From an optimization exercise on the open Yosys and OpenROAD flow, aimed at small area and a short achievable clock period; shortcuts taken in it are not production practice.
Function was checked by simulation only, so behaviour that the tests miss may differ from the original.
Some runs may be left out. An edit can pass the tests and still lose a function that they never use.

==> flow/design.v <==
module processor_arm #(
    parameter N = 64
) (
    input logic CLOCK_50,
    reset,
    output logic [N-1:0] DM_writeData,
    DM_addr,
    output logic DM_writeEnable,
    output logic DM_readEnable,
    input logic [N-1:0] DM_readData,
    output logic [N-1:0] IM_addr,
    input logic [31:0] IM_readData
);
  logic clk;
  assign clk = CLOCK_50;
  logic [63:2] pc;
  logic [31:21] opD;
  logic [20:0] fldD;
  logic [63:2] pcD;
  logic regWriteE, memReadE, memWriteE, branchE;
  logic fwdAE, fwdBE, useImmE, andE, orrE, subE;
  logic [4:0] rdE;
  logic [63:0] opAE, opBE;
  logic [15:0] immPE;
  logic [4:0] immQE;
  logic immSE, immE0E, immM1E, immM2E, immM3E;
  logic regWriteM, memReadM, memWriteM, takenM;
  logic [4:0] rdM;
  logic [63:0] aluM, wdM;
  logic [30:0][63:0] R;
  logic [30:0] valid;
  logic stall;
  always_ff @(posedge clk or posedge reset)
    if (reset) pc <= '0;
    else if (!stall) pc <= takenM ? aluM[63:2] : pc + 62'd1;
  assign IM_addr = {pc, 2'b00};
  always_ff @(posedge clk or posedge reset)
    if (reset) opD <= '0;
    else if (!stall) opD <= IM_readData[31:21];
  always_ff @(posedge clk)
    if (!stall) begin
      fldD <= IM_readData[20:0];
      pcD  <= pc;
    end
  logic isLDUR, isSTUR, isCBZ, isMOVZ, isADD, isSUB, isAND, isORR, isR, reg2loc;
  assign isLDUR = opD == 11'b11111000010;
  assign isSTUR = opD == 11'b11111000000;
  assign isCBZ = opD[31:24] == 8'b10110100;
  assign isMOVZ = opD[31:23] == 9'b110100101;
  assign isADD = opD == 11'b10001011000;
  assign isSUB = opD == 11'b11001011000;
  assign isAND = opD == 11'b10001010000;
  assign isORR = opD == 11'b10101010000;
  assign isR = isADD | isSUB | isAND | isORR;
  assign reg2loc = isSTUR | isCBZ | isMOVZ;
  logic [4:0] rnD, rmD, rdD;
  assign rnD = fldD[9:5];
  assign rmD = reg2loc ? fldD[4:0] : fldD[20:16];
  assign rdD = fldD[4:0];
  assign stall = memReadE && (rnD == rdE || rmD == rdE);
  logic [63:0] wbM;
  logic weRF;
  assign wbM  = memReadM ? DM_readData : aluM;
  assign weRF = regWriteM && rdM != 5'd31;
  logic noRegA, bypA, bypB;
  logic [31:0] ohA, ohB;
  logic [30:0] selA, selB, invA, invB;
  logic [63:0] rdA, rdB;
  logic [4:0] lowA, lowB;
  assign noRegA = isCBZ | isMOVZ;
  assign bypA = weRF && rdM == rnD && !noRegA;
  assign bypB = weRF && rdM == rmD;
  assign ohA = 32'd1 << rnD;
  assign ohB = 32'd1 << rmD;
  assign selA = ohA[30:0] & valid & {31{!bypA && !noRegA}};
  assign invA = ohA[30:0] & ~valid & {31{!bypA && !noRegA}};
  assign selB = ohB[30:0] & valid & {31{!bypB}};
  assign invB = ohB[30:0] & ~valid & {31{!bypB}};
  always_comb begin
    rdA  = ({64{bypA}} & wbM) | ({64{isCBZ}} & {pcD, 2'b00});
    rdB  = {64{bypB}} & wbM;
    lowA = '0;
    lowB = '0;
    for (int k = 0; k < 31; k++) begin
      rdA  = rdA | ({64{selA[k]}} & R[k]);
      rdB  = rdB | ({64{selB[k]}} & R[k]);
      lowA = lowA | ({5{invA[k]}} & 5'(k));
      lowB = lowB | ({5{invB[k]}} & 5'(k));
    end
    rdA[4:0] = rdA[4:0] | lowA;
    rdB[4:0] = rdB[4:0] | lowB;
  end
  logic [15:0] immP;
  logic [4:0] immQ;
  logic immS;
  always_comb begin
    if (isMOVZ) begin
      immP = fldD[20:5];
      immQ = '0;
      immS = 1'b0;
    end else if (isCBZ) begin
      immP = {fldD[18:5], 2'b00};
      immQ = {opD[23:21], fldD[20:19]};
      immS = opD[23];
    end else begin   
      immP = {{7{fldD[20]}}, fldD[20:12]};
      immQ = {5{fldD[20]}};
      immS = fldD[20];
    end
  end
  always_ff @(posedge clk or posedge reset)
    if (reset) begin
      regWriteE <= 1'b0;
      memReadE  <= 1'b0;
      memWriteE <= 1'b0;
      branchE   <= 1'b0;
    end else begin
      regWriteE <= !stall && (isLDUR || isR || isMOVZ);
      memReadE  <= !stall && isLDUR;
      memWriteE <= !stall && isSTUR;
      branchE   <= !stall && isCBZ;
    end
  always_ff @(posedge clk) begin
    fwdAE   <= regWriteE && rdE != 5'd31 && rdE == rnD && !noRegA;
    fwdBE   <= regWriteE && rdE != 5'd31 && rdE == rmD;
    useImmE <= !isR;
    andE    <= isAND;
    orrE    <= isORR;
    subE    <= isSUB;
    rdE     <= rdD;
    opAE    <= rdA;
    opBE    <= rdB;
    immPE   <= immP;
    immQE   <= immQ;
    immSE   <= immS;
    immE0E  <= !isMOVZ || opD[22:21] == 2'd0;
    immM1E  <= isMOVZ && opD[22:21] == 2'd1;
    immM2E  <= isMOVZ && opD[22:21] == 2'd2;
    immM3E  <= isMOVZ && opD[22:21] == 2'd3;
  end
  logic [63:0] aE, bfE, bE, immE, resE;
  assign immE[15:0]  = immE0E ? immPE : 16'd0;
  assign immE[20:16] = immM1E ? immPE[4:0] : immQE;
  assign immE[31:21] = immM1E ? immPE[15:5] : {11{immSE}};
  assign immE[47:32] = immM2E ? immPE : {16{immSE}};
  assign immE[63:48] = immM3E ? immPE : {16{immSE}};
  assign aE  = fwdAE ? aluM : opAE;
  assign bfE = fwdBE ? aluM : opBE;
  assign bE  = useImmE ? immE : bfE;
  always_comb
    if (andE) resE = aE & bE;
    else if (orrE) resE = aE | bE;
    else resE = aE + (subE ? ~bE : bE) + {63'd0, subE};
  always_ff @(posedge clk or posedge reset)
    if (reset) begin
      regWriteM <= 1'b0;
      memReadM  <= 1'b0;
      memWriteM <= 1'b0;
      takenM    <= 1'b0;
    end else begin
      regWriteM <= regWriteE;
      memReadM  <= memReadE;
      memWriteM <= memWriteE;
      takenM    <= branchE && bfE == 64'd0;
    end
  always_ff @(posedge clk) begin
    rdM  <= rdE;
    aluM <= resE;
    wdM  <= bfE;
  end
  assign DM_addr = aluM;
  assign DM_writeData = wdM;
  assign DM_writeEnable = memWriteM;
  assign DM_readEnable = memReadM;
  for (genvar k = 0; k < 31; k++) begin : g_rf
    always_ff @(posedge clk) if (weRF && rdM == 5'(k)) R[k] <= wbM;
    always_ff @(posedge clk or posedge reset)
      if (reset) valid[k] <= 1'b0;
      else if (weRF && rdM == 5'(k)) valid[k] <= 1'b1;
  end
endmodule
==> flow/run.sh <==
#!/bin/bash
# synth_recipe.tcl (not shown) runs the flow's synth.tcl, then flattens the netlist and writes it again
# the make line also repeats each setting of config.mk as NAME=value (left out here)
make -C /OpenROAD-flow-scripts/flow DESIGN_CONFIG=/design/flow/config.mk WORK_HOME=/design/flow/orfs CLKGATE_MAP_FILE= SYNTH_SCRIPT=/design/flow/synth_recipe.tcl finish
==> flow/config.mk <==
export PLATFORM = sky130hd
export DESIGN_NAME = processor_arm
export DESIGN_NICKNAME = processor_arm
export VERILOG_FILES = /design/flow/design.v
export SDC_FILE = /design/flow/constraint.sdc
export NUM_CORES = 8
export LEC_CHECK = 0
export CAP_MARGIN = 30
export CORE_MARGIN = 2
export CORE_UTILIZATION = 35
export PLACE_DENSITY = 0.55
export SLEW_MARGIN = 40
==> flow/constraint.sdc <==
create_clock -name core_clock -period 8.5 [get_ports {CLOCK_50}]
set_input_delay 1.7000 -clock core_clock [delete_from_list [all_inputs] [get_ports {CLOCK_50}]]
set_output_delay 1.7000 -clock core_clock [all_outputs]
set_load 0.01 [all_outputs]
Figure 1. Top view of the die (run 1).
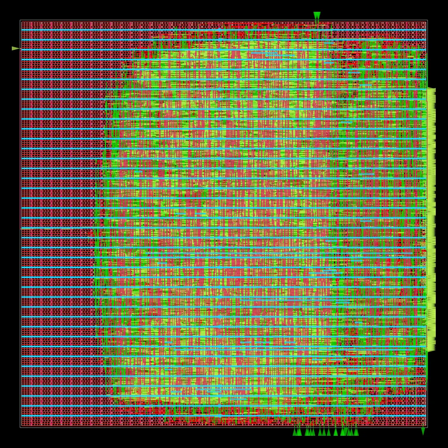
FP Rows: 204
total die area: 314000 um2
fin util: 0.413
routed wire length: 652000 um
Die H: 560 um

Figure 2. Clock tree branches (run 1).
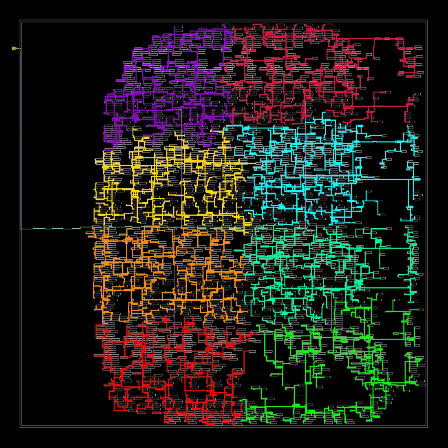
Seq Cell Count: 2476
H-tree levels: 5
TritonCTS Buffers: 273

==> flow_summary.yaml, run 1 <==
status:
  outcome: "finished clean"
sta:
  slew_headroom: 0.152
  skew_ns: 0.0566
  worst_slew_pin_slew_ns: 1.27
  period_needed_ns: 6.63
  setup_tns_ns: 0
  period_share: 0.780
  fmax_mhz: 151
  final_max_slew_viol_count: 0
  rsz0062_at_grt: "no"
  finalSetupViolCount: 0
  hold_viol_final: 0
cells_and_area:
  fillCellCount: 28400
  layout-drive-gt1-share: 0.121
  final_common_cell: "edfxtp_1"
  final_cell_mix: "2067 x edfxtp_1, 917 x a22oi_1, 454 x a221oi_1"
  syn2layout_area_growth_pct: 17.6
  nNetsFinal: 8602
  postLayoutCellArea_um2: 127000
critical_path:
  start_kind: "flop"
  slowest_stage: "and3_4"
  critical_path.cell_chain: "nor4bb_1, nand4_1, o22ai_4, mux2i_1, xor2_1, nand4_1, buf_4, and3_4, buf_4, buf_4, a221oi_1, nand4_1, or3_1"
  path_buf_inv: 3
  critPathKind: "flop to flop"
  path_delay_family: "simple AND/OR/NAND/NOR gates"
  critPathMaxStageDelay_ns: 0.94
  path_max_fanout: 33
  crit_path_end_kind: "flop"
  arrival_ns: 7.47
  cp.required_ns: 9.34
yosys:
  yosys_warnings: 1
  synth_area_um2: 108000
  ys.flop_type: "edfxtp_1"
  synth.distinct_cells: 94
  synth_sequential_area_ratio: 0.654
  netlist_instances: 8195
  synth-edff-count: 2067
  ys_ff_latch: 2476
  syn_area_per_cell_um2: 13.2
  synthArstFlopShare: 0.0452
route:
  drt-initial-drc-count: 23000
  dr.pass1.iters: 15
  drc: 0
  dr_total_vias: 97700
  routedWlPerCell_um: 50.5
  ant_nets: 0
  viasPerCell: 7.57
clock_network:
  cts-root-buf: "clkbuf_16"
  clk_pin_slew_ns: 0.07
  post_cts_buffers: 0
  insertion_delay_ns: 0.94
  cts_resized: 0
  ctsHoldBuffers: 0
  cts_tree: "yes"
  clock_tree.buffer_depth: 4
  cts_sinks: 2476
placement:
  place_congestion: 1.06
  hpwlAfterDp_um: 392000
  numPortBuffers: 289
  place_area_um2: 118000
floorplanning:
  io_pins: 292
  die_x_um: 560
  start_util: 0.351
  core_area_um2: 308000
global_routing:
  grt_first_pass_wirelength_um: 844000
  grt_pass1_vias: 88400
  grt_max_degree: 122
  overflow: 0
  antenna_found_initial: 95
  grt_usage: 0.399
flow_run:
  maxCapViolations: 0
worst_hold_path:
  hold_path.class: "flop to flop"
Figure 3. Metal layers overlaid (run 1).
Drawn at 1 px/um. Two of the layers only.
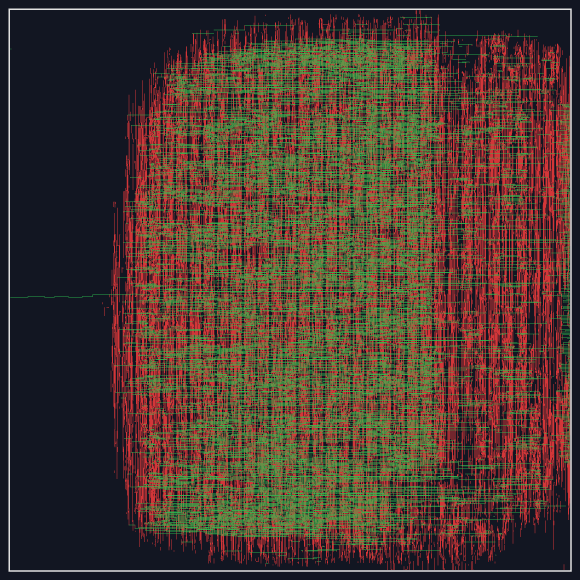
| layer | color | wire length |
|---|---|---|
| metal 2 | red | 258 mm |
| metal 3 | green | 118 mm |

Figure 4. M1 wires (run 1).
Drawn at 1 px/um. Supply wires on this layer in gray.
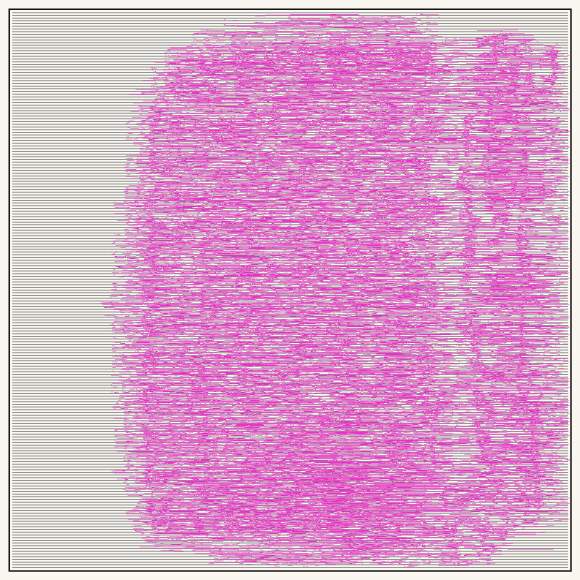
share of all routed wire: 33%
main direction: horizontal
wire length on this layer: 215 mm
nets with wire on the layer: 8207

## run 1: area by class of cell
cell class              count  area [um2]  area share
repair buffers            615        6440      0.0506
flip-flops and latches   2476       70800       0.556
clock inverters           138        1510      0.0118
diodes                    137         343     0.00269
clock buffers             352        7390      0.0580
multi-input cells        4912       35100       0.275
inverters                 162         618     0.00485
well taps                4120        5150      0.0405
## run 1: synth_stat cells (55+ instances only)
cell	n	share of area
dfxtp_1	297	0.055
nor2_1	288	0.010
o21ai_0	290	0.013
buf_1	93	0.0032
nand4_1	321	0.019
clkbuf_1	428	0.015
nand3_1	229	0.011
nor3_1	91	0.0042
ha_1	63	0.0073
dfrtp_1	112	0.026
inv_1	159	0.0055
nand2_1	399	0.014
a22oi_1	917	0.064
xnor2_1	109	0.0088
a21oi_1	280	0.013
mux2i_1	97	0.0090
buf_2	109	0.0050
a22o_1	370	0.030
a221oi_1	454	0.037
edfxtp_1	2067	0.57
a31oi_1	61	0.0035
a21o_1	55	0.0038
a222oi_1	150	0.014
and3_1	80	0.0046
mux2_2	114	0.012
## run 1: routing by layer
layer	track usage	part of all wire	wire length (um)
met4	0.289	0.092	60200
met1	0.470	0.33	215000
met3	0.211	0.18	118000
met2	0.549	0.40	258000
met5	0.00181	0.0021	1390
## run 1: flip-flops by register name (all words and copies together) (netlist names), 21 cells and up
name   count
fldD      21
pc        62
valid     31
wdM       64
aluM      64
pcD       62
opBE      64
R       1984
opAE      64
## run 1: final timing paths
| check | start | end | slack [ns] | cells past startpoint |
|---|---|---|---|---|
| min in group asynchronous | reset | opD[28] | 1.31 | 2 |
| worst min-delay path | memWriteE | memWriteM | 0.35 | 0 |
| worst min register to register | memWriteE | memWriteM | 0.35 | 0 |
| max in group asynchronous | reset | pc[56] | 6.07 | 3 |
| worst max register to register | opD[29] | opBE[56] | 1.87 | 13 |
| worst max-delay path | opD[29] | opBE[56] | 1.87 | 13 |
## run 1: cells by family after synthesis
kind of cell | Yosys count | share of synthesized area
AOI/OAI and AO/OA | 2849 | 0.199
DFF | 2476 | 0.654
and+or+nand+nor | 1649 | 0.0774
buffers and inverters | 808 | 0.0303
muxes | 211 | 0.0208
xor gates and xnor gates | 137 | 0.0111
adders and majority gates | 64 | 0.00746
other | 1 | 0.0000346
## run 1: metrics by stage
stage                     cells  hold WS (ns)  setup slack, ns
after global placement    12200         0.333             2.30
after floorplan            8196         0.331             3.25
final                     12900         0.354             1.87
after CTS                 12800         0.355             2.30
after detailed placement  12300         0.341             2.34
after global routing      12800         0.370             1.92
Figure 5. Sequential cells colored by netlist name (run 1).
Drawn at 1 px/um. Other sequential cells in the stronger gray, the rest of the logic in the fainter gray.
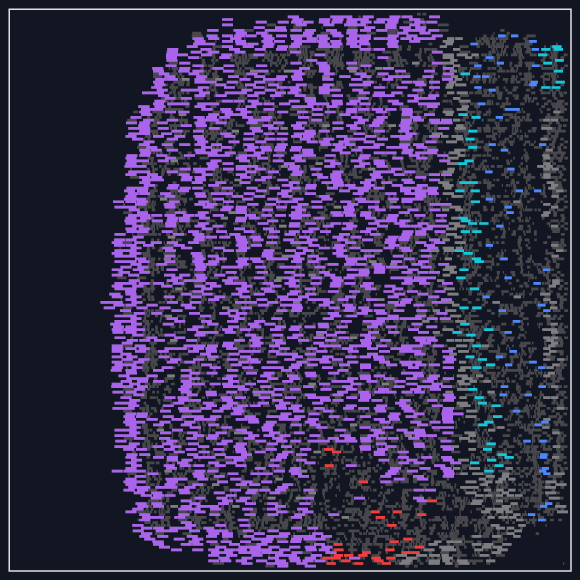

## Run 2: files that changed since run 1, shown whole
removed: flow/run.sh
==> flow/design.v <==
module alu (
    input  logic [63:0] fwd,
    input  logic [63:0] opA,
    input  logic [63:0] opX,
    input  logic        fwdA,
    input  logic        selFp,
    input  logic        selFn,
    input  logic        selX,
    input  logic        arith,
    input  logic        andOp,
    input  logic        orrOp,
    input  logic        sub,
    output logic [63:0] result
);
  logic [63:0] a, b;
  logic [64:0] sum;
  assign a = fwdA ? fwd : opA;
  assign b = ({64{selFp}} & fwd) | ({64{selFn}} & ~fwd) | ({64{selX}} & opX);
  assign sum = {a, sub} + {b, sub};
  assign result = ({64{arith}} & sum[64:1]) | ({64{andOp}} & a & b) | ({64{orrOp}} & (a | b));
endmodule
module processor_arm #(
    parameter N = 64
) (
    input logic CLOCK_50,
    reset,
    output logic [N-1:0] DM_writeData,
    DM_addr,
    output logic DM_writeEnable,
    output logic DM_readEnable,
    input logic [N-1:0] DM_readData,
    output logic [N-1:0] IM_addr,
    input logic [31:0] IM_readData
);
  logic clk;
  assign clk = CLOCK_50;
  logic [63:2] pc;
  logic isLDUR, isSTUR, isCBZ, isMOVZ, isADD, isSUB, isAND, isORR;
  logic [23:21] opD;
  logic [20:0] fldD;
  logic [4:0] rmD;
  logic bypRawA, bypRawB;   
  logic [63:2] pcD;
  logic regWriteE, memReadE, memWriteE, branchE;
  logic fwdAE, fwdBE, selBFpE, selBFnE, selBXE, andE, orrE, subE, arithE;
  logic [4:0] rdE;
  logic [63:0] opAE, opBE, opXE;
  logic regWriteM, memReadM, memWriteM, takenM, loadWbM;
  logic [4:0] rdM;
  logic [63:0] aluM, wdM;
  logic [30:0][63:0] R;
  logic [30:0] valid;
  logic stall;
  always_ff @(posedge clk or posedge reset)
    if (reset) pc <= '0;
    else if (!stall) pc <= takenM ? aluM[63:2] : pc + 62'd1;
  assign IM_addr = {pc, 2'b00};
  logic [10:0] opF;
  logic isSTURF, isCBZF, isMOVZF;
  assign opF = IM_readData[31:21];
  assign isSTURF = opF == 11'b11111000000;
  assign isCBZF = opF[10:3] == 8'b10110100;
  assign isMOVZF = opF[10:2] == 9'b110100101;
  always_ff @(posedge clk or posedge reset)
    if (reset) begin
      isLDUR <= 1'b0;
      isSTUR <= 1'b0;
      isCBZ  <= 1'b0;
      isMOVZ <= 1'b0;
      isADD  <= 1'b0;
      isSUB  <= 1'b0;
      isAND  <= 1'b0;
      isORR  <= 1'b0;
    end else if (!stall) begin
      isLDUR <= opF == 11'b11111000010;
      isSTUR <= isSTURF;
      isCBZ  <= isCBZF;
      isMOVZ <= isMOVZF;
      isADD  <= opF == 11'b10001011000;
      isSUB  <= opF == 11'b11001011000;
      isAND  <= opF == 11'b10001010000;
      isORR  <= opF == 11'b10101010000;
    end
  logic [4:0] rnNext, rmNext;
  assign rnNext = stall ? fldD[9:5] : IM_readData[9:5];
  assign rmNext = stall ? rmD :
      (isSTURF || isCBZF || isMOVZF) ? IM_readData[4:0] : IM_readData[20:16];
  always_ff @(posedge clk)
    if (!stall) begin
      opD  <= IM_readData[23:21];
      fldD <= IM_readData[20:0];
      pcD  <= pc;
    end
  always_ff @(posedge clk) rmD <= rmNext;
  always_ff @(posedge clk or posedge reset)
    if (reset) begin
      bypRawA <= 1'b0;
      bypRawB <= 1'b0;
    end else begin
      bypRawA <= regWriteE && rdE != 5'd31 && rdE == rnNext;
      bypRawB <= regWriteE && rdE != 5'd31 && rdE == rmNext;
    end
  logic isR;
  assign isR = isADD | isSUB | isAND | isORR;
  logic [4:0] rnD, rdD;
  assign rnD = fldD[9:5];
  assign rdD = fldD[4:0];
  assign stall = memReadE && (rnD == rdE || rmD == rdE);
  logic [63:0] wbM;
  logic weRF;
  assign wbM  = loadWbM ? DM_readData : aluM;
  assign weRF = regWriteM && rdM != 5'd31;
  logic noRegA, bypA, bypB;
  logic [30:0] selA, selB;
  logic [63:0] rdA, rdB;
  logic [4:0] lowA, lowB;
  assign noRegA = isCBZ | isMOVZ;
  assign bypA = bypRawA && !noRegA;
  assign bypB = bypRawB;
  logic noRegNext;
  logic [30:0] validNext, selANext, selBNext;
  logic [4:0] lowANext, lowBNext;
  assign noRegNext = stall ? noRegA : (isCBZF || isMOVZF);
  for (genvar k = 0; k < 31; k++) begin : g_sel
    assign validNext[k] = valid[k] || (weRF && rdM == 5'(k));
    assign selANext[k]  = rnNext == 5'(k) && validNext[k] && !noRegNext;
    assign selBNext[k]  = rmNext == 5'(k) && validNext[k];
  end
  logic [31:0] validNext32;
  assign validNext32 = {1'b1, validNext};   
  assign lowANext = (!validNext32[rnNext] && !noRegNext) ? rnNext : 5'd0;
  assign lowBNext = !validNext32[rmNext] ? rmNext : 5'd0;
  always_ff @(posedge clk) begin
    selA <= selANext;
    selB <= selBNext;
    lowA <= lowANext;
    lowB <= lowBNext;
  end
  logic [63:0] treeA, treeB;
  always_comb begin
    treeA = {64{isCBZ}} & {pcD, 2'b00};
    treeB = '0;
    for (int k = 0; k < 31; k++) begin
      treeA = treeA | ({64{selA[k]}} & R[k]);
      treeB = treeB | ({64{selB[k]}} & R[k]);
    end
    treeA[4:0] = treeA[4:0] | lowA;
    treeB[4:0] = treeB[4:0] | lowB;
  end
  assign rdA = ({64{bypA && loadWbM}} & DM_readData) | ({64{bypA && !loadWbM}} & aluM) |
               ({64{!bypA}} & treeA);
  assign rdB = ({64{bypB && loadWbM}} & DM_readData) | ({64{bypB && !loadWbM}} & aluM) |
               ({64{!bypB}} & treeB);
  logic [63:0] immD;
  always_comb
    if (isMOVZ) immD = {48'd0, fldD[20:5]} << {opD[22:21], 4'd0};
    else if (isCBZ) immD = {{43{opD[23]}}, opD[23:21], fldD[20:5], 2'b00};
    else immD = {{55{fldD[20]}}, fldD[20:12]};
  always_ff @(posedge clk or posedge reset)
    if (reset) begin
      regWriteE <= 1'b0;
      memReadE  <= 1'b0;
      memWriteE <= 1'b0;
      branchE   <= 1'b0;
    end else begin
      regWriteE <= !stall && (isLDUR || isR || isMOVZ);
      memReadE  <= !stall && isLDUR;
      memWriteE <= !stall && isSTUR;
      branchE   <= !stall && isCBZ;
    end
  always_ff @(posedge clk) begin
    fwdAE   <= regWriteE && rdE != 5'd31 && rdE == rnD && !noRegA;
    fwdBE   <= regWriteE && rdE != 5'd31 && rdE == rmD;
    selBFpE <= (isADD || isAND || isORR) && regWriteE && rdE != 5'd31 && rdE == rmD;
    selBFnE <= isSUB && regWriteE && rdE != 5'd31 && rdE == rmD;
    selBXE  <= !(isR && regWriteE && rdE != 5'd31 && rdE == rmD);
    arithE  <= !(isAND || isORR);
    andE    <= isAND;
    orrE    <= isORR;
    subE    <= isSUB;
    rdE     <= rdD;
    opAE    <= rdA;
    opBE    <= rdB;
    opXE    <= isR ? (isSUB ? ~rdB : rdB) : immD;
  end
  logic [63:0] bfE, resE;
  assign bfE = fwdBE ? aluM : opBE;
  alu ALU (
      .fwd   (aluM),
      .opA   (opAE),
      .opX   (opXE),
      .fwdA  (fwdAE),
      .selFp (selBFpE),
      .selFn (selBFnE),
      .selX  (selBXE),
      .arith (arithE),
      .andOp (andE),
      .orrOp (orrE),
      .sub   (subE),
      .result(resE)
  );
  always_ff @(posedge clk or posedge reset)
    if (reset) begin
      regWriteM <= 1'b0;
      loadWbM   <= 1'b0;
      memReadM  <= 1'b0;
      memWriteM <= 1'b0;
      takenM    <= 1'b0;
    end else begin
      regWriteM <= regWriteE;
      loadWbM   <= memReadE && rdE != 5'd31;   
      memReadM  <= memReadE;
      memWriteM <= memWriteE;
      takenM    <= branchE && bfE == 64'd0;
    end
  always_ff @(posedge clk) begin
    rdM  <= rdE;
    aluM <= resE;
    wdM  <= bfE;
  end
  assign DM_addr = aluM;
  assign DM_writeData = wdM;
  assign DM_writeEnable = memWriteM;
  assign DM_readEnable = memReadM;
  for (genvar k = 0; k < 31; k++) begin : g_rf
    always_ff @(posedge clk) if (weRF && rdM == 5'(k)) R[k] <= wbM;
    always_ff @(posedge clk or posedge reset)
      if (reset) valid[k] <= 1'b0;
      else valid[k] <= validNext[k];
  end
endmodule
==> flow/flow/run.sh <==
#!/bin/bash
# Layout flow: the standard ORFS flow (standard.sh) with these changes:
#  - synthesis keeps the ALU (alu.sv, no registers) as its own module until the end,
#    maps it with ABC's delay-driven "map" (flow/abc_alu.script), and maps the rest with
#    flow/abc_top.script; the design is flattened afterwards as usual (synth_recipe.tcl),
#    so the registers are the standard synthesis's;
#  - input and output ports are buffered with buf_4;
#  - timing repair aims at a setup margin of 5.3 ns.
# ORFS writes each tool's log under orfs/logs; make's own output goes to flow.log.
set -euo pipefail
here=$(pwd)
rm -rf "$here/scripts_mod"
cp -r "$FLOW_HOME/scripts" "$here/scripts_mod"
python3 "$here/flow/patch_synth.py" "$here/scripts_mod/synth.tcl"
bash standard.sh \
  SCRIPTS_DIR="$here/scripts_mod" \
  SYNTH_HIERARCHICAL=1 \
  FAST_ABC_MODULES=alu \
  FAST_ABC_SCRIPT="$here/flow/abc_alu.script" \
  TOP_ABC_SCRIPT="$here/flow/abc_top.script" \
  BUFFER_PORTS_ARGS="-buffer_cell sky130_fd_sc_hd__buf_4" \
  SETUP_SLACK_MARGIN=5.3 \
  finish > "$here/flow.log" 2>&1
==> flow/flow/abc_alu.script <==
strash
dch
map -D 1000
buffer -c
topo
stime -c
upsize -c
dnsize -c
==> flow/flow/abc_top.script <==
strash
dch
map -D 1500
buffer -c
topo
stime -c
upsize -c
dnsize -c
==> flow/flow/patch_synth.py <==
# Patch ORFS synth.tcl (copy) so that the modules in FAST_ABC_MODULES are mapped with
# FAST_ABC_SCRIPT and the top module with TOP_ABC_SCRIPT, instead of one ABC run for all.
import sys
p = sys.argv[1]
s = open(p).read()
old = """  log_cmd abc {*}$abc_args
} else {"""
new = """  if { [env_var_exists_and_non_empty FAST_ABC_MODULES] } {
    set map_args [lrange $abc_args 2 end]
    foreach m $::env(FAST_ABC_MODULES) {
      log_cmd abc -script $::env(FAST_ABC_SCRIPT) {*}$map_args $m
    }
    log_cmd abc -script $::env(TOP_ABC_SCRIPT) {*}$map_args $::env(DESIGN_NAME)
  } else {
    log_cmd abc {*}$abc_args
  }
} else {"""
assert s.count(old) == 1
open(p, 'w').write(s.replace(old, new))
==> flow/standard.sh <==
#!/bin/bash
# synth_recipe.tcl (not shown) runs the flow's synth.tcl, then flattens the netlist and writes it again
# the make line also repeats each setting of config.mk as NAME=value (left out here)
make -C /OpenROAD-flow-scripts/flow DESIGN_CONFIG=/design/flow/config.mk WORK_HOME=/design/flow/orfs CLKGATE_MAP_FILE= SYNTH_SCRIPT=/design/flow/synth_recipe.tcl "${@:-finish}"
==> flow/config.mk <==
export PLATFORM = sky130hd
export DESIGN_NAME = processor_arm
export DESIGN_NICKNAME = processor_arm
export VERILOG_FILES = /design/flow/design.v
export SDC_FILE = /design/flow/constraint.sdc
export NUM_CORES = 8
export LEC_CHECK = 0
export CAP_MARGIN = 30
export CORE_MARGIN = 2
export CORE_UTILIZATION = 45
export CTS_CLUSTER_DIAMETER = 100
export CTS_CLUSTER_SIZE = 20
export PLACE_DENSITY = 0.55
export SETUP_SLACK_MARGIN = 5
export SLEW_MARGIN = 40
Figure 6. Sequential cells colored by netlist name (run 2).
Drawn at 1 px/um. Other sequential cells in the stronger gray, the rest of the logic in the fainter gray.
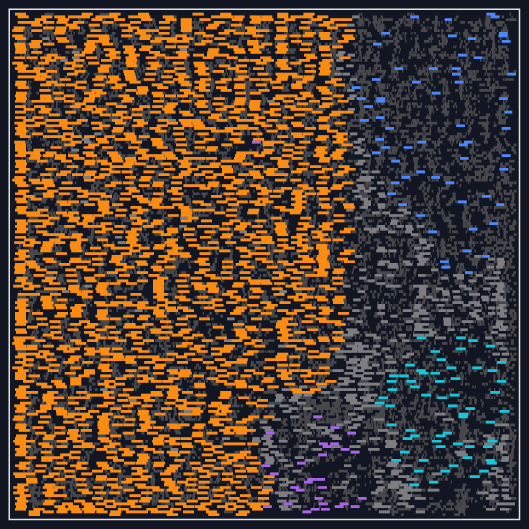
| netlist name | color | placed flops |
|---|---|---|
| aluM | blue | 64 |
| pc | cyan | 62 |
| selB | purple | 31 |
| R | orange | 1984 |

==> run 2 against run 1 <==
Effect of this change: via count increased by 7.5%; clock-buffer cell count decreased by 95; synthesized cell count increased by 24%; highest routed layer unchanged; still clean; sequential cell count increased by 122.
==> flow_summary.yaml, run 2 <==
status:
  outcome: "finished clean"
floorplanning:
  core_area_um2: 254000
  row_count: 185
  fp.dieH_um: 509
  die_x_um: 509
  io_pins: 292
  start_util: 0.452
critical_path:
  critPathMaxStageDelay_ns: 0.77
  critical_path.cell_chain: "nor2_2, nand2_4, buf_4, buf_6, nor2_1, a31oi_1"
  start_kind: "flop"
  path_max_fanout: 29
  crit_path_end_kind: "flop"
  arrival_ns: 4.14
  cp.required_ns: 9.22
  slowest_stage: "dfrtp_2"
  r2r_slack_ns: 5.08
clock_network:
  cts_tree: "yes"
  clk_pin_slew_ns: 0.09
  clock_tree.buffer_depth: 3
  ctsHoldBuffers: 0
  numCtsBuffers: 157
  cts_sinks: 2598
  htreeDepth: 4
yosys:
  synth-edff-count: 2070
  yosysMostFrequentCell: "edfxtp_1"
  netlist.area_leader.share: 0.542
  syn_area_per_cell_um2: 11.2
  netlist_instances: 10200
  synth_sequential_area_ratio: 0.639
  yosys_warnings: 7
  synth.distinct_cells: 80
  synth_area_leaders: "edfxtp_1 54%, a22oi_1 8.5%, dfxtp_1 7.3%"
  ys_top_cells_by_count: "2070 x edfxtp_1, 1503 x nand2_1, 1291 x a22oi_1"
  synthArstFlopShare: 0.0431
  synth.largest_area_cell: "edfxtp_1"
  ys_ff_latch: 2598
  ys.flop_type: "edfxtp_1"
global_routing:
  overflow: 0
  grt_pass1_vias: 94900
  antenna_found_initial: 94
  grt_max_degree: 92
  grt_first_pass_wirelength_um: 876000
sta:
  setup_tns_ns: 0
  slew_headroom: 0.294
  period_needed_ns: 3.42
  fmax_mhz: 292
  worst_slew_pin_slew_ns: 1.06
  finalSetupViolCount: 0
  whs_ns: 0.347
  skew_ns: 0.0504
  hold_viol_final: 0
  rsz0062_at_grt: "yes"
  final_max_slew_viol_count: 0
placement:
  hpwlAfterDp_um: 424000
  place_congestion: 1.04
route:
  ant_nets: 0
  drc: 0
  dr.pass1.iters: 7
  drt-initial-drc-count: 21100
  viasPerCell: 7.40
cells_and_area:
  layout-drive-gt1-share: 0.168
  syn2layout_area_growth_pct: 16.0
  final_common_cell: "edfxtp_1"
  nNetsFinal: 10800
  regMostFlops: "R"
  final_cell_mix: "2070 x edfxtp_1, 1460 x nand2_1, 1290 x a22oi_1"
  largest_reg_flops: 1984
worst_hold_path:
  hold_path.class: "flop to flop"
flow_run:
  maxCapViolations: 0
Figure 7. Metal layers overlaid (run 2).
Drawn at 1 px/um. Two of the layers only.
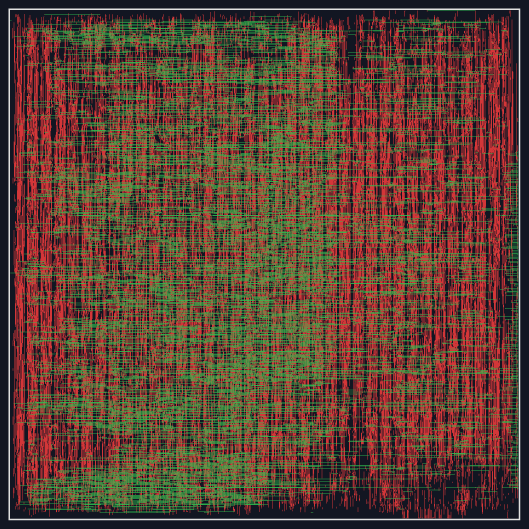
| layer | color | wire length |
|---|---|---|
| metal 2 | red | 268 mm |
| metal 3 | green | 115 mm |
Total GRT Usage: 0.509
Vias: 105000
drt wl/cell: 47.9 um
routed wire length: 681000 um

[run 2: logic make-up after synthesis]
group	share of synthesized area
and+or+nand+nor	0.118
adders and majority gates	0.0141
xor gates and xnor gates	0.00290
DFF	0.639
muxes	0.000447
AOI/OAI and AO/OA	0.179
buffers and inverters	0.0464
other	0.0000327
[run 2: worst max-delay path: cells and delay by family (launching register included)]
kind | cells | cell delay (ns)
DFF | 1 | 0.77
and+or+nand+nor | 3 | 0.54
AOI/OAI and AO/OA | 1 | 0.67
buffers and inverters | 2 | 1.11
[run 2: what timing repair did]
item                       4_1_cts  5_1_grt
cloned                           6       11
setup buffers                  154       75
pin swaps                       28       79
setup endpoints to repair      895      277
resized for setup              442      339
[run 2: worst paths after layout]
path | from | end | depth (start not counted)
min | fldD[1] | rdE[1] | 0
min reg2reg | fldD[1] | rdE[1] | 0
min in group asynchronous | reset | pc[2] | 2
max in group asynchronous | reset | loadWbM | 4
max reg2reg | isMOVZ | opAE[48] | 6
max | isMOVZ | opAE[48] | 6
[run 2: routing by layer]
layer  global-route usage  part of all wire  vias to the layer above  wire [um]
met5                    0           0.00099                        -        671
met4                0.391             0.098                       52      67000
met3                0.228              0.17                     2966     115000
met2                0.698              0.39                    11000     268000
met1                0.623              0.34                    51700     230000
li1                     -                 -                    39400          -
[run 2: area by class of cell]
cell class	count	area, um2
flip-flops and latches	2598	73900
clock inverters	33	513
inverters	767	2970
well taps	3366	4210
fillers	22300	121000
clock buffers	257	4370
repair buffers	849	8220
diodes	118	295
repair inverters	3	26.3
multi-input cells	6205	38600
[run 2: through the flow]
stage / setup slack (ns) / util / area, um2 / instances
after floorplan: 5.08 / - / 115000 / 10200
after global placement: 3.58 / 0.482 / 122000 / 13500
after detailed placement: 4.06 / 0.484 / 123000 / 13500
after CTS: 5.17 / 0.515 / 131000 / 14000
after global routing: 5.14 / 0.524 / 133000 / 14100
final: 5.08 / 0.524 / 133000 / 14200
[run 2: Yosys stat by module (local to each module, per instance)]
module | cells inside | flops+latches
alu | 1740 | 0
processor_arm | 8458 | 2598
Figure 8. Clock tree branches (run 2).
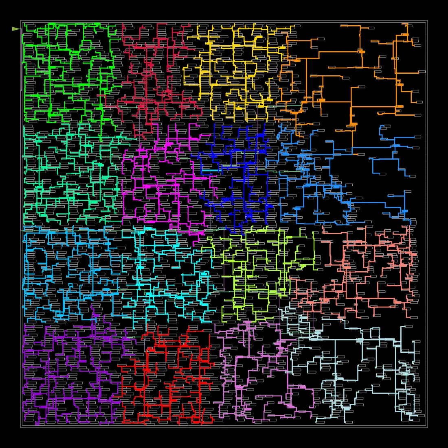

==> run 2 -> run 3 <==
==> flow/flow/abc_top.script (replaced) <==
&get -n
&st
&dch
&nf
&put
buffer -c
topo
stime -c
upsize -c
dnsize -c
Figure 9. Clock tree branches (run 3).
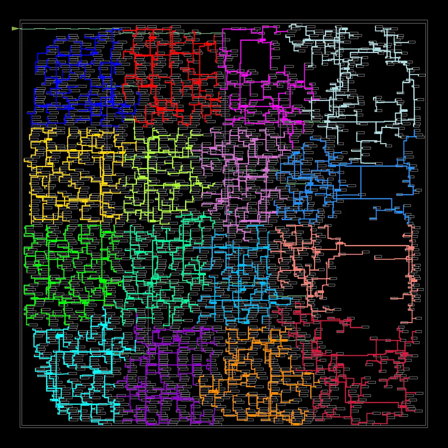
H-tree levels: 4
# clock sinks: 2598

Figure 10. Top view of the die (run 3).
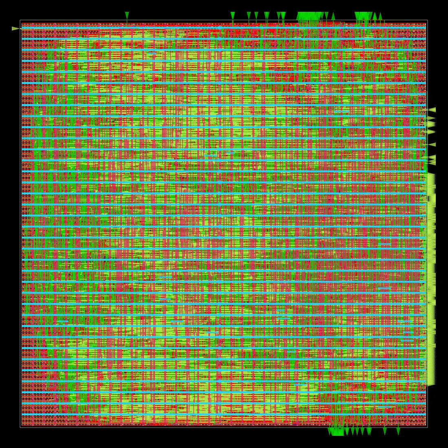
Die W: 502 um
total die area: 252000 um2

==> run 3 against run 2 <==
Effect of this change: still clean; register-to-register slack worse by 0.06 ns; design area is 2.4% lower; area after synthesis is 2.7% lower; hold slack worse by 0.0069 ns; critical path type unchanged; critical endpoint is now opAE[13].
==> flow_summary.yaml, run 3 <==
status:
  outcome: "finished clean"
cells_and_area:
  syn2layout_area_growth_pct: 16.5
  nNetsFinal: 9453
  largest_reg_flops: 1984
  final_cell_mix: "2070 x edfxtp_1, 781 x a222oi_1, 762 x nand2_1"
  final_common_cell: "edfxtp_1"
  layout-drive-gt1-share: 0.210
  postLayoutCellArea_um2: 130000
  multi_input_area_um2: 37600
  register_area_um2: 73900
  final_cells: 12600
  fillCellCount: 21100
  final_util: 0.528
  regMostFlops: "R"
global_routing:
  met3_usage: 0.198
  grt_use_met1: 0.537
  use_met2: 0.640
  grt_first_pass_wirelength_um: 758000
  busiest_layer: "met2"
  grt_pass1_vias: 86700
  antenna_found_initial: 49
  grt_usage: 0.445
  overflow: 0
  grt_max_degree: 92
sta:
  worst_slew_pin_slew_ns: 1.04
  period_needed_ns: 3.48
  fmax_mhz: 287
  slew_headroom: 0.303
  fin_ws_ns: 5.02
  skew_ns: 0.0450
  final_max_slew_viol_count: 0
  hold_viol_final: 0
  setup_tns_ns: 0
  finalSetupViolCount: 0
  rsz0062_at_grt: "yes"
  period_share: 0.409
clock_network:
  cts_tree: "yes"
  cts-root-buf: "clkbuf_16"
  clk_pin_slew_ns: 0.09
  insertion_delay_ns: 0.88
  numCtsBuffers: 152
  clock_tree.buffer_depth: 3
yosys:
  netlist.area_leader.share: 0.557
  syn_area_per_cell_um2: 12.7
  ys_ff_latch: 2598
  synth-edff-count: 2070
  ys.flop_type: "edfxtp_1"
  synthArstFlopShare: 0.0431
  synth_sequential_area_ratio: 0.657
  synth_area_um2: 112000
  synth_area_leaders: "edfxtp_1 56%, dfxtp_1 7.5%, a222oi_1 7.0%"
  yosys_warnings: 7
  synth.largest_area_cell: "edfxtp_1"
  ys_top_cells_by_count: "2070 x edfxtp_1, 814 x nand2_1, 781 x a222oi_1"
  yosysMostFrequentCell: "edfxtp_1"
  netlist_instances: 8818
  synth.distinct_cells: 87
critical_path:
  start_kind: "flop"
  path_max_fanout: 24
  rr_worst_depth: 6
  critical_path.cell_chain: "buf_4, buf_4, a222oi_1, nand4_1, nor3_2, a21oi_1"
  reg2reg_to: "opAE[13]"
  path_buf_inv: 2
  r2r_slack_ns: 5.02
  critPathMaxStageDelay_ns: 0.68
  slowest_stage: "buf_4"
  path_delay_family: "buffers and inverters"
  arrival_ns: 4.15
  cp_common_cell: "buf_4"
  cp.required_ns: 9.17
  crit_path_end_kind: "flop"
  critPathKind: "flop to flop"
  crit-reg2reg-launch: "selA[21]"
worst_hold_path:
  hp-start: "fldD[1]"
  hold_depth: 0
  hold_path.class: "flop to flop"
  hold_end: "rdE[1]"
placement:
  dp_cells: 12100
  place_congestion: 1.05
  place_ws_ns: 3.71
  numPortBuffers: 289
  place_area_um2: 119000
  hpwlAfterDp_um: 364000
route:
  ant_nets: 0
  drc: 0
  drt-initial-drc-count: 19600
  dr.pass1.iters: 17
  dr_total_vias: 93700
  routed_wl_um: 583000
  viasPerCell: 7.42
  routedWlPerCell_um: 46.1
floorplanning:
  io_pins: 292
  start_util: 0.453
  core_area_um2: 246000
  row_count: 182
flow_run:
  maxCapViolations: 0
[run 3: cell types whose count changed after synthesis, moves of 59 or more]
cell and delta:
o211ai_1 -59, o21ai_0 -245, inv_1 -338, a21oi_1 +89, nor3_1 +73, a222oi_1 +781, a221oi_1 -110, nor2_1 -188
nand2_1 -689, a22oi_1 -748, mux2i_1 +140, mux2_2 +74, a2111oi_0 -59
[run 3: final cells by class]
| cell class | count | area share |
|---|---|---|
| well taps | 3312 | 0.0319 |
| clock inverters | 16 | 0.00164 |
| clock buffers | 209 | 0.0321 |
| inverters | 422 | 0.0128 |
| multi-input cells | 5163 | 0.289 |
| repair buffers | 884 | 0.0628 |
| repair inverters | 5 | 0.000279 |
| diodes | 25 | 0.000482 |
| flip-flops and latches | 2598 | 0.569 |
[run 3: how the worst max path moves through the flow]
stage | from | end | cells after the start | slack [ns]
after floorplan | IM_readData[25] | lowB[3] | 12 | 4.56
after global placement | IM_readData[24] | lowB[0] | 11 | 3.66
after detailed placement | IM_readData[24] | lowB[0] | 11 | 3.71
after CTS | pc[20] | IM_addr[20] | 1 | 5.14
after global routing | IM_readData[27] | lowB[2] | 11 | 5.10
final | selA[21] | opAE[13] | 6 | 5.02
[run 3: through the flow]
| step | hold slack (ns) |
|---|---|
| after floorplan | 0.323 |
| after global placement | 0.331 |
| after detailed placement | 0.327 |
| after CTS | 0.322 |
| after global routing | 0.341 |
| final | 0.340 |
[run 3: repair_timing]
action                      CTS  global route
setup buffers               204            86
hold buffers                  0             0
setup endpoints to repair  1370           466
pin swaps                    49            51
gates resized for setup     528           367
gates cloned                 12             9
[run 3: cell families (layout without fill, tap and decap cells)]
logic type               Yosys count  count (layout)  synth area share
AO/OA/AOI/OAI                   2506            2507             0.172
XOR/XNOR                          90              90           0.00707
adder cells (fa/ha/maj)          129             129            0.0145
buffers and inverters           1062            1536            0.0362
flip-flops                      2598            2598             0.657
multiplexers                     219             220            0.0205
other                              1              27         0.0000336
AND/OR/NAND/NOR                 2213            2215            0.0924
[run 3: Yosys stat by module (local to each module, per instance)]
module         cell area [um2]  cells  flops+latches  times used
processor_arm           102000   7078           2598           1
alu                       9170   1740              0           1
[run 3: layer usage]
layer  wire length, um  part of all wire
met1            197000              0.34
met2            243000              0.42
met3             93700              0.16
met4             49300             0.085
met5               234           0.00040
Figure 11. Clock wires, drivers and flops (run 3).
Drawn at 1 px/um.
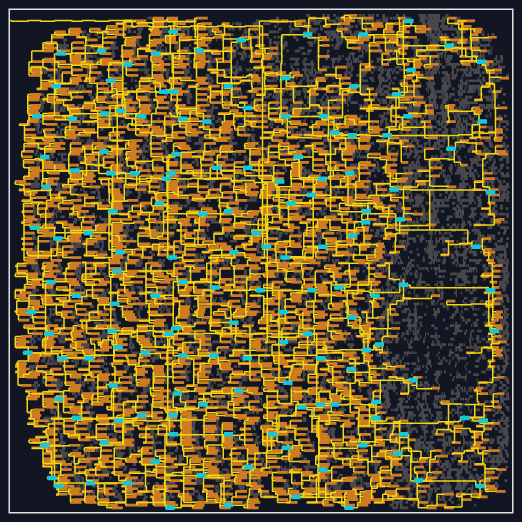

==> run 3 -> run 4 <==
==> flow/flow/abc_alu.script (replaced) <==
strash
dch
map -D 1500
buffer -c
topo
stime -c
upsize -c
dnsize -c
Figure 12. Clock wires, drivers and flops (run 4).
Drawn at 1 px/um.
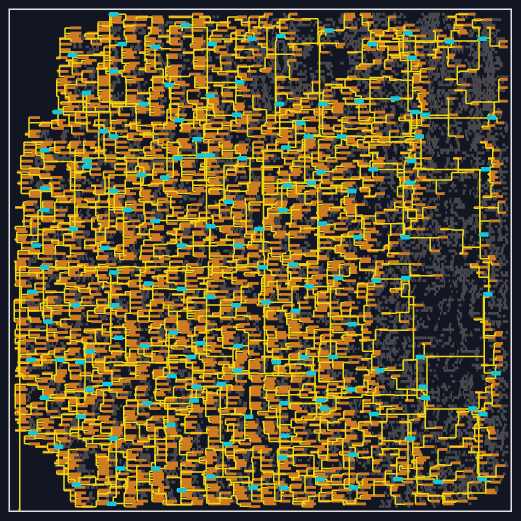
[flip-flops] orange | count: 2598
[clock drivers] cyan | count: 152
[clock wires] yellow | length: 29.5 mm
flops lie: widely spread
routed clock nets: 153

==> run 4 against run 3 <==
Effect of this change: still clean; clock skew shrank 0.0039 ns; area after synthesis down 0.52%; cell count shrank 1.4%; non-clock buffer count increased by 43; synthesized cell count fell by 1.5%; critical path depth stayed put; sequential cell count did not move; sequential share of layout area decreased by 0.12 points; register-to-register slack gained 0.02 ns.
==> flow_summary.yaml, run 4 <==
placement:
  numPortBuffers: 289
  place_ws_ns: 3.82
  place_congestion: 1.05
  hpwlAfterDp_um: 359000
critical_path:
  crit-reg2reg-launch: "selA[13]"
  slowest_stage: "a21oi_1"
  crit_path_end_kind: "flop"
  cp_common_cell: "buf_4"
  path_max_fanout: 25
  r2r_slack_ns: 5.04
  path_buf_inv: 2
  path_delay_family: "buffers and inverters"
  start_kind: "flop"
  arrival_ns: 4.10
  reg2reg_to: "opAE[28]"
  critical_path.cell_chain: "buf_4, buf_4, a22oi_1, nand4_1, nor3_1, a21oi_1"
  cp.required_ns: 9.14
  critPathKind: "flop to flop"
  critPathMaxStageDelay_ns: 0.81
  crit_cells: 6
  rr_worst_depth: 6
yosys:
  netlist.area_leader.share: 0.560
  synth-edff-count: 2070
  synth_area_um2: 111000
  ys.flop_type: "edfxtp_1"
  ys_top_cells_by_count: "2070 x edfxtp_1, 781 x a222oi_1, 729 x nand2_1"
  synthArstFlopShare: 0.0431
  synth.largest_area_cell: "edfxtp_1"
  yosys_warnings: 7
  netlist_instances: 8682
  synth_sequential_area_ratio: 0.660
  synth_area_leaders: "edfxtp_1 56%, dfxtp_1 7.5%, a222oi_1 7.0%"
  synth.distinct_cells: 92
  syn_area_per_cell_um2: 12.8
  yosysMostFrequentCell: "edfxtp_1"
  ys_ff_latch: 2598
route:
  viasPerCell: 7.45
  routed_wl_um: 571000
  drt-initial-drc-count: 20600
  ant_nets: 0
  dr_total_vias: 92800
  drc: 0
  routedWlPerCell_um: 45.8
  dr.pass1.iters: 13
sta:
  period_needed_ns: 3.46
  rsz0062_at_grt: "yes"
  hold_viol_final: 0
  slew_headroom: 0.318
  fmax_mhz: 289
  fin_ws_ns: 5.04
  skew_ns: 0.0411
  finalSetupViolCount: 0
  period_share: 0.407
  setup_tns_ns: 0
  final_max_slew_viol_count: 0
  worst_slew_pin_slew_ns: 1.02
cells_and_area:
  final_common_cell: "edfxtp_1"
  fillCellCount: 20800
  nNetsFinal: 9367
  largest_reg_flops: 1984
  final_cell_mix: "2070 x edfxtp_1, 781 x a222oi_1, 754 x buf_4"
  layout-drive-gt1-share: 0.225
  syn2layout_area_growth_pct: 17.3
  regMostFlops: "R"
clock_network:
  htreeDepth: 4
  cts_tree: "yes"
  insertion_delay_ns: 0.87
  cts_sinks: 2598
  clock_tree.buffer_depth: 3
  clk_pin_slew_ns: 0.09
  ctsHoldBuffers: 0
floorplanning:
  io_pins: 292
  core_area_um2: 245000
  start_util: 0.452
  die_area_um2: 251000
  fp.dieH_um: 501
  row_count: 182
  die_x_um: 501
global_routing:
  overflow: 0
  antenna_found_initial: 53
  grt_max_degree: 87
  grt_pass1_vias: 86100
  grt_usage: 0.435
  grt_first_pass_wirelength_um: 744000
worst_hold_path:
  hold_end: "rdE[4]"
  hold_path.class: "flop to flop"
  hp-start: "fldD[4]"
  hold_depth: 0
status:
  outcome: "finished clean"
flow_run:
  maxCapViolations: 0
Figure 13. Clock tree branches (run 4).
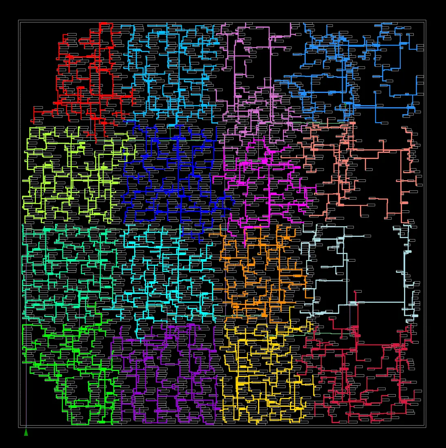
TritonCTS Buffers: 152
root buffer cell: clkbuf_16

## run 4: changes by cell type in the layout (fill, tap and decap cells not counted), moves of 20 or more
cell,delta
nand2_1,-83
a21oi_1,+39
buf_4,+55
o21ai_0,-29
o21ai_2,+20
nor2_1,-48
inv_1,-36
## run 4: metal layers
layer | routed length (um) | vias to the layer above | track usage
li1 | - | 35900 | -
met3 | 90400 | 1908 | 0.184
met4 | 41800 | 48 | 0.253
met2 | 241000 | 8433 | 0.634
met5 | 417 | - | 0
met1 | 197000 | 46400 | 0.539
## run 4: worst reg2reg max path, delay by kind of cell, from the launching register on
family	cells	cell delay [ns]
buffers and inverters	2	1.35
AO/OA/AOI/OAI	2	0.98
flip-flops	1	0.71
AND/OR/NAND/NOR	2	0.20
## run 4: kinds of logic (layout without fill, tap and decap cells)
family | count (synthesis) | in the layout | share of synthesized area
AO/OA/AOI/OAI | 2525 | 2526 | 0.173
XOR/XNOR | 97 | 97 | 0.00766
adder cells (fa/ha/maj) | 129 | 129 | 0.0146
buffers and inverters | 1052 | 1573 | 0.0361
flip-flops | 2598 | 2598 | 0.660
multiplexers | 219 | 221 | 0.0206
other | 1 | 27 | 0.0000338
AND/OR/NAND/NOR | 2061 | 2063 | 0.0871
## run 4: how the worst max path moves through the flow
stage,startpoint,to,slack (ns)
4_1_cts,selBFpE,aluM[59],5.04
6_report,selA[13],opAE[28],5.04
2_1_floorplan,IM_readData[25],lowB[3],4.56
5_1_grt,selBFnE,aluM[51],4.97
3_5_place_dp,IM_readData[24],lowB[3],3.82
3_3_place_gp,IM_readData[27],lowB[0],3.80
## run 4: modules after synthesis, one instance, submodules excluded
module,flops+latches,cell area [um2],copies in the design
processor_arm,2598,102000,1
alu,0,8580,1
## run 4: area by class of cell
type,instances,area [um2],area share
inverter,409,1620,0.0125
timing repair inverter,14,103,0.000788
timing repair buffer,927,8380,0.0644
tap,3220,4030,0.0310
sequential,2598,73900,0.568
antenna,25,62.6,0.000481
clock inverter,19,287,0.00220
clock buffer,204,4100,0.0315
multi-input combinational,5038,37700,0.289
## run 4: per-stage QoR
step                 util  cell area [um2]  cells  hold slack [ns]
floorplan               -           111000   8683            0.323
global placement    0.480           118000  11800            0.331
detailed placement  0.483           118000  11800            0.329
CTS                 0.518           127000  12300            0.349
global route        0.530           130000  12400            0.357
finish              0.530           130000  12500            0.347
## run 4: repair_timing
| action | CTS | global route |
|---|---|---|
| setup buffers | 233 | 105 |
| gates cloned | 17 | 12 |
| pin swaps | 69 | 115 |
| resized for setup | 614 | 444 |
| endpoints found under the setup margin | 1357 | 543 |
Figure 14. M1 wires (run 4).
Drawn at 1 px/um. Supply wires on this layer in gray.
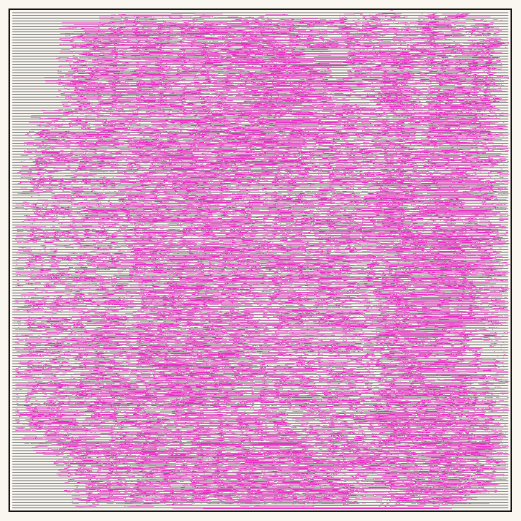

==> run 4 -> run 5 <==
==> flow/flow/abc_alu.script (replaced) <==
strash
dch
map -D 1000
buffer -c
topo
stime -c
upsize -c
dnsize -c
--- a/flow/config.mk
+++ b/flow/config.mk
@@ -14,2 +14,3 @@
 export SETUP_SLACK_MARGIN = 5
 export SLEW_MARGIN = 40
+export TNS_END_PERCENT = 20
Figure 15. M1 wires (run 5).
Drawn at 1 px/um. Supply wires on this layer in gray.
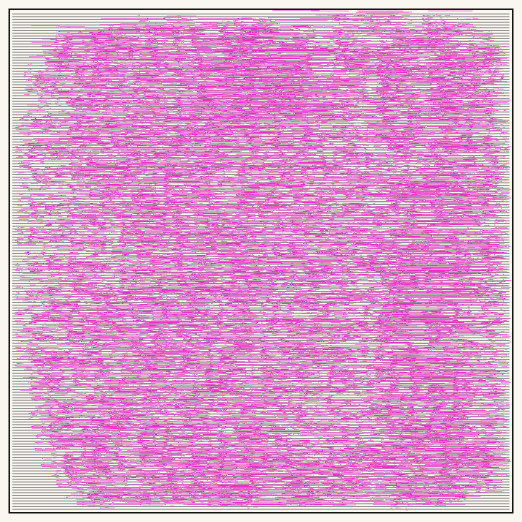
share of all routed wire: 34%
wire length on this layer: 198 mm
routed wire length: 586000 um
Vias: 93300

Figure 16. Metal layers overlaid (run 5).
Drawn at 1 px/um. Two of the layers only.
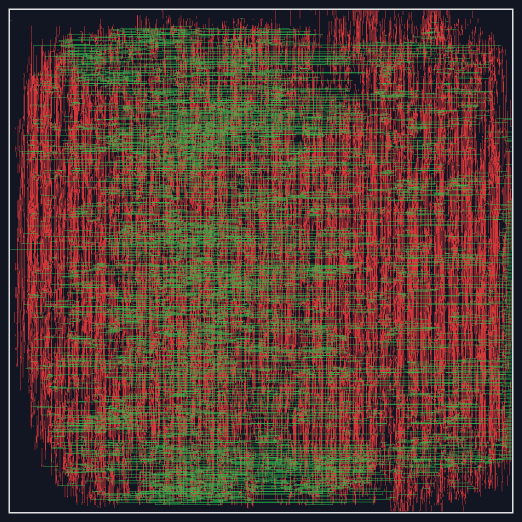
| layer | color | wire length |
|---|---|---|
| metal 3 | green | 96.6 mm |
| metal 2 | red | 242 mm |

==> run 5 against run 4 <==
Effect of this change: still clean; clock skew fell by 0.0058 ns; sequential cell count unchanged; synthesized cell count increased by 1.6%; global-route usage grew 1.6 points; clock-buffer cell count grew 3; non-clock buffer count down 176; sequential share of layout area increased by 1.0 points; setup slack worse by 0.13 ns; design area down 2.0%; register-to-register slack worse by 0.13 ns; largest cell class unchanged.
==> flow_summary.yaml, run 5 <==
status:
  outcome: "finished clean"
route:
  wl_met1_um: 198000
  drt-initial-drc-count: 20600
  dr.pass1.iters: 14
  viasPerCell: 7.45
  routed-wl-met2_um: 242000
  wl_met3_um: 96600
  drc: 0
  ant_nets: 0
  routedWlPerCell_um: 46.8
  routed.top_layer: "met5"
sta:
  worst_slew_pin_slew_ns: 0.984
  finalSetupViolCount: 0
  slew_headroom: 0.325
  final_max_slew_viol_count: 0
  hold_viol_final: 0
  period_needed_ns: 3.59
  rsz0062_at_grt: "yes"
  fmax_mhz: 279
  period_share: 0.422
  setup_tns_ns: 0
worst_hold_path:
  hold_depth: 0
  hold_path.class: "flop to flop"
placement:
  numPortBuffers: 289
  place_congestion: 1.08
  place_area_um2: 119000
cells_and_area:
  syn2layout_area_growth_pct: 14.3
  final_common_cell: "edfxtp_1"
  regMostFlops: "R"
  layout-drive-gt1-share: 0.176
  fillCellCount: 20900
  postLayoutCellArea_um2: 127000
  largest_reg_flops: 1984
floorplanning:
  die_area_um2: 252000
  io_pins: 292
  row_count: 182
  start_util: 0.453
  die_x_um: 502
  core_area_um2: 246000
yosys:
  netlist.area_leader.share: 0.557
  yosys_warnings: 7
  synth.largest_area_cell: "edfxtp_1"
  synth-edff-count: 2070
  synth.distinct_cells: 87
  netlist_instances: 8818
  ys.flop_type: "edfxtp_1"
  ys_top_cells_by_count: "2070 x edfxtp_1, 814 x nand2_1, 781 x a222oi_1"
  ys_ff_latch: 2598
  yosysMostFrequentCell: "edfxtp_1"
  synthArstFlopShare: 0.0431
  synth_area_leaders: "edfxtp_1 56%, dfxtp_1 7.5%, a222oi_1 7.0%"
  synth_area_um2: 112000
  syn_area_per_cell_um2: 12.7
critical_path:
  cp.required_ns: 9.24
  path_max_fanout: 36
  start_kind: "flop"
  rr_worst_depth: 7
global_routing:
  grt_first_pass_wirelength_um: 767000
  overflow: 0
  grt_max_degree: 98
  grt_usage: 0.450
  grt_pass1_vias: 86400
clock_network:
  cts_sinks: 2598
  ctsHoldBuffers: 0
  cts_tree: "yes"
  htreeDepth: 4
  clk_pin_slew_ns: 0.09
  insertion_delay_ns: 0.89
  numCtsBuffers: 153
-- run 5: what timing repair did --
item / 4_1_cts / 5_1_grt
setup endpoints to repair: 1121 / 766
gates cloned: 10 / 7
setup buffers: 124 / 34
pin swaps: 52 / 21
resized for setup: 372 / 112
endpoints found under the hold margin: 0 / 0
-- run 5: cell type report --
cell class | instances | area, um2 | area share
well taps | 3312 | 4140 | 0.0325
repair inverters | 6 | 38.8 | 0.000304
clock buffers | 207 | 4100 | 0.0321
diodes | 36 | 90.1 | 0.000707
multi-input cells | 5165 | 36700 | 0.288
flip-flops and latches | 2598 | 73700 | 0.578
repair buffers | 751 | 6720 | 0.0527
inverters | 422 | 1630 | 0.0128
clock inverters | 27 | 344 | 0.00270
-- run 5: path summary, 6_finish.rpt --
kind / slack (ns) / end / start
max in group asynchronous: 6.59 / pc[38] / reset
setup reg to reg: 4.91 / opAE[46] / isCBZ
hold reg to reg: 0.35 / rdE[2] / fldD[2]
min in group asynchronous: 0.77 / valid[25] / reset
hold / removal: 0.35 / rdE[2] / fldD[2]
setup / recovery: 4.91 / opAE[46] / isCBZ
-- run 5: worst max-delay path: stages, from the launching register on --
cell	delay [ns]
dfrtp_4	0.72
buf_6	0.54
nor2_4	0.28
and2_4	0.25
buf_12	0.15
bufbuf_16	0.38
nor4_4	0.93
a21oi_1	0.11
-- run 5: per-module statistics from Yosys (local to each module, per instance) --
module | cells inside | flip-flops and latches | times used | cell area (um2)
processor_arm | 7078 | 2598 | 1 | 102000
alu | 1740 | 0 | 1 | 9170
-- run 5: through the flow --
step           std cells  setup slack, ns   util  hold WS, ns
5_1_grt            12500             4.99  0.518        0.368
4_1_cts            12400             4.95  0.514        0.351
3_3_place_gp       12100             3.79  0.482        0.327
2_1_floorplan       8819             4.56      -        0.323
6_report           12500             4.91  0.518        0.350
3_5_place_dp       12100             3.78  0.485        0.331
-- run 5: kinds of logic (layout without fill, tap and decap cells) --
group | count (synthesis) | in the layout | synth area share
adders and majority gates | 129 | 129 | 0.0145
other | 1 | 38 | 0.0000336
and+or+nand+nor | 2213 | 2216 | 0.0924
buffers and inverters | 1062 | 1413 | 0.0362
DFF | 2598 | 2598 | 0.657
xor gates and xnor gates | 90 | 90 | 0.00707
muxes | 219 | 220 | 0.0205
AOI/OAI and AO/OA | 2506 | 2508 | 0.172
-- run 5: metal layers --
metal  vias up  GRT usage
met5         -          0
met4        38      0.301
met2      8848      0.643
met1     46300      0.547
met3      2123      0.202
li1      36000          -
Figure 17. Clock tree branches (run 5).
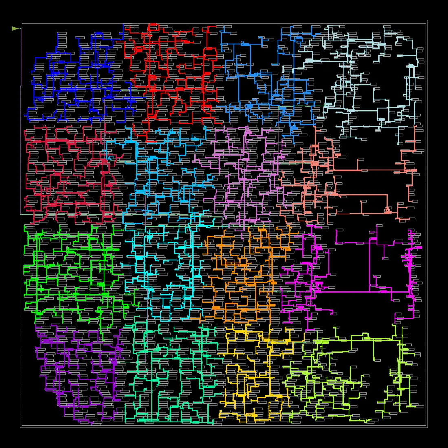

==> run 5 -> run 6 <==
==> flow/flow/abc_top.script (replaced) <==
&get -n
&st
&dch
&nf
&put
--- a/flow/config.mk
+++ b/flow/config.mk
@@ -14,3 +14,2 @@
 export SETUP_SLACK_MARGIN = 5
 export SLEW_MARGIN = 40
-export TNS_END_PERCENT = 20
Figure 18. Clock tree branches (run 6).
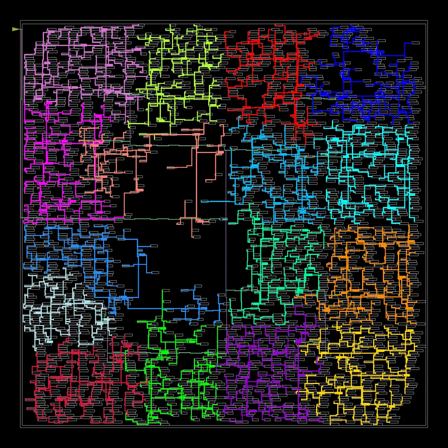
Seq Cell Count: 2598
TritonCTS Buffers: 153

==> run 6 against run 5 <==
Effect of this change: setup slack improved by 0.11 ns; sequential cell count unchanged; clock-buffer cell count up 56; die area is 2.1% lower; routed wire length increased by 5.5%; largest cell class unchanged; maximum frequency increased by 3.1%; critical endpoint is now opXE[13]; critical path depth is 2 higher.
==> flow_summary.yaml, run 6 <==
clock_network:
  clock_tree.buffer_depth: 3
  cts-root-buf: "clkbuf_16"
  cts_tree: "yes"
  cts_sinks: 2598
  insertion_delay_ns: 0.90
  htreeDepth: 4
  clk_pin_slew_ns: 0.09
sta:
  setup_tns_ns: 0
  final_max_slew_viol_count: 0
  rsz0062_at_grt: "yes"
  period_needed_ns: 3.48
  hold_viol_final: 0
  slew_headroom: 0.290
  skew_ns: 0.0477
  worst_slew_pin_slew_ns: 1.07
  period_share: 0.410
  fin_ws_ns: 5.02
route:
  dr_total_vias: 98100
  ant_nets: 0
  drt-initial-drc-count: 23000
  viasPerCell: 7.81
  routed_wl_um: 618000
  drc: 0
yosys:
  synth-edff-count: 2070
  netlist_instances: 8234
  netlist.area_leader.share: 0.569
  ys_ff_latch: 2598
  ys_top_cells_by_count: "2070 x edfxtp_1, 814 x nand2_1, 781 x a222oi_1"
  yosys_warnings: 7
  synthArstFlopShare: 0.0431
  syn_area_per_cell_um2: 13.3
  synth.distinct_cells: 80
  muxShareOfSynthArea: 0.0209
  synth-xor-area-share: 0.00722
  synth_sequential_area_ratio: 0.671
  synth-simple-area-share: 0.0935
  synth_compound_area_frac: 0.176
cells_and_area:
  final_cell_mix: "2070 x edfxtp_1, 783 x nand2_1, 781 x a222oi_1"
  syn2layout_area_growth_pct: 17.9
  final_common_cell: "edfxtp_1"
  regMostFlops: "R"
  nNetsFinal: 9431
  final_util: 0.535
  largest_reg_flops: 1984
  fillCellCount: 20400
worst_hold_path:
  hold_depth: 0
  hold_end: "rdE[1]"
  hold_path.class: "flop to flop"
critical_path:
  critPathMaxStageDelay_ns: 0.80
  rr_worst_depth: 9
  arrival_ns: 4.22
  critPathKind: "flop to flop"
  start_kind: "flop"
  critical_path.cell_chain: "buf_4, a222oi_1, nand3_1, a21oi_1, nand4_1, nor3_1, a21oi_1, mux2i_1, o21ai_0"
  cp_common_cell: "a21oi_1"
  r2r_slack_ns: 5.02
  crit_path_end_kind: "flop"
  path_max_fanout: 23
  cp.required_ns: 9.24
global_routing:
  antenna_found_initial: 73
  grt_pass1_vias: 90600
  overflow: 0
  grt_max_degree: 85
  grt_usage: 0.484
floorplanning:
  io_pins: 292
  fp.dieH_um: 497
  row_count: 180
  die_area_um2: 247000
  die_x_um: 497
  core_area_um2: 241000
status:
  outcome: "finished clean"
placement:
  place_congestion: 1.05
  hpwlAfterDp_um: 370000
flow_run:
  maxCapViolations: 0
Figure 19. Metal layers overlaid (run 6).
Drawn at 1 px/um. Two of the layers only.
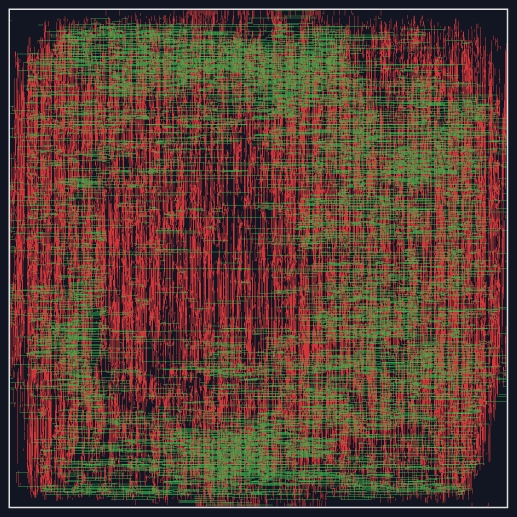
| layer | color | wire length |
|---|---|---|
| metal 3 | green | 103 mm |
| metal 2 | red | 249 mm |

run 6: cell count changes after synthesis, moves of 16 or more:
cell,previous run,this run
buf_1,169,12
mux2_1,0,75
clkinv_1,3,119
inv_1,417,301
buf_2,22,6
clkbuf_1,441,36
mux2_2,75,0
run 6: cells by family (layout without fill, tap and decap cells):
family	Yosys count	in the layout
multiplexers	219	221
AO/OA/AOI/OAI	2506	2506
XOR/XNOR	90	90
AND/OR/NAND/NOR	2213	2215
other	1	45
buffers and inverters	478	1572
adder cells (fa/ha/maj)	129	129
flip-flops	2598	2598
run 6: critical path, delay by kind of cell (launching register included):
family | cells | cell delay [ns]
simple gates | 3 | 0.32
mux | 1 | 0.39
compound gates | 4 | 1.09
buf+inv | 1 | 0.64
flops | 1 | 0.80
run 6: per-module statistics from Yosys (local to each module, per instance):
| module | flip-flops and latches | cells inside |
|---|---|---|
| alu | 0 | 1740 |
| processor_arm | 2598 | 6494 |
run 6: worst max path at each step:
stage	start	depth (start not counted)	slack, ns	end
after global routing	IM_readData[27]	11	5.05	lowB[3]
after CTS	pc[63]	1	5.13	IM_addr[63]
after detailed placement	IM_readData[27]	12	3.92	lowB[0]
after floorplan	IM_readData[25]	11	4.63	lowB[0]
final	selB[24]	9	5.02	opXE[13]
after global placement	pc[4]	10	3.94	pc[59]
run 6: layout make-up:
| type | count | area, um2 | share of cell area |
|---|---|---|---|
| antenna | 43 | 108 | 0.000835 |
| clock buffer | 263 | 4310 | 0.0334 |
| tap | 3185 | 3990 | 0.0309 |
| timing repair buffer | 863 | 8070 | 0.0627 |
| inverter | 422 | 1670 | 0.0129 |
| multi-input combinational | 5163 | 36500 | 0.283 |
| clock inverter | 21 | 270 | 0.00210 |
| sequential | 2598 | 73900 | 0.574 |
| timing repair inverter | 3 | 30.0 | 0.000233 |
run 6: layer usage:
layer | routed length, um | GRT usage
met1 | 205000 | 0.586
met2 | 249000 | 0.674
met3 | 103000 | 0.215
met4 | 60200 | 0.369
met5 | 837 | 0.0108
run 6: through the flow:
stage	cells	hold slack, ns	instance area (um2)
after global placement	11900	0.331	118000
after detailed placement	11900	0.339	119000
after CTS	12400	0.352	127000
after floorplan	8235	0.323	110000
final	12600	0.349	129000
after global routing	12500	0.357	129000
run 6: what timing repair did:
item,in CTS,in global routing
setup buffers,242,74
hold buffers,0,0
pin swaps,35,57
setup endpoints to repair,937,535
gates cloned,7,2
gates resized for setup,516,272
Figure 20. Top view of the die (run 6).
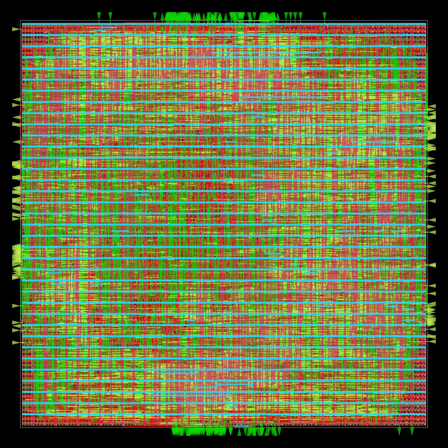

==> run 6 -> run 7 <==
==> flow/flow/abc_top.script (replaced) <==
&get -n
&st
&dch
&nf
&put
buffer -c
topo
stime -c
upsize -c
dnsize -c
--- a/flow/config.mk
+++ b/flow/config.mk
@@ -8,8 +8,8 @@
 export CAP_MARGIN = 30
 export CORE_MARGIN = 2
-export CORE_UTILIZATION = 45
+export CORE_UTILIZATION = 52
 export CTS_CLUSTER_DIAMETER = 100
 export CTS_CLUSTER_SIZE = 20
-export PLACE_DENSITY = 0.55
+export PLACE_DENSITY = 0.62
 export SETUP_SLACK_MARGIN = 5
 export SLEW_MARGIN = 40
Figure 21. Top view of the die (run 7).
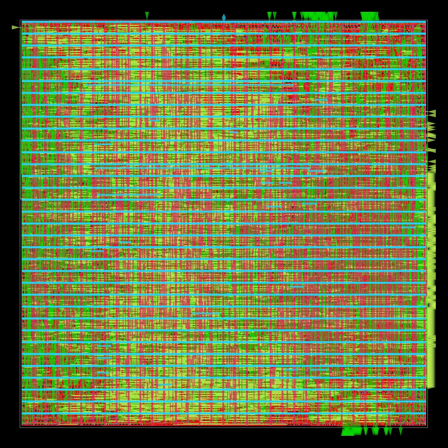
Die W: 467 um
FP Rows: 170
fin cells: 12200
fin util: 0.609
total die area: 218000 um2

==> run 7 against run 6 <==
Effect of this change: setup slack improved by 0.042 ns; clock-buffer cell count fell by 37; core utilization rose by 7.5 points; critical path depth fell by 3; critical endpoint is now opAE[1]; global-route usage rose by 2.5 points; sequential cell count did not move; synthesized cell count rose by 7.1%.
==> flow_summary.yaml, run 7 <==
sta:
  final_max_slew_viol_count: 0
  period_share: 0.405
  worst_slew_pin_slew_ns: 1.04
  hold_viol_final: 0
  period_needed_ns: 3.44
  setup_tns_ns: 0
  finalSetupViolCount: 0
  rsz0062_at_grt: "yes"
  fin_ws_ns: 5.06
  fmax_mhz: 291
  skew_ns: 0.0760
  slew_headroom: 0.306
global_routing:
  grt_first_pass_wirelength_um: 751000
  grt_max_degree: 105
  grt_pass1_vias: 88000
  overflow: 0
  antenna_found_initial: 62
yosys:
  synth.distinct_cells: 87
  yosys_warnings: 7
  synth.largest_area_cell: "edfxtp_1"
  synth_sequential_area_ratio: 0.657
  ys_top_cells_by_count: "2070 x edfxtp_1, 814 x nand2_1, 781 x a222oi_1"
  netlist.area_leader.share: 0.557
  netlist_instances: 8818
  syn_area_per_cell_um2: 12.7
  synthArstFlopShare: 0.0431
  synth_area_leaders: "edfxtp_1 56%, dfxtp_1 7.5%, a222oi_1 7.0%"
  synth-edff-count: 2070
  yosysMostFrequentCell: "edfxtp_1"
  synth_area_um2: 112000
  ys.flop_type: "edfxtp_1"
  ys_ff_latch: 2598
clock_network:
  clk_pin_slew_ns: 0.09
  cts_sinks: 2598
  cts-root-buf: "clkbuf_16"
  cts_tree: "yes"
  numCtsBuffers: 151
  clock_tree.buffer_depth: 3
  htreeDepth: 4
  insertion_delay_ns: 0.91
critical_path:
  path_buf_inv: 2
  rr_worst_depth: 6
  r2r_slack_ns: 5.06
  crit_path_end_kind: "flop"
  reg2reg_to: "opAE[1]"
  path_max_fanout: 31
  start_kind: "flop"
  slowest_stage: "buf_4"
  path_delay_family: "buffers and inverters"
  crit-reg2reg-launch: "isCBZ"
  endpoint: "opAE[1]"
  cp-startpoint: "isCBZ"
  cp_common_cell: "buf_4"
  critPathMaxStageDelay_ns: 0.70
  arrival_ns: 4.14
  critical_path.cell_chain: "nor2_1, and2_4, buf_4, nor4_1, buf_4, a21oi_1"
  crit_cells: 6
  critPathKind: "flop to flop"
  cp.required_ns: 9.20
placement:
  dp_cells: 11600
  numPortBuffers: 289
  place_congestion: 1.07
  hpwlAfterDp_um: 363000
  place_ws_ns: 3.78
route:
  dr.pass1.iters: 14
  drc: 0
  viasPerCell: 7.81
  ant_nets: 0
  drt-initial-drc-count: 21900
floorplanning:
  core_area_um2: 214000
  start_util: 0.521
  io_pins: 292
worst_hold_path:
  hold_path.class: "flop to flop"
  hp-start: "fldD[2]"
cells_and_area:
  final_cell_mix: "2070 x edfxtp_1, 781 x a222oi_1, 750 x nand2_1"
  nNetsFinal: 9464
  largest_reg_flops: 1984
  layout-drive-gt1-share: 0.221
  regMostFlops: "R"
  final_common_cell: "edfxtp_1"
  fillCellCount: 16800
  syn2layout_area_growth_pct: 16.9
flow_run:
  maxCapViolations: 0
status:
  outcome: "finished clean"
Figure 22. Metal layers overlaid (run 7).
Drawn at 1 px/um. Two of the layers only.
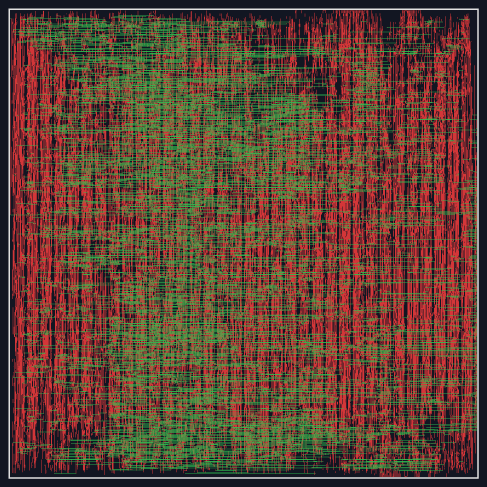
| layer | color | wire length |
|---|---|---|
| metal 2 | red | 236 mm |
| metal 3 | green | 98.6 mm |
drt wl/cell: 47.0 um
routed wire length: 573000 um
Vias: 95400
Total GRT Usage: 0.509

==> run 7: final cells by class <==
cell class	count	area, um2	area share
inverters	422	1680	0.0129
repair buffers	891	8160	0.0626
repair inverters	11	72.6	0.000557
multi-input cells	5162	38500	0.295
flip-flops and latches	2598	73900	0.567
diodes	38	95.1	0.000729
well taps	2838	3550	0.0272
clock buffers	226	4140	0.0318
clock inverters	19	305	0.00234
==> run 7: per-module statistics from Yosys (local to each module, per instance) <==
module / cells inside / cell area, um2 / flops+latches / copies in the design
processor_arm: 7078 / 102000 / 2598 / 1
alu: 1740 / 9170 / 0 / 1
==> run 7: how the worst min path moves through the flow <==
stage	cells after the start	end	slack, ns
2_1_floorplan	0	rdE[0]	0.32
3_3_place_gp	0	rdE[0]	0.33
3_5_place_dp	0	rdE[4]	0.33
4_1_cts	0	rdE[2]	0.36
5_1_grt	0	rdE[2]	0.35
6_report	0	rdE[2]	0.34
==> run 7: stage by stage <==
step            util  hold slack (ns)  area (um2)
2_1_floorplan      -            0.323      112000
3_3_place_gp   0.551            0.329      118000
3_5_place_dp   0.554            0.333      119000
4_1_cts        0.593            0.356      127000
5_1_grt        0.609            0.353      130000
6_report       0.609            0.345      130000
==> run 7: cell families (layout without fill, tap and decap cells) <==
logic type	count (synthesis)	after routing	share of synthesized area
flops	2598	2598	0.657
compound gates	2506	2506	0.172
simple gates	2213	2215	0.0924
buf+inv	1062	1569	0.0362
mux	219	220	0.0205
fa+ha+maj	129	129	0.0145
xor+xnor	90	90	0.00707
other cells	1	40	0.0000336
==> run 7: what timing repair did <==
action	in CTS	in global routing
pin swaps	56	98
hold buffers	0	0
gates cloned	6	12
endpoints found under the setup margin	1785	967
gates resized for setup	615	468
setup buffers	204	113
==> run 7: per-layer routing <==
layer	share of wire	wire length [um]	up-vias	GRT usage
li1	-	-	36300	-
met1	0.32	182000	46500	0.585
met2	0.41	236000	9799	0.720
met3	0.17	98600	2721	0.255
met4	0.098	56000	48	0.395
met5	0.0015	851	-	0.00769
Figure 23. Sequential cells colored by netlist name (run 7).
Drawn at 1 px/um. Other sequential cells in the stronger gray, the rest of the logic in the fainter gray.
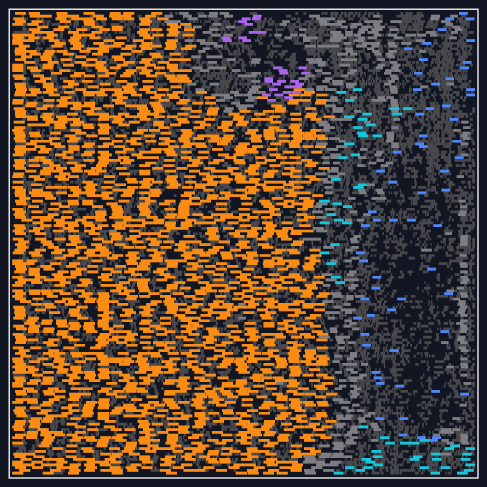

==> run 7 -> run 8 <==
--- a/flow/config.mk
+++ b/flow/config.mk
@@ -6,10 +6,10 @@
 export NUM_CORES = 8
 export LEC_CHECK = 0
-export CAP_MARGIN = 30
+export CAP_MARGIN = 20
 export CORE_MARGIN = 2
-export CORE_UTILIZATION = 52
+export CORE_UTILIZATION = 45
 export CTS_CLUSTER_DIAMETER = 100
 export CTS_CLUSTER_SIZE = 20
-export PLACE_DENSITY = 0.62
+export PLACE_DENSITY = 0.55
 export SETUP_SLACK_MARGIN = 5
-export SLEW_MARGIN = 40
+export SLEW_MARGIN = 20
Figure 24. Sequential cells colored by netlist name (run 8).
Drawn at 1 px/um. Other sequential cells in the stronger gray, the rest of the logic in the fainter gray.
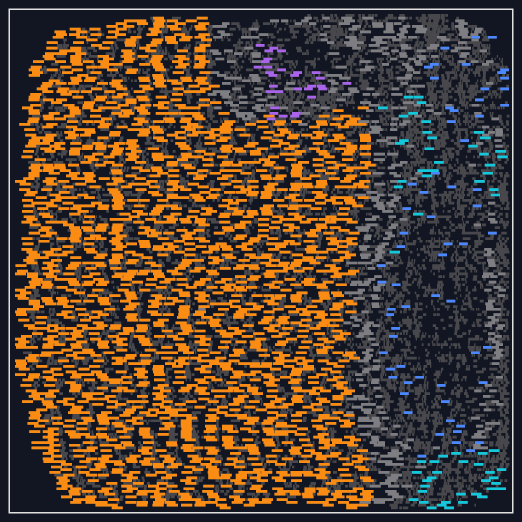
| netlist name | color | placed flops |
|---|---|---|
| aluM | blue | 64 |
| R | orange | 1984 |
| pc | cyan | 62 |
| selB | purple | 31 |
fin util: 0.528

==> run 8 against run 7 <==
Effect of this change: non-clock buffer count down 1; critical endpoint is now R[1363]; routed wire length is 2.0% higher; core utilization shrank 8.1 points; global-route usage is 6.0 points lower; register-to-register slack better by 0.03 ns; area after synthesis stayed put; highest routed layer unchanged; clock skew fell by 0.016 ns.
==> flow_summary.yaml, run 8 <==
critical_path:
  path_delay_family: "buffers and inverters"
  arrival_ns: 3.84
  critPathKind: "flop to flop"
  start_kind: "flop"
  critical_path.cell_chain: "buf_6, mux2i_1, inv_1"
  crit_path_end_kind: "flop"
  path_buf_inv: 2
  slowest_stage: "mux2i_1"
  cp.required_ns: 8.93
  path_max_fanout: 33
  critPathMaxStageDelay_ns: 0.82
yosys:
  yosys_warnings: 7
  ys_ff_latch: 2598
  synth_sequential_area_ratio: 0.657
  netlist.area_leader.share: 0.557
  synth.distinct_cells: 87
  synth_area_leaders: "edfxtp_1 56%, dfxtp_1 7.5%, a222oi_1 7.0%"
  netlist_instances: 8818
  ys.flop_type: "edfxtp_1"
  yosysMostFrequentCell: "edfxtp_1"
  ys_top_cells_by_count: "2070 x edfxtp_1, 814 x nand2_1, 781 x a222oi_1"
  synth.largest_area_cell: "edfxtp_1"
  synth-edff-count: 2070
  syn_area_per_cell_um2: 12.7
  synthArstFlopShare: 0.0431
  synth_area_um2: 112000
global_routing:
  grt_first_pass_wirelength_um: 764000
  overflow: 0
  grt_usage: 0.449
  antenna_found_initial: 58
  grt_pass1_vias: 86700
  grt_max_degree: 92
route:
  viasPerCell: 7.42
  dr.pass1.iters: 14
  drt-initial-drc-count: 20200
  routedWlPerCell_um: 46.2
  routed_wl_um: 585000
  ant_nets: 0
  drc: 0
  dr_total_vias: 94000
cells_and_area:
  layout-drive-gt1-share: 0.207
  multi_input_area_um2: 37700
  largest_reg_flops: 1984
  register_area_um2: 73900
  regMostFlops: "R"
  final_cell_mix: "2070 x edfxtp_1, 781 x a222oi_1, 762 x nand2_1"
  final_cells: 12700
  fillCellCount: 21000
  syn2layout_area_growth_pct: 16.6
  final_common_cell: "edfxtp_1"
  postLayoutCellArea_um2: 130000
  nNetsFinal: 9472
sta:
  rsz0062_at_grt: "yes"
  period_needed_ns: 3.41
  final_max_slew_viol_count: 0
  fmax_mhz: 293
  hold_viol_final: 0
  slew_headroom: 0.150
  worst_slew_pin_slew_ns: 1.26
  finalSetupViolCount: 0
  setup_tns_ns: 0
  skew_ns: 0.0602
  fin_ws_ns: 5.09
  period_share: 0.401
placement:
  dp_cells: 12100
  numPortBuffers: 289
  place_ws_ns: 3.77
  hpwlAfterDp_um: 363000
  place_congestion: 1.05
  place_area_um2: 119000
clock_network:
  htreeDepth: 4
  clock_tree.buffer_depth: 3
  cts-root-buf: "clkbuf_16"
  cts_tree: "yes"
  numCtsBuffers: 152
  cts_sinks: 2598
  clk_pin_slew_ns: 0.09
  insertion_delay_ns: 0.91
worst_hold_path:
  hold_path.class: "flop to flop"
floorplanning:
  io_pins: 292
  die_area_um2: 252000
  start_util: 0.453
  core_area_um2: 246000
  fp.dieH_um: 502
  row_count: 182
  die_x_um: 502
status:
  outcome: "finished clean"
flow_run:
  maxCapViolations: 0
Figure 25. Metal layers overlaid (run 8).
Drawn at 1 px/um. Two of the layers only.
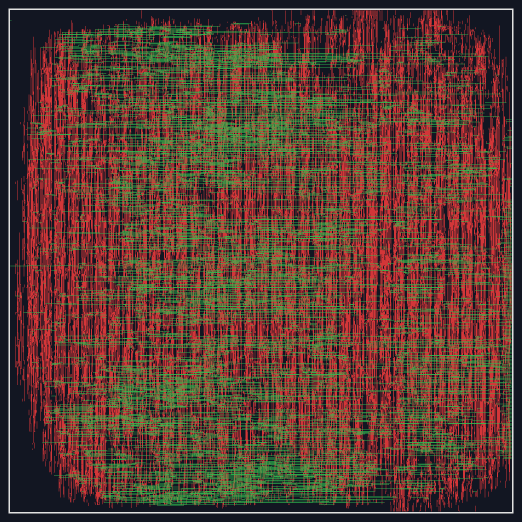
| layer | color | wire length |
|---|---|---|
| metal 2 | red | 247 mm |
| metal 3 | green | 94.6 mm |

## run 8: worst reg2reg max path, stage by stage (launching register included)
cell and delay, ns:
dfrtp_4 0.79, buf_6 0.63, mux2i_1 0.84, inv_1 0.69
## run 8: cell families (layout without fill, tap and decap cells)
kind of cell,after synthesis,count (layout),synth area share
AO/OA/AOI/OAI,2506,2507,0.172
XOR/XNOR,90,90,0.00707
adder cells (fa/ha/maj),129,129,0.0145
buffers and inverters,1062,1556,0.0362
flip-flops,2598,2598,0.657
multiplexers,219,220,0.0205
other,1,31,0.0000336
AND/OR/NAND/NOR,2213,2218,0.0924
## run 8: cell type report
cell class                 count  share of cell area
tap                         3312              0.0319
multi-input combinational   5166               0.290
clock buffer                 210              0.0317
timing repair inverter        15            0.000798
timing repair buffer         890              0.0619
sequential                  2598               0.568
inverter                     422              0.0129
clock inverter                19             0.00190
antenna                       29            0.000558
## run 8: stage by stage
step                hold slack [ns]
floorplan                     0.323
global placement              0.331
detailed placement            0.327
CTS                           0.347
global route                  0.362
finish                        0.350
## run 8: path summary, 6_finish.rpt
check / start / endpoint / slack, ns / cells after the start
max reg2reg: loadWbM / R[1363] / 5.09 / 3
max: loadWbM / R[1363] / 5.09 / 3
min in group asynchronous: reset / valid[29] / 0.96 / 2
min: fldD[1] / rdE[1] / 0.35 / 0
min reg2reg: fldD[1] / rdE[1] / 0.35 / 0
max in group asynchronous: reset / pc[54] / 6.21 / 3
## run 8: Yosys stat by module, one instance, submodules excluded
module,cells inside,flip-flops and latches,times used
processor_arm,7078,2598,1
alu,1740,0,1
## run 8: metal layers
| metal | GRT usage | part of all wire | vias to the layer above |
|---|---|---|---|
| met5 | 0 | 0.00037 | - |
| met4 | 0.294 | 0.079 | 32 |
| met3 | 0.214 | 0.16 | 2026 |
| met2 | 0.650 | 0.42 | 8633 |
| met1 | 0.533 | 0.34 | 47000 |
| li1 | - | - | 36300 |
## run 8: timing repair
action,CTS,global route
endpoints found under the setup margin,1374,959
hold endpoints to repair,0,0
pin swaps,47,80
hold buffers,0,0
setup buffers,197,114
resized for setup,576,458
gates cloned,14,17
Figure 26. M1 wires (run 8).
Drawn at 1 px/um. Supply wires on this layer in gray.
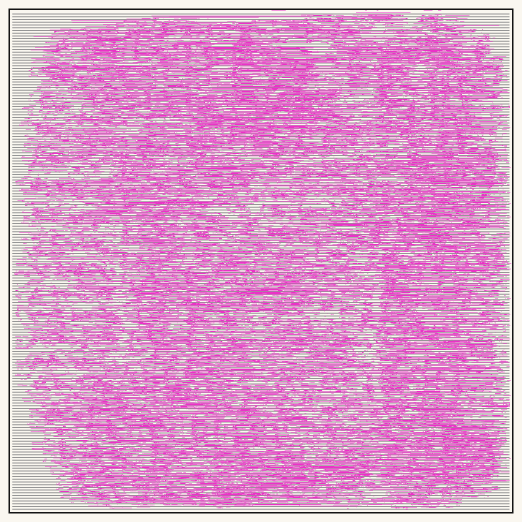

==> run 8 -> run 9 <==
--- a/flow/flow/run.sh
+++ b/flow/flow/run.sh
@@ -6,5 +6,5 @@
 #    so the registers are the standard synthesis's;
 #  - input and output ports are buffered with buf_4;
-#  - timing repair aims at a setup margin of 5.3 ns.
+#  - timing repair aims at a setup margin of 5.15 ns.
 # ORFS writes each tool's log under orfs/logs; make's own output goes to flow.log.
 set -euo pipefail
@@ -20,4 +20,4 @@
   TOP_ABC_SCRIPT="$here/flow/abc_top.script" \
   BUFFER_PORTS_ARGS="-buffer_cell sky130_fd_sc_hd__buf_4" \
-  SETUP_SLACK_MARGIN=5.3 \
+  SETUP_SLACK_MARGIN=5.15 \
   finish > "$here/flow.log" 2>&1
--- a/flow/config.mk
+++ b/flow/config.mk
@@ -6,5 +6,5 @@
 export NUM_CORES = 8
 export LEC_CHECK = 0
-export CAP_MARGIN = 20
+export CAP_MARGIN = 30
 export CORE_MARGIN = 2
 export CORE_UTILIZATION = 45
@@ -13,3 +13,3 @@
 export PLACE_DENSITY = 0.55
 export SETUP_SLACK_MARGIN = 5
-export SLEW_MARGIN = 20
+export SLEW_MARGIN = 40
Figure 27. M1 wires (run 9).
Drawn at 1 px/um. Supply wires on this layer in gray.
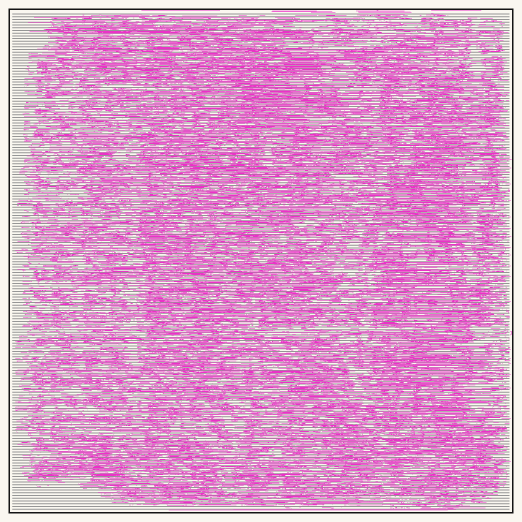
share of all routed wire: 34%
longest straight run: 279 um
wire length on this layer: 198 mm

==> run 9 against run 8 <==
Effect of this change: still clean; area after synthesis unchanged; register-to-register slack got worse by 0.10 ns; critical path depth is 5 higher; routed wire length shrank 1.6%; core utilization is 1.1 points lower; clock-buffer cell count is 3 higher; via count is 2.0% lower; non-clock buffer count down 173; synthesized cell count unchanged; setup slack got worse by 0.10 ns; highest routed layer unchanged.
==> flow_summary.yaml, run 9 <==
floorplanning:
  core_area_um2: 246000
  io_pins: 292
  die_x_um: 502
  row_count: 182
  start_util: 0.453
clock_network:
  insertion_delay_ns: 0.91
  cts-root-buf: "clkbuf_16"
  cts_tree: "yes"
  clk_pin_slew_ns: 0.09
  numCtsBuffers: 154
  cts_sinks: 2598
  ctsHoldBuffers: 0
  htreeDepth: 4
  clock_tree.buffer_depth: 3
route:
  routed.top_layer: "met5"
  routed-wl-met2_um: 243000
  wl_met3_um: 87800
  ant_nets: 0
  dr.pass1.iters: 14
  drc: 0
  drt-initial-drc-count: 19200
  viasPerCell: 7.37
yosys:
  muxShareOfSynthArea: 0.0205
  synth_sequential_area_ratio: 0.657
  syn_area_per_cell_um2: 12.7
  synth-edff-count: 2070
  synth.distinct_cells: 87
  ys.flop_type: "edfxtp_1"
  synth.largest_area_cell: "edfxtp_1"
  synth_fa_ha_area_frac: 0.0145
  yosysMostFrequentCell: "edfxtp_1"
  synth_compound_area_frac: 0.172
  synth_area_um2: 112000
  ys_ff_latch: 2598
  yosys_warnings: 7
  synth-xor-area-share: 0.00707
  synth_top_family_by_area: "compound AO/OA/AOI/OAI gates"
  synth_area_leaders: "edfxtp_1 56%, dfxtp_1 7.5%, a222oi_1 7.0%"
sta:
  setup_tns_ns: 0
  worst_slew_pin_slew_ns: 1.03
  finalSetupViolCount: 0
  slew_headroom: 0.305
  final_max_slew_viol_count: 0
  fmax_mhz: 285
  period_share: 0.413
  rsz0062_at_grt: "yes"
cells_and_area:
  final_cell_mix: "2070 x edfxtp_1, 791 x nand2_1, 781 x a222oi_1"
  largest_reg_flops: 1984
  register_area_um2: 73800
  fillCellCount: 21100
  layout-drive-gt1-share: 0.181
  final_common_cell: "edfxtp_1"
  multi_input_area_um2: 36700
  syn2layout_area_growth_pct: 14.1
  regMostFlops: "R"
  nNetsFinal: 9287
critical_path:
  rr_worst_depth: 8
  r2r_slack_ns: 4.99
  path_max_fanout: 21
  critPathKind: "flop to flop"
  arrival_ns: 4.27
  cp-startpoint: "selB[21]"
  crit-reg2reg-launch: "selB[21]"
  cp.required_ns: 9.25
  crit_path_end_kind: "flop"
  reg2reg_to: "opXE[34]"
global_routing:
  grt_first_pass_wirelength_um: 759000
  grt_max_degree: 94
  overflow: 0
placement:
  place_congestion: 1.02
  hpwlAfterDp_um: 373000
  numPortBuffers: 289
worst_hold_path:
  hold_path.class: "flop to flop"
  hp-start: "fldD[4]"
  hold_depth: 0
  hold_end: "rdE[4]"
status:
  outcome: "finished clean"
flow_run:
  maxCapViolations: 0
Figure 28. Metal layers overlaid (run 9).
Drawn at 1 px/um. Two of the layers only.
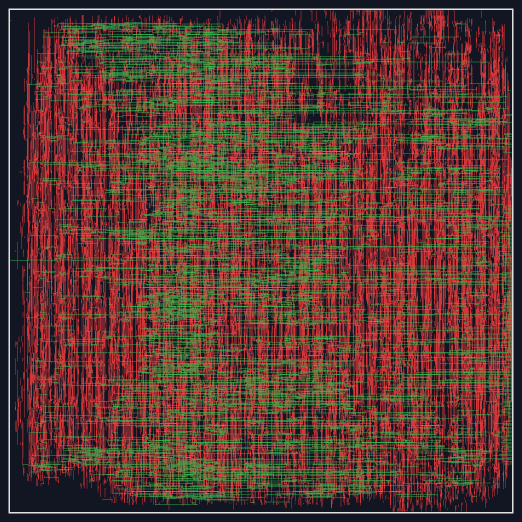
| layer | color | wire length |
|---|---|---|
| metal 2 | red | 243 mm |
| metal 3 | green | 87.8 mm |
Vias: 92100
drt wl/cell: 46.1 um
Total GRT Usage: 0.445
routed wire length: 575000 um

run 9: critical path, cell delays in order, from the launching register on:
cell and delay [ns]:
dfxtp_4 0.67, buf_4 0.62, buf_4 0.46, a222oi_1 0.23
nand3_1 0.22, nor4_2 0.09, a21oi_2 0.48, mux2i_2 0.42
o21ai_0 0.13
run 9: cell families after synthesis:
kind of cell	after synthesis
adder cells (fa/ha/maj)	129
other	1
AND/OR/NAND/NOR	2213
AO/OA/AOI/OAI	2506
multiplexers	219
flip-flops	2598
buffers and inverters	1062
XOR/XNOR	90
run 9: worst max-delay path by stage:
stage / endpoint / slack (ns) / depth (start not counted)
global route: aluM[61] / 5.05 / 15
CTS: R[1741] / 5.12 / 4
floorplan: lowB[3] / 4.59 / 12
detailed placement: lowB[0] / 3.77 / 11
global placement: lowB[1] / 3.75 / 11
finish: opXE[34] / 4.99 / 8
run 9: layout make-up:
class                           instances  share of cell area
Antenna cell                           33            0.000649
Clock buffer                          213              0.0328
Sequential cell                      2598               0.580
Timing Repair Buffer                  717              0.0492
Inverter                              422              0.0129
Clock inverter                         27             0.00323
Timing Repair inverter                  5            0.000295
Tap cell                             3312              0.0326
Multi-Input combinational cell       5162               0.288
run 9: stage by stage:
step,setup WS (ns),instance area (um2),hold slack (ns),std cells,util
after floorplan,4.59,112000,0.323,8819,-
after CTS,5.12,126000,0.346,12400,0.510
after global placement,3.75,119000,0.327,12100,0.482
final,4.99,127000,0.346,12500,0.517
after global routing,5.05,127000,0.354,12500,0.517
after detailed placement,3.77,119000,0.327,12100,0.485
run 9: per-layer routing:
layer	track usage	vias to the layer above
li1	-	35900
met1	0.533	46200
met2	0.646	7929
met3	0.197	1977
met4	0.290	32
met5	0.00733	-
run 9: repair_timing:
action | in CTS | in global routing
endpoints found under the hold margin | 0 | 0
cloned | 7 | 8
setup buffers | 84 | 37
endpoints found under the setup margin | 709 | 371
pin swaps | 24 | 43
resized for setup | 309 | 248
run 9: modules after synthesis, one instance, submodules excluded:
| module | cell area [um2] | flip-flops and latches | times used |
|---|---|---|---|
| alu | 9170 | 0 | 1 |
| processor_arm | 102000 | 2598 | 1 |
Figure 29. Top view of the die (run 9).
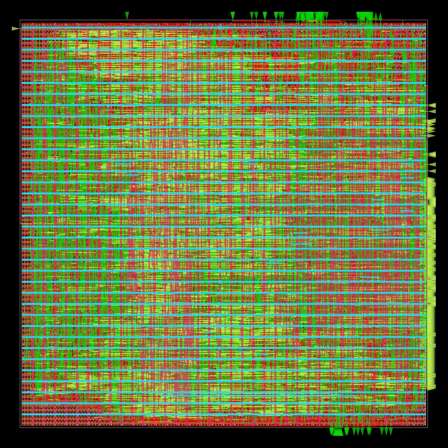

==> run 9 -> run 10 <==
--- a/flow/flow/run.sh
+++ b/flow/flow/run.sh
@@ -6,5 +6,5 @@
 #    so the registers are the standard synthesis's;
 #  - input and output ports are buffered with buf_4;
-#  - timing repair aims at a setup margin of 5.15 ns.
+#  - timing repair aims at a setup margin of 5.6 ns.
 # ORFS writes each tool's log under orfs/logs; make's own output goes to flow.log.
 set -euo pipefail
@@ -20,4 +20,4 @@
   TOP_ABC_SCRIPT="$here/flow/abc_top.script" \
   BUFFER_PORTS_ARGS="-buffer_cell sky130_fd_sc_hd__buf_4" \
-  SETUP_SLACK_MARGIN=5.15 \
+  SETUP_SLACK_MARGIN=5.6 \
   finish > "$here/flow.log" 2>&1
Figure 30. Top view of the die (run 10).
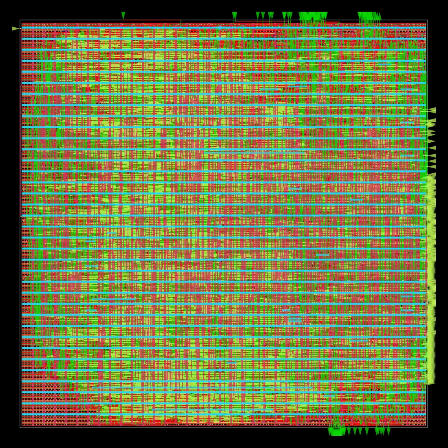
fin cells: 13100
Design Area, Final: 139000 um2
fin util: 0.566
routed wire length: 646000 um

==> run 10 against run 9 <==
Effect of this change: global-route usage is 4.5 points higher; maximum frequency is 1.5% higher; critical path depth is 7 lower; clock skew is 0.00062 ns lower; largest cell class unchanged; still clean; sequential share of layout area is 4.9 points lower; first-iteration DRC count is 14% higher; hold slack better by 0.0067 ns; clock-buffer cell count is 6 lower; setup slack better by 0.052 ns.
==> flow_summary.yaml, run 10 <==
status:
  outcome: "finished clean"
cells_and_area:
  syn2layout_area_growth_pct: 24.9
  final_cell_mix: "2070 x edfxtp_1, 781 x a222oi_1, 708 x buf_4"
  final_common_cell: "edfxtp_1"
  fillCellCount: 20000
  regMostFlops: "R"
  layout-drive-gt1-share: 0.294
  largest_reg_flops: 1984
  nNetsFinal: 9879
route:
  viasPerCell: 7.59
  drc: 0
  dr_total_vias: 99300
  drt-initial-drc-count: 21900
  ant_nets: 0
  dr.pass1.iters: 14
  routedWlPerCell_um: 49.4
yosys:
  syn_area_per_cell_um2: 12.7
  netlist_instances: 8818
  synthArstFlopShare: 0.0431
  synth.distinct_cells: 87
  ys_ff_latch: 2598
  yosys_warnings: 7
  synth_area_um2: 112000
  synth_area_leaders: "edfxtp_1 56%, dfxtp_1 7.5%, a222oi_1 7.0%"
  ys_top_cells_by_count: "2070 x edfxtp_1, 814 x nand2_1, 781 x a222oi_1"
  synth-edff-count: 2070
  yosysMostFrequentCell: "edfxtp_1"
  netlist.area_leader.share: 0.557
  ys.flop_type: "edfxtp_1"
  synth_sequential_area_ratio: 0.657
  synth.largest_area_cell: "edfxtp_1"
global_routing:
  grt_max_degree: 92
  use_met2: 0.669
  busiest_layer: "met2"
  overflow: 0
  grt_use_met1: 0.571
  grt_usage: 0.489
  antenna_found_initial: 72
  grt_pass1_vias: 91100
  grt_first_pass_wirelength_um: 824000
  met3_usage: 0.259
critical_path:
  crit_path_end_kind: "output port"
  slowest_stage: "dfrtp_4"
  path_buf_inv: 1
  cp.required_ns: 6.80
  critPathMaxStageDelay_ns: 0.66
  arrival_ns: 1.76
  critical_path.cell_chain: "buf_6"
  path_delay_family: "flip-flops"
  start_kind: "flop"
  path_max_fanout: 2
  critPathKind: "flop to output port"
sta:
  fmax_mhz: 289
  hold_viol_final: 0
  finalSetupViolCount: 0
  rsz0062_at_grt: "yes"
  period_share: 0.407
  setup_tns_ns: 0
  final_max_slew_viol_count: 0
  slew_headroom: 0.313
  period_needed_ns: 3.46
  worst_slew_pin_slew_ns: 1.03
  skew_ns: 0.0479
  whs_ns: 0.353
floorplanning:
  die_x_um: 502
  die_area_um2: 252000
  fp.dieH_um: 502
  io_pins: 292
  row_count: 182
  core_area_um2: 246000
  start_util: 0.453
placement:
  place_congestion: 1.01
  place_area_um2: 120000
  hpwlAfterDp_um: 371000
  numPortBuffers: 289
clock_network:
  numCtsBuffers: 152
  cts_sinks: 2598
  cts-root-buf: "clkbuf_16"
  htreeDepth: 4
  clk_pin_slew_ns: 0.09
  ctsHoldBuffers: 0
  clock_tree.buffer_depth: 3
  insertion_delay_ns: 0.90
  cts_tree: "yes"
worst_hold_path:
  hold_path.class: "flop to flop"
flow_run:
  maxCapViolations: 0
Figure 31. M1 wires (run 10).
Drawn at 1 px/um. Supply wires on this layer in gray.
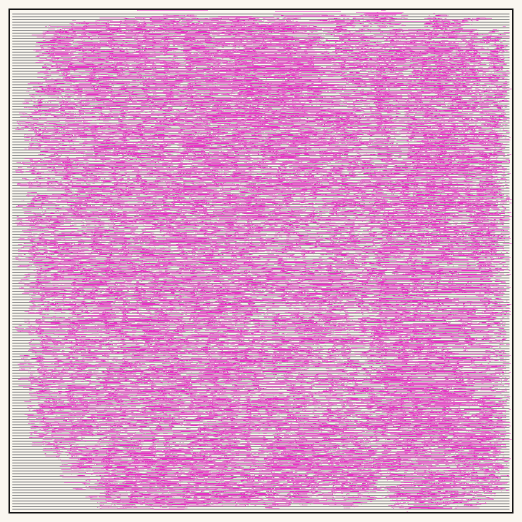
wire length on this layer: 207 mm
main direction: horizontal
share of all routed wire: 32%
longest straight run: 146 um
nets with wire on the layer: 9337

==> run 10: cell counts after synthesis <==
No cell type changed its count.
==> run 10: modules after synthesis, one instance, submodules excluded <==
module,area [um2],flip-flops and latches
processor_arm,102000,2598
alu,9170,0
==> run 10: worst paths after layout <==
check	cells after the start	endpoint	start	slack, ns
setup / recovery	1	IM_addr[26]	pc[26]	5.04
max in group asynchronous	3	pc[30]	reset	6.55
hold reg to reg	0	rdE[0]	fldD[0]	0.35
hold / removal	0	rdE[0]	fldD[0]	0.35
setup reg to reg	12	pc[58]	pc[13]	5.12
min in group asynchronous	2	valid[17]	reset	0.78
==> run 10: worst register-to-register path, stage by stage (launching register included) <==
cell and delay [ns]:
dfrtp_4 0.48, buf_6 0.11, buf_6 0.10, nand4_1 0.11, or4_4 0.58, or4_4 0.56, nor3_4 0.32, nand4_4 0.18
nor4_4 0.33, xnor2_1 0.16, nor2_1 0.08, a21oi_2 0.16, o21ai_2 0.06
==> run 10: logic make-up (layout without fill, tap and decap cells) <==
logic type / Yosys count / after routing / synth area share
AO/OA/AOI/OAI: 2506 / 2506 / 0.172
XOR/XNOR: 90 / 90 / 0.00707
adder cells (fa/ha/maj): 129 / 129 / 0.0145
buffers and inverters: 1062 / 1965 / 0.0362
flip-flops: 2598 / 2598 / 0.657
multiplexers: 219 / 220 / 0.0205
other: 1 / 38 / 0.0000336
AND/OR/NAND/NOR: 2213 / 2216 / 0.0924
==> run 10: through the flow <==
step	setup WS [ns]	instances
floorplan	4.61	8819
global placement	3.67	12100
global route	5.04	13000
finish	5.04	13100
CTS	5.15	12800
detailed placement	3.65	12100
==> run 10: repair_timing <==
item,4_1_cts,5_1_grt
setup endpoints to repair,2711,1630
gates cloned,37,22
setup buffers,450,223
pin swaps,189,293
resized for setup,1524,643
==> run 10: layout make-up <==
type | instances | area, um2 | area share
clock inverters | 21 | 279 | 0.00200
diodes | 36 | 90.1 | 0.000646
clock buffers | 207 | 4100 | 0.0294
well taps | 3312 | 4140 | 0.0297
repair buffers | 1286 | 13800 | 0.0992
repair inverters | 29 | 200 | 0.00144
multi-input cells | 5163 | 41000 | 0.294
flip-flops and latches | 2598 | 74000 | 0.531
inverters | 422 | 1750 | 0.0125
==> run 10: metal layers <==
layer,vias up,part of all wire
li1,37100,-
met1,49200,0.32
met2,10100,0.40
met3,2769,0.18
met4,50,0.10
met5,-,0.0014
Figure 32. Clock tree branches (run 10).
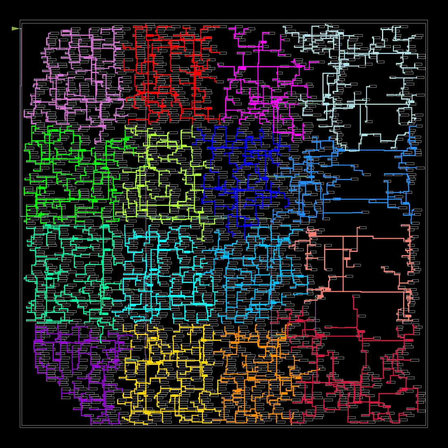

==> run 10 -> run 11 <==
--- a/flow/flow/run.sh
+++ b/flow/flow/run.sh
@@ -6,5 +6,5 @@
 #    so the registers are the standard synthesis's;
 #  - input and output ports are buffered with buf_4;
-#  - timing repair aims at a setup margin of 5.6 ns.
+#  - timing repair aims at a setup margin of 5.45 ns.
 # ORFS writes each tool's log under orfs/logs; make's own output goes to flow.log.
 set -euo pipefail
@@ -20,4 +20,4 @@
   TOP_ABC_SCRIPT="$here/flow/abc_top.script" \
   BUFFER_PORTS_ARGS="-buffer_cell sky130_fd_sc_hd__buf_4" \
-  SETUP_SLACK_MARGIN=5.6 \
+  SETUP_SLACK_MARGIN=5.45 \
   finish > "$here/flow.log" 2>&1
Figure 33. Clock tree branches (run 11).
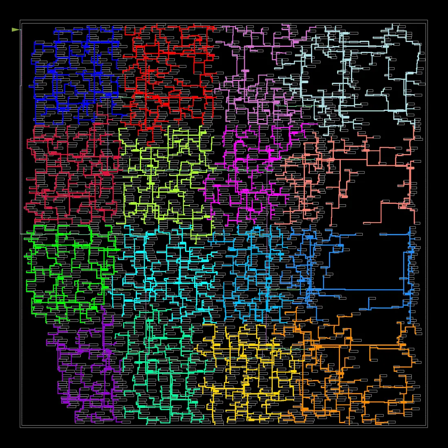
TritonCTS Buffers: 152

Figure 34. Sequential cells colored by netlist name (run 11).
Drawn at 1 px/um. Other sequential cells in the stronger gray, the rest of the logic in the fainter gray.
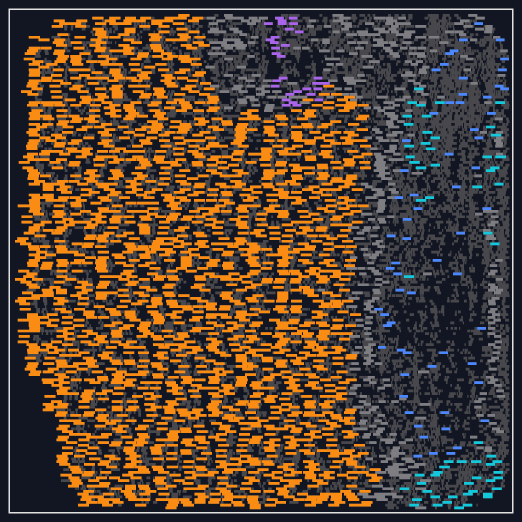
| netlist name | color | placed flops |
|---|---|---|
| aluM | blue | 64 |
| selB | purple | 31 |
| R | orange | 1984 |
| pc | cyan | 62 |

==> run 11 against run 10 <==
Effect of this change: sequential share of layout area is 1.4 points higher; cell count down 1.3%; critical endpoint is now IM_addr[21].
==> flow_summary.yaml, run 11 <==
cells_and_area:
  register_area_um2: 73900
  final_common_cell: "edfxtp_1"
  layout-drive-gt1-share: 0.266
  syn2layout_area_growth_pct: 21.6
  final_util: 0.551
  postLayoutCellArea_um2: 136000
  nNetsFinal: 9694
  final_cell_mix: "2070 x edfxtp_1, 781 x a222oi_1, 705 x buf_4"
  largest_reg_flops: 1984
  multi_input_area_um2: 40100
  fillCellCount: 20300
  regMostFlops: "R"
clock_network:
  ctsHoldBuffers: 0
  clk_pin_slew_ns: 0.09
  clock_tree.buffer_depth: 3
  cts_tree: "yes"
  insertion_delay_ns: 0.90
  cts-root-buf: "clkbuf_16"
  htreeDepth: 4
  cts_sinks: 2598
floorplanning:
  fp.dieH_um: 502
  io_pins: 292
  die_area_um2: 252000
  row_count: 182
  core_area_um2: 246000
  die_x_um: 502
  start_util: 0.453
route:
  drt-initial-drc-count: 21400
  dr.pass1.iters: 13
  drc: 0
  viasPerCell: 7.58
  ant_nets: 0
  routedWlPerCell_um: 48.9
  dr_total_vias: 97800
  routed_wl_um: 631000
status:
  outcome: "finished clean"
critical_path:
  arrival_ns: 1.71
  slowest_stage: "dfrtp_4"
  crit_path_end_kind: "output port"
  critPathMaxStageDelay_ns: 0.61
  path_buf_inv: 1
  start_kind: "flop"
  path_delay_family: "flip-flops"
  critical_path.cell_chain: "buf_6"
  path_max_fanout: 2
  cp.required_ns: 6.80
  critPathKind: "flop to output port"
sta:
  period_needed_ns: 3.41
  fmax_mhz: 294
  hold_viol_final: 0
  setup_tns_ns: 0
  rsz0062_at_grt: "yes"
  finalSetupViolCount: 0
  whs_ns: 0.337
  worst_slew_pin_slew_ns: 1.13
  skew_ns: 0.0626
  final_max_slew_viol_count: 0
  slew_headroom: 0.235
  period_share: 0.401
yosys:
  netlist.area_leader.share: 0.557
  netlist_instances: 8818
  synth_area_um2: 112000
  synthArstFlopShare: 0.0431
  ys_top_cells_by_count: "2070 x edfxtp_1, 814 x nand2_1, 781 x a222oi_1"
  syn_area_per_cell_um2: 12.7
  yosysMostFrequentCell: "edfxtp_1"
  yosys_warnings: 7
  synth-edff-count: 2070
  synth_area_leaders: "edfxtp_1 56%, dfxtp_1 7.5%, a222oi_1 7.0%"
  ys_ff_latch: 2598
  synth.distinct_cells: 87
  synth_sequential_area_ratio: 0.657
  ys.flop_type: "edfxtp_1"
  synth.largest_area_cell: "edfxtp_1"
placement:
  place_area_um2: 120000
  place_congestion: 1.05
  numPortBuffers: 289
  hpwlAfterDp_um: 375000
worst_hold_path:
  hold_path.class: "flop to flop"
global_routing:
  antenna_found_initial: 66
  grt_pass1_vias: 89400
  grt_first_pass_wirelength_um: 807000
  grt_usage: 0.480
  grt_max_degree: 87
  overflow: 0
flow_run:
  maxCapViolations: 0
## run 11: cell counts after synthesis
No cell type changed its count.
## run 11: cells by family after synthesis
kind of cell,count (synthesis),share of synthesized area
adder cells (fa/ha/maj),129,0.0145
AND/OR/NAND/NOR,2213,0.0924
multiplexers,219,0.0205
other,1,0.0000336
buffers and inverters,1062,0.0362
flip-flops,2598,0.657
AO/OA/AOI/OAI,2506,0.172
XOR/XNOR,90,0.00707
## run 11: cell type report
class | count | share of cell area
antenna | 47 | 0.000867
clock buffer | 211 | 0.0309
clock inverter | 19 | 0.00181
inverter | 422 | 0.0127
multi-input combinational | 5164 | 0.295
sequential | 2598 | 0.545
tap | 3312 | 0.0305
timing repair buffer | 1103 | 0.0814
timing repair inverter | 26 | 0.00127
## run 11: through the flow
step	setup slack, ns	cells
6_report	5.09	12900
5_1_grt	5.07	12900
4_1_cts	5.14	12600
3_5_place_dp	3.79	12100
3_3_place_gp	3.69	12100
2_1_floorplan	4.61	8819
## run 11: final timing paths
path	from	end	cells past startpoint	slack, ns
setup / recovery	pc[21]	IM_addr[21]	1	5.09
hold / removal	fldD[4]	rdE[4]	0	0.34
setup reg to reg	selA[21]	opAE[57]	6	5.17
hold reg to reg	fldD[4]	rdE[4]	0	0.34
max in group asynchronous	reset	pc[46]	3	6.29
min in group asynchronous	reset	valid[25]	2	0.96
## run 11: repair_timing
item	CTS	global route
hold endpoints to repair	0	0
gates resized for setup	939	764
cloned	35	12
pin swaps	66	252
setup endpoints to repair	2124	950
setup buffers	295	204
## run 11: worst register-to-register path, stage by stage, from the launching register on
cell and delay, ns:
dfxtp_4 0.79, buf_4 0.78, buf_4 0.57, a222oi_1 0.15, nand4_1 0.15, nor3_1 0.09
a21oi_1 0.60
## run 11: layer usage
layer	routed length, um	up-vias	global-route usage
met5	451	-	0.00772
met4	63600	44	0.384
met3	107000	2733	0.241
met2	256000	9612	0.672
met1	204000	48700	0.552
li1	-	36800	-
## run 11: modules after synthesis, one instance, submodules excluded
| module | flops+latches | cells inside | cell area (um2) | copies in the design |
|---|---|---|---|---|
| processor_arm | 2598 | 7078 | 102000 | 1 |
| alu | 0 | 1740 | 9170 | 1 |

==> notes/layouts.md <==
Pictures saved along the way, in no particular order.

M1 wires.
Drawn at 1 px/um. Supply wires on this layer in gray.
shot_01.png
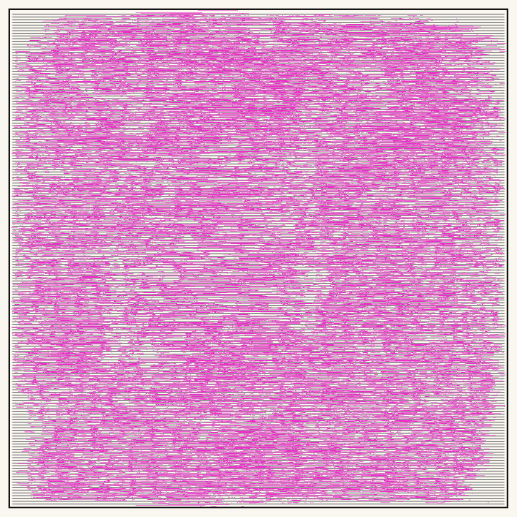
shot_02.png
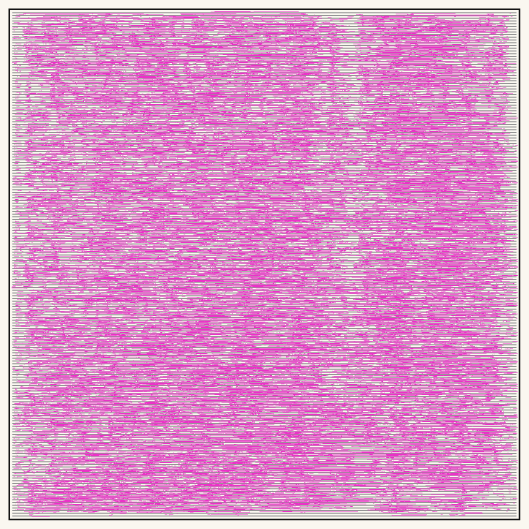
shot_03.png
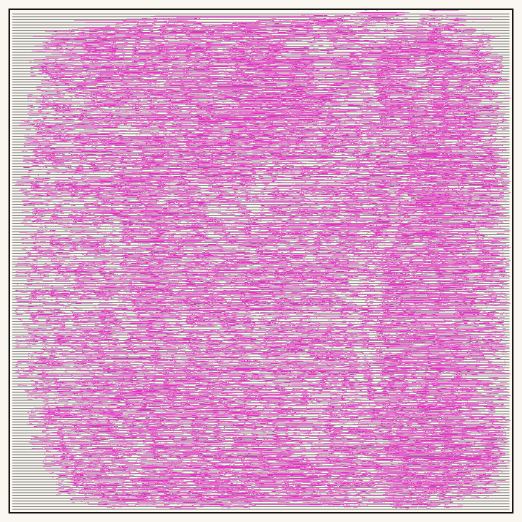
| picture | from |
|---|---|
| shot_03.png | run 3 |
| shot_02.png | run 2 |
| shot_01.png | run 6 |

Key to shot_03.png:
share of all routed wire: 34%
main direction: horizontal
wire length on this layer: 197 mm

[what the ideal ports hide]
The flow's constraints put no driver on any port. The routed layouts listed below were extracted and timed again, unchanged, in two steps. Step 1 (the two cells are an assumption about what drives the block):
set clk [get_ports {CLOCK_50}]
set_driving_cell -lib_cell sky130_fd_sc_hd__clkbuf_16 $clk
set_driving_cell -lib_cell sky130_fd_sc_hd__buf_2 [delete_from_list [all_inputs] $clk]
Step 2 times the ports against the registers' clock, not the clock port: input delays grow and output delays shrink by t, the midpoint of the rising clock arrivals with the driver on. Three values: ideal, step 1, step 2; two values: the first two.
run | t (ns) | slack for setup (ns) | worst hold slack (ns) | worst register clock-pin slew, ns | cell pins on the clock port's net
run 1 | 1.007 | 1.873 / 1.873 / 1.873 | 0.354 / 0.354 / 0.354 | 0.07 / 0.07 | 1
run 2 | 1.018 | 5.078 / 5.074 / 4.370 | 0.347 / 0.347 / 0.347 | 0.10 / 0.10 | 1
run 3 | 0.962 | 5.020 / 5.010 / 4.272 | 0.340 / 0.340 / 0.340 | 0.10 / 0.10 | 1
run 4 | 0.959 | 5.043 / 5.043 / 4.234 | 0.347 / 0.347 / 0.347 | 0.11 / 0.11 | 1
run 5 | 0.972 | 4.911 / 4.866 / 4.142 | 0.350 / 0.350 / 0.350 | 0.10 / 0.10 | 1
run 6 | 0.973 | 5.018 / 5.018 / 4.130 | 0.349 / 0.349 / 0.349 | 0.10 / 0.10 | 1
run 7 | 0.959 | 5.060 / 5.036 / 4.313 | 0.345 / 0.345 / 0.345 | 0.10 / 0.10 | 1
run 8 | 0.980 | 5.090 / 5.067 / 4.191 | 0.350 / 0.350 / 0.350 | 0.10 / 0.10 | 1
run 9 | 0.974 | 4.989 / 4.989 / 4.146 | 0.346 / 0.346 / 0.346 | 0.10 / 0.10 | 1
run 10 | 0.966 | 5.040 / 4.946 / 4.215 | 0.353 / 0.353 / 0.353 | 0.10 / 0.10 | 1
run 11 | 0.971 | 5.094 / 4.996 / 4.236 | 0.337 / 0.337 / 0.337 | 0.10 / 0.10 | 1
After both steps setup and hold are still met in every run listed. For run 8, which loses most, drivers alone change the setup slack by -0.023 ns; drivers and shift together by -0.899 ns.
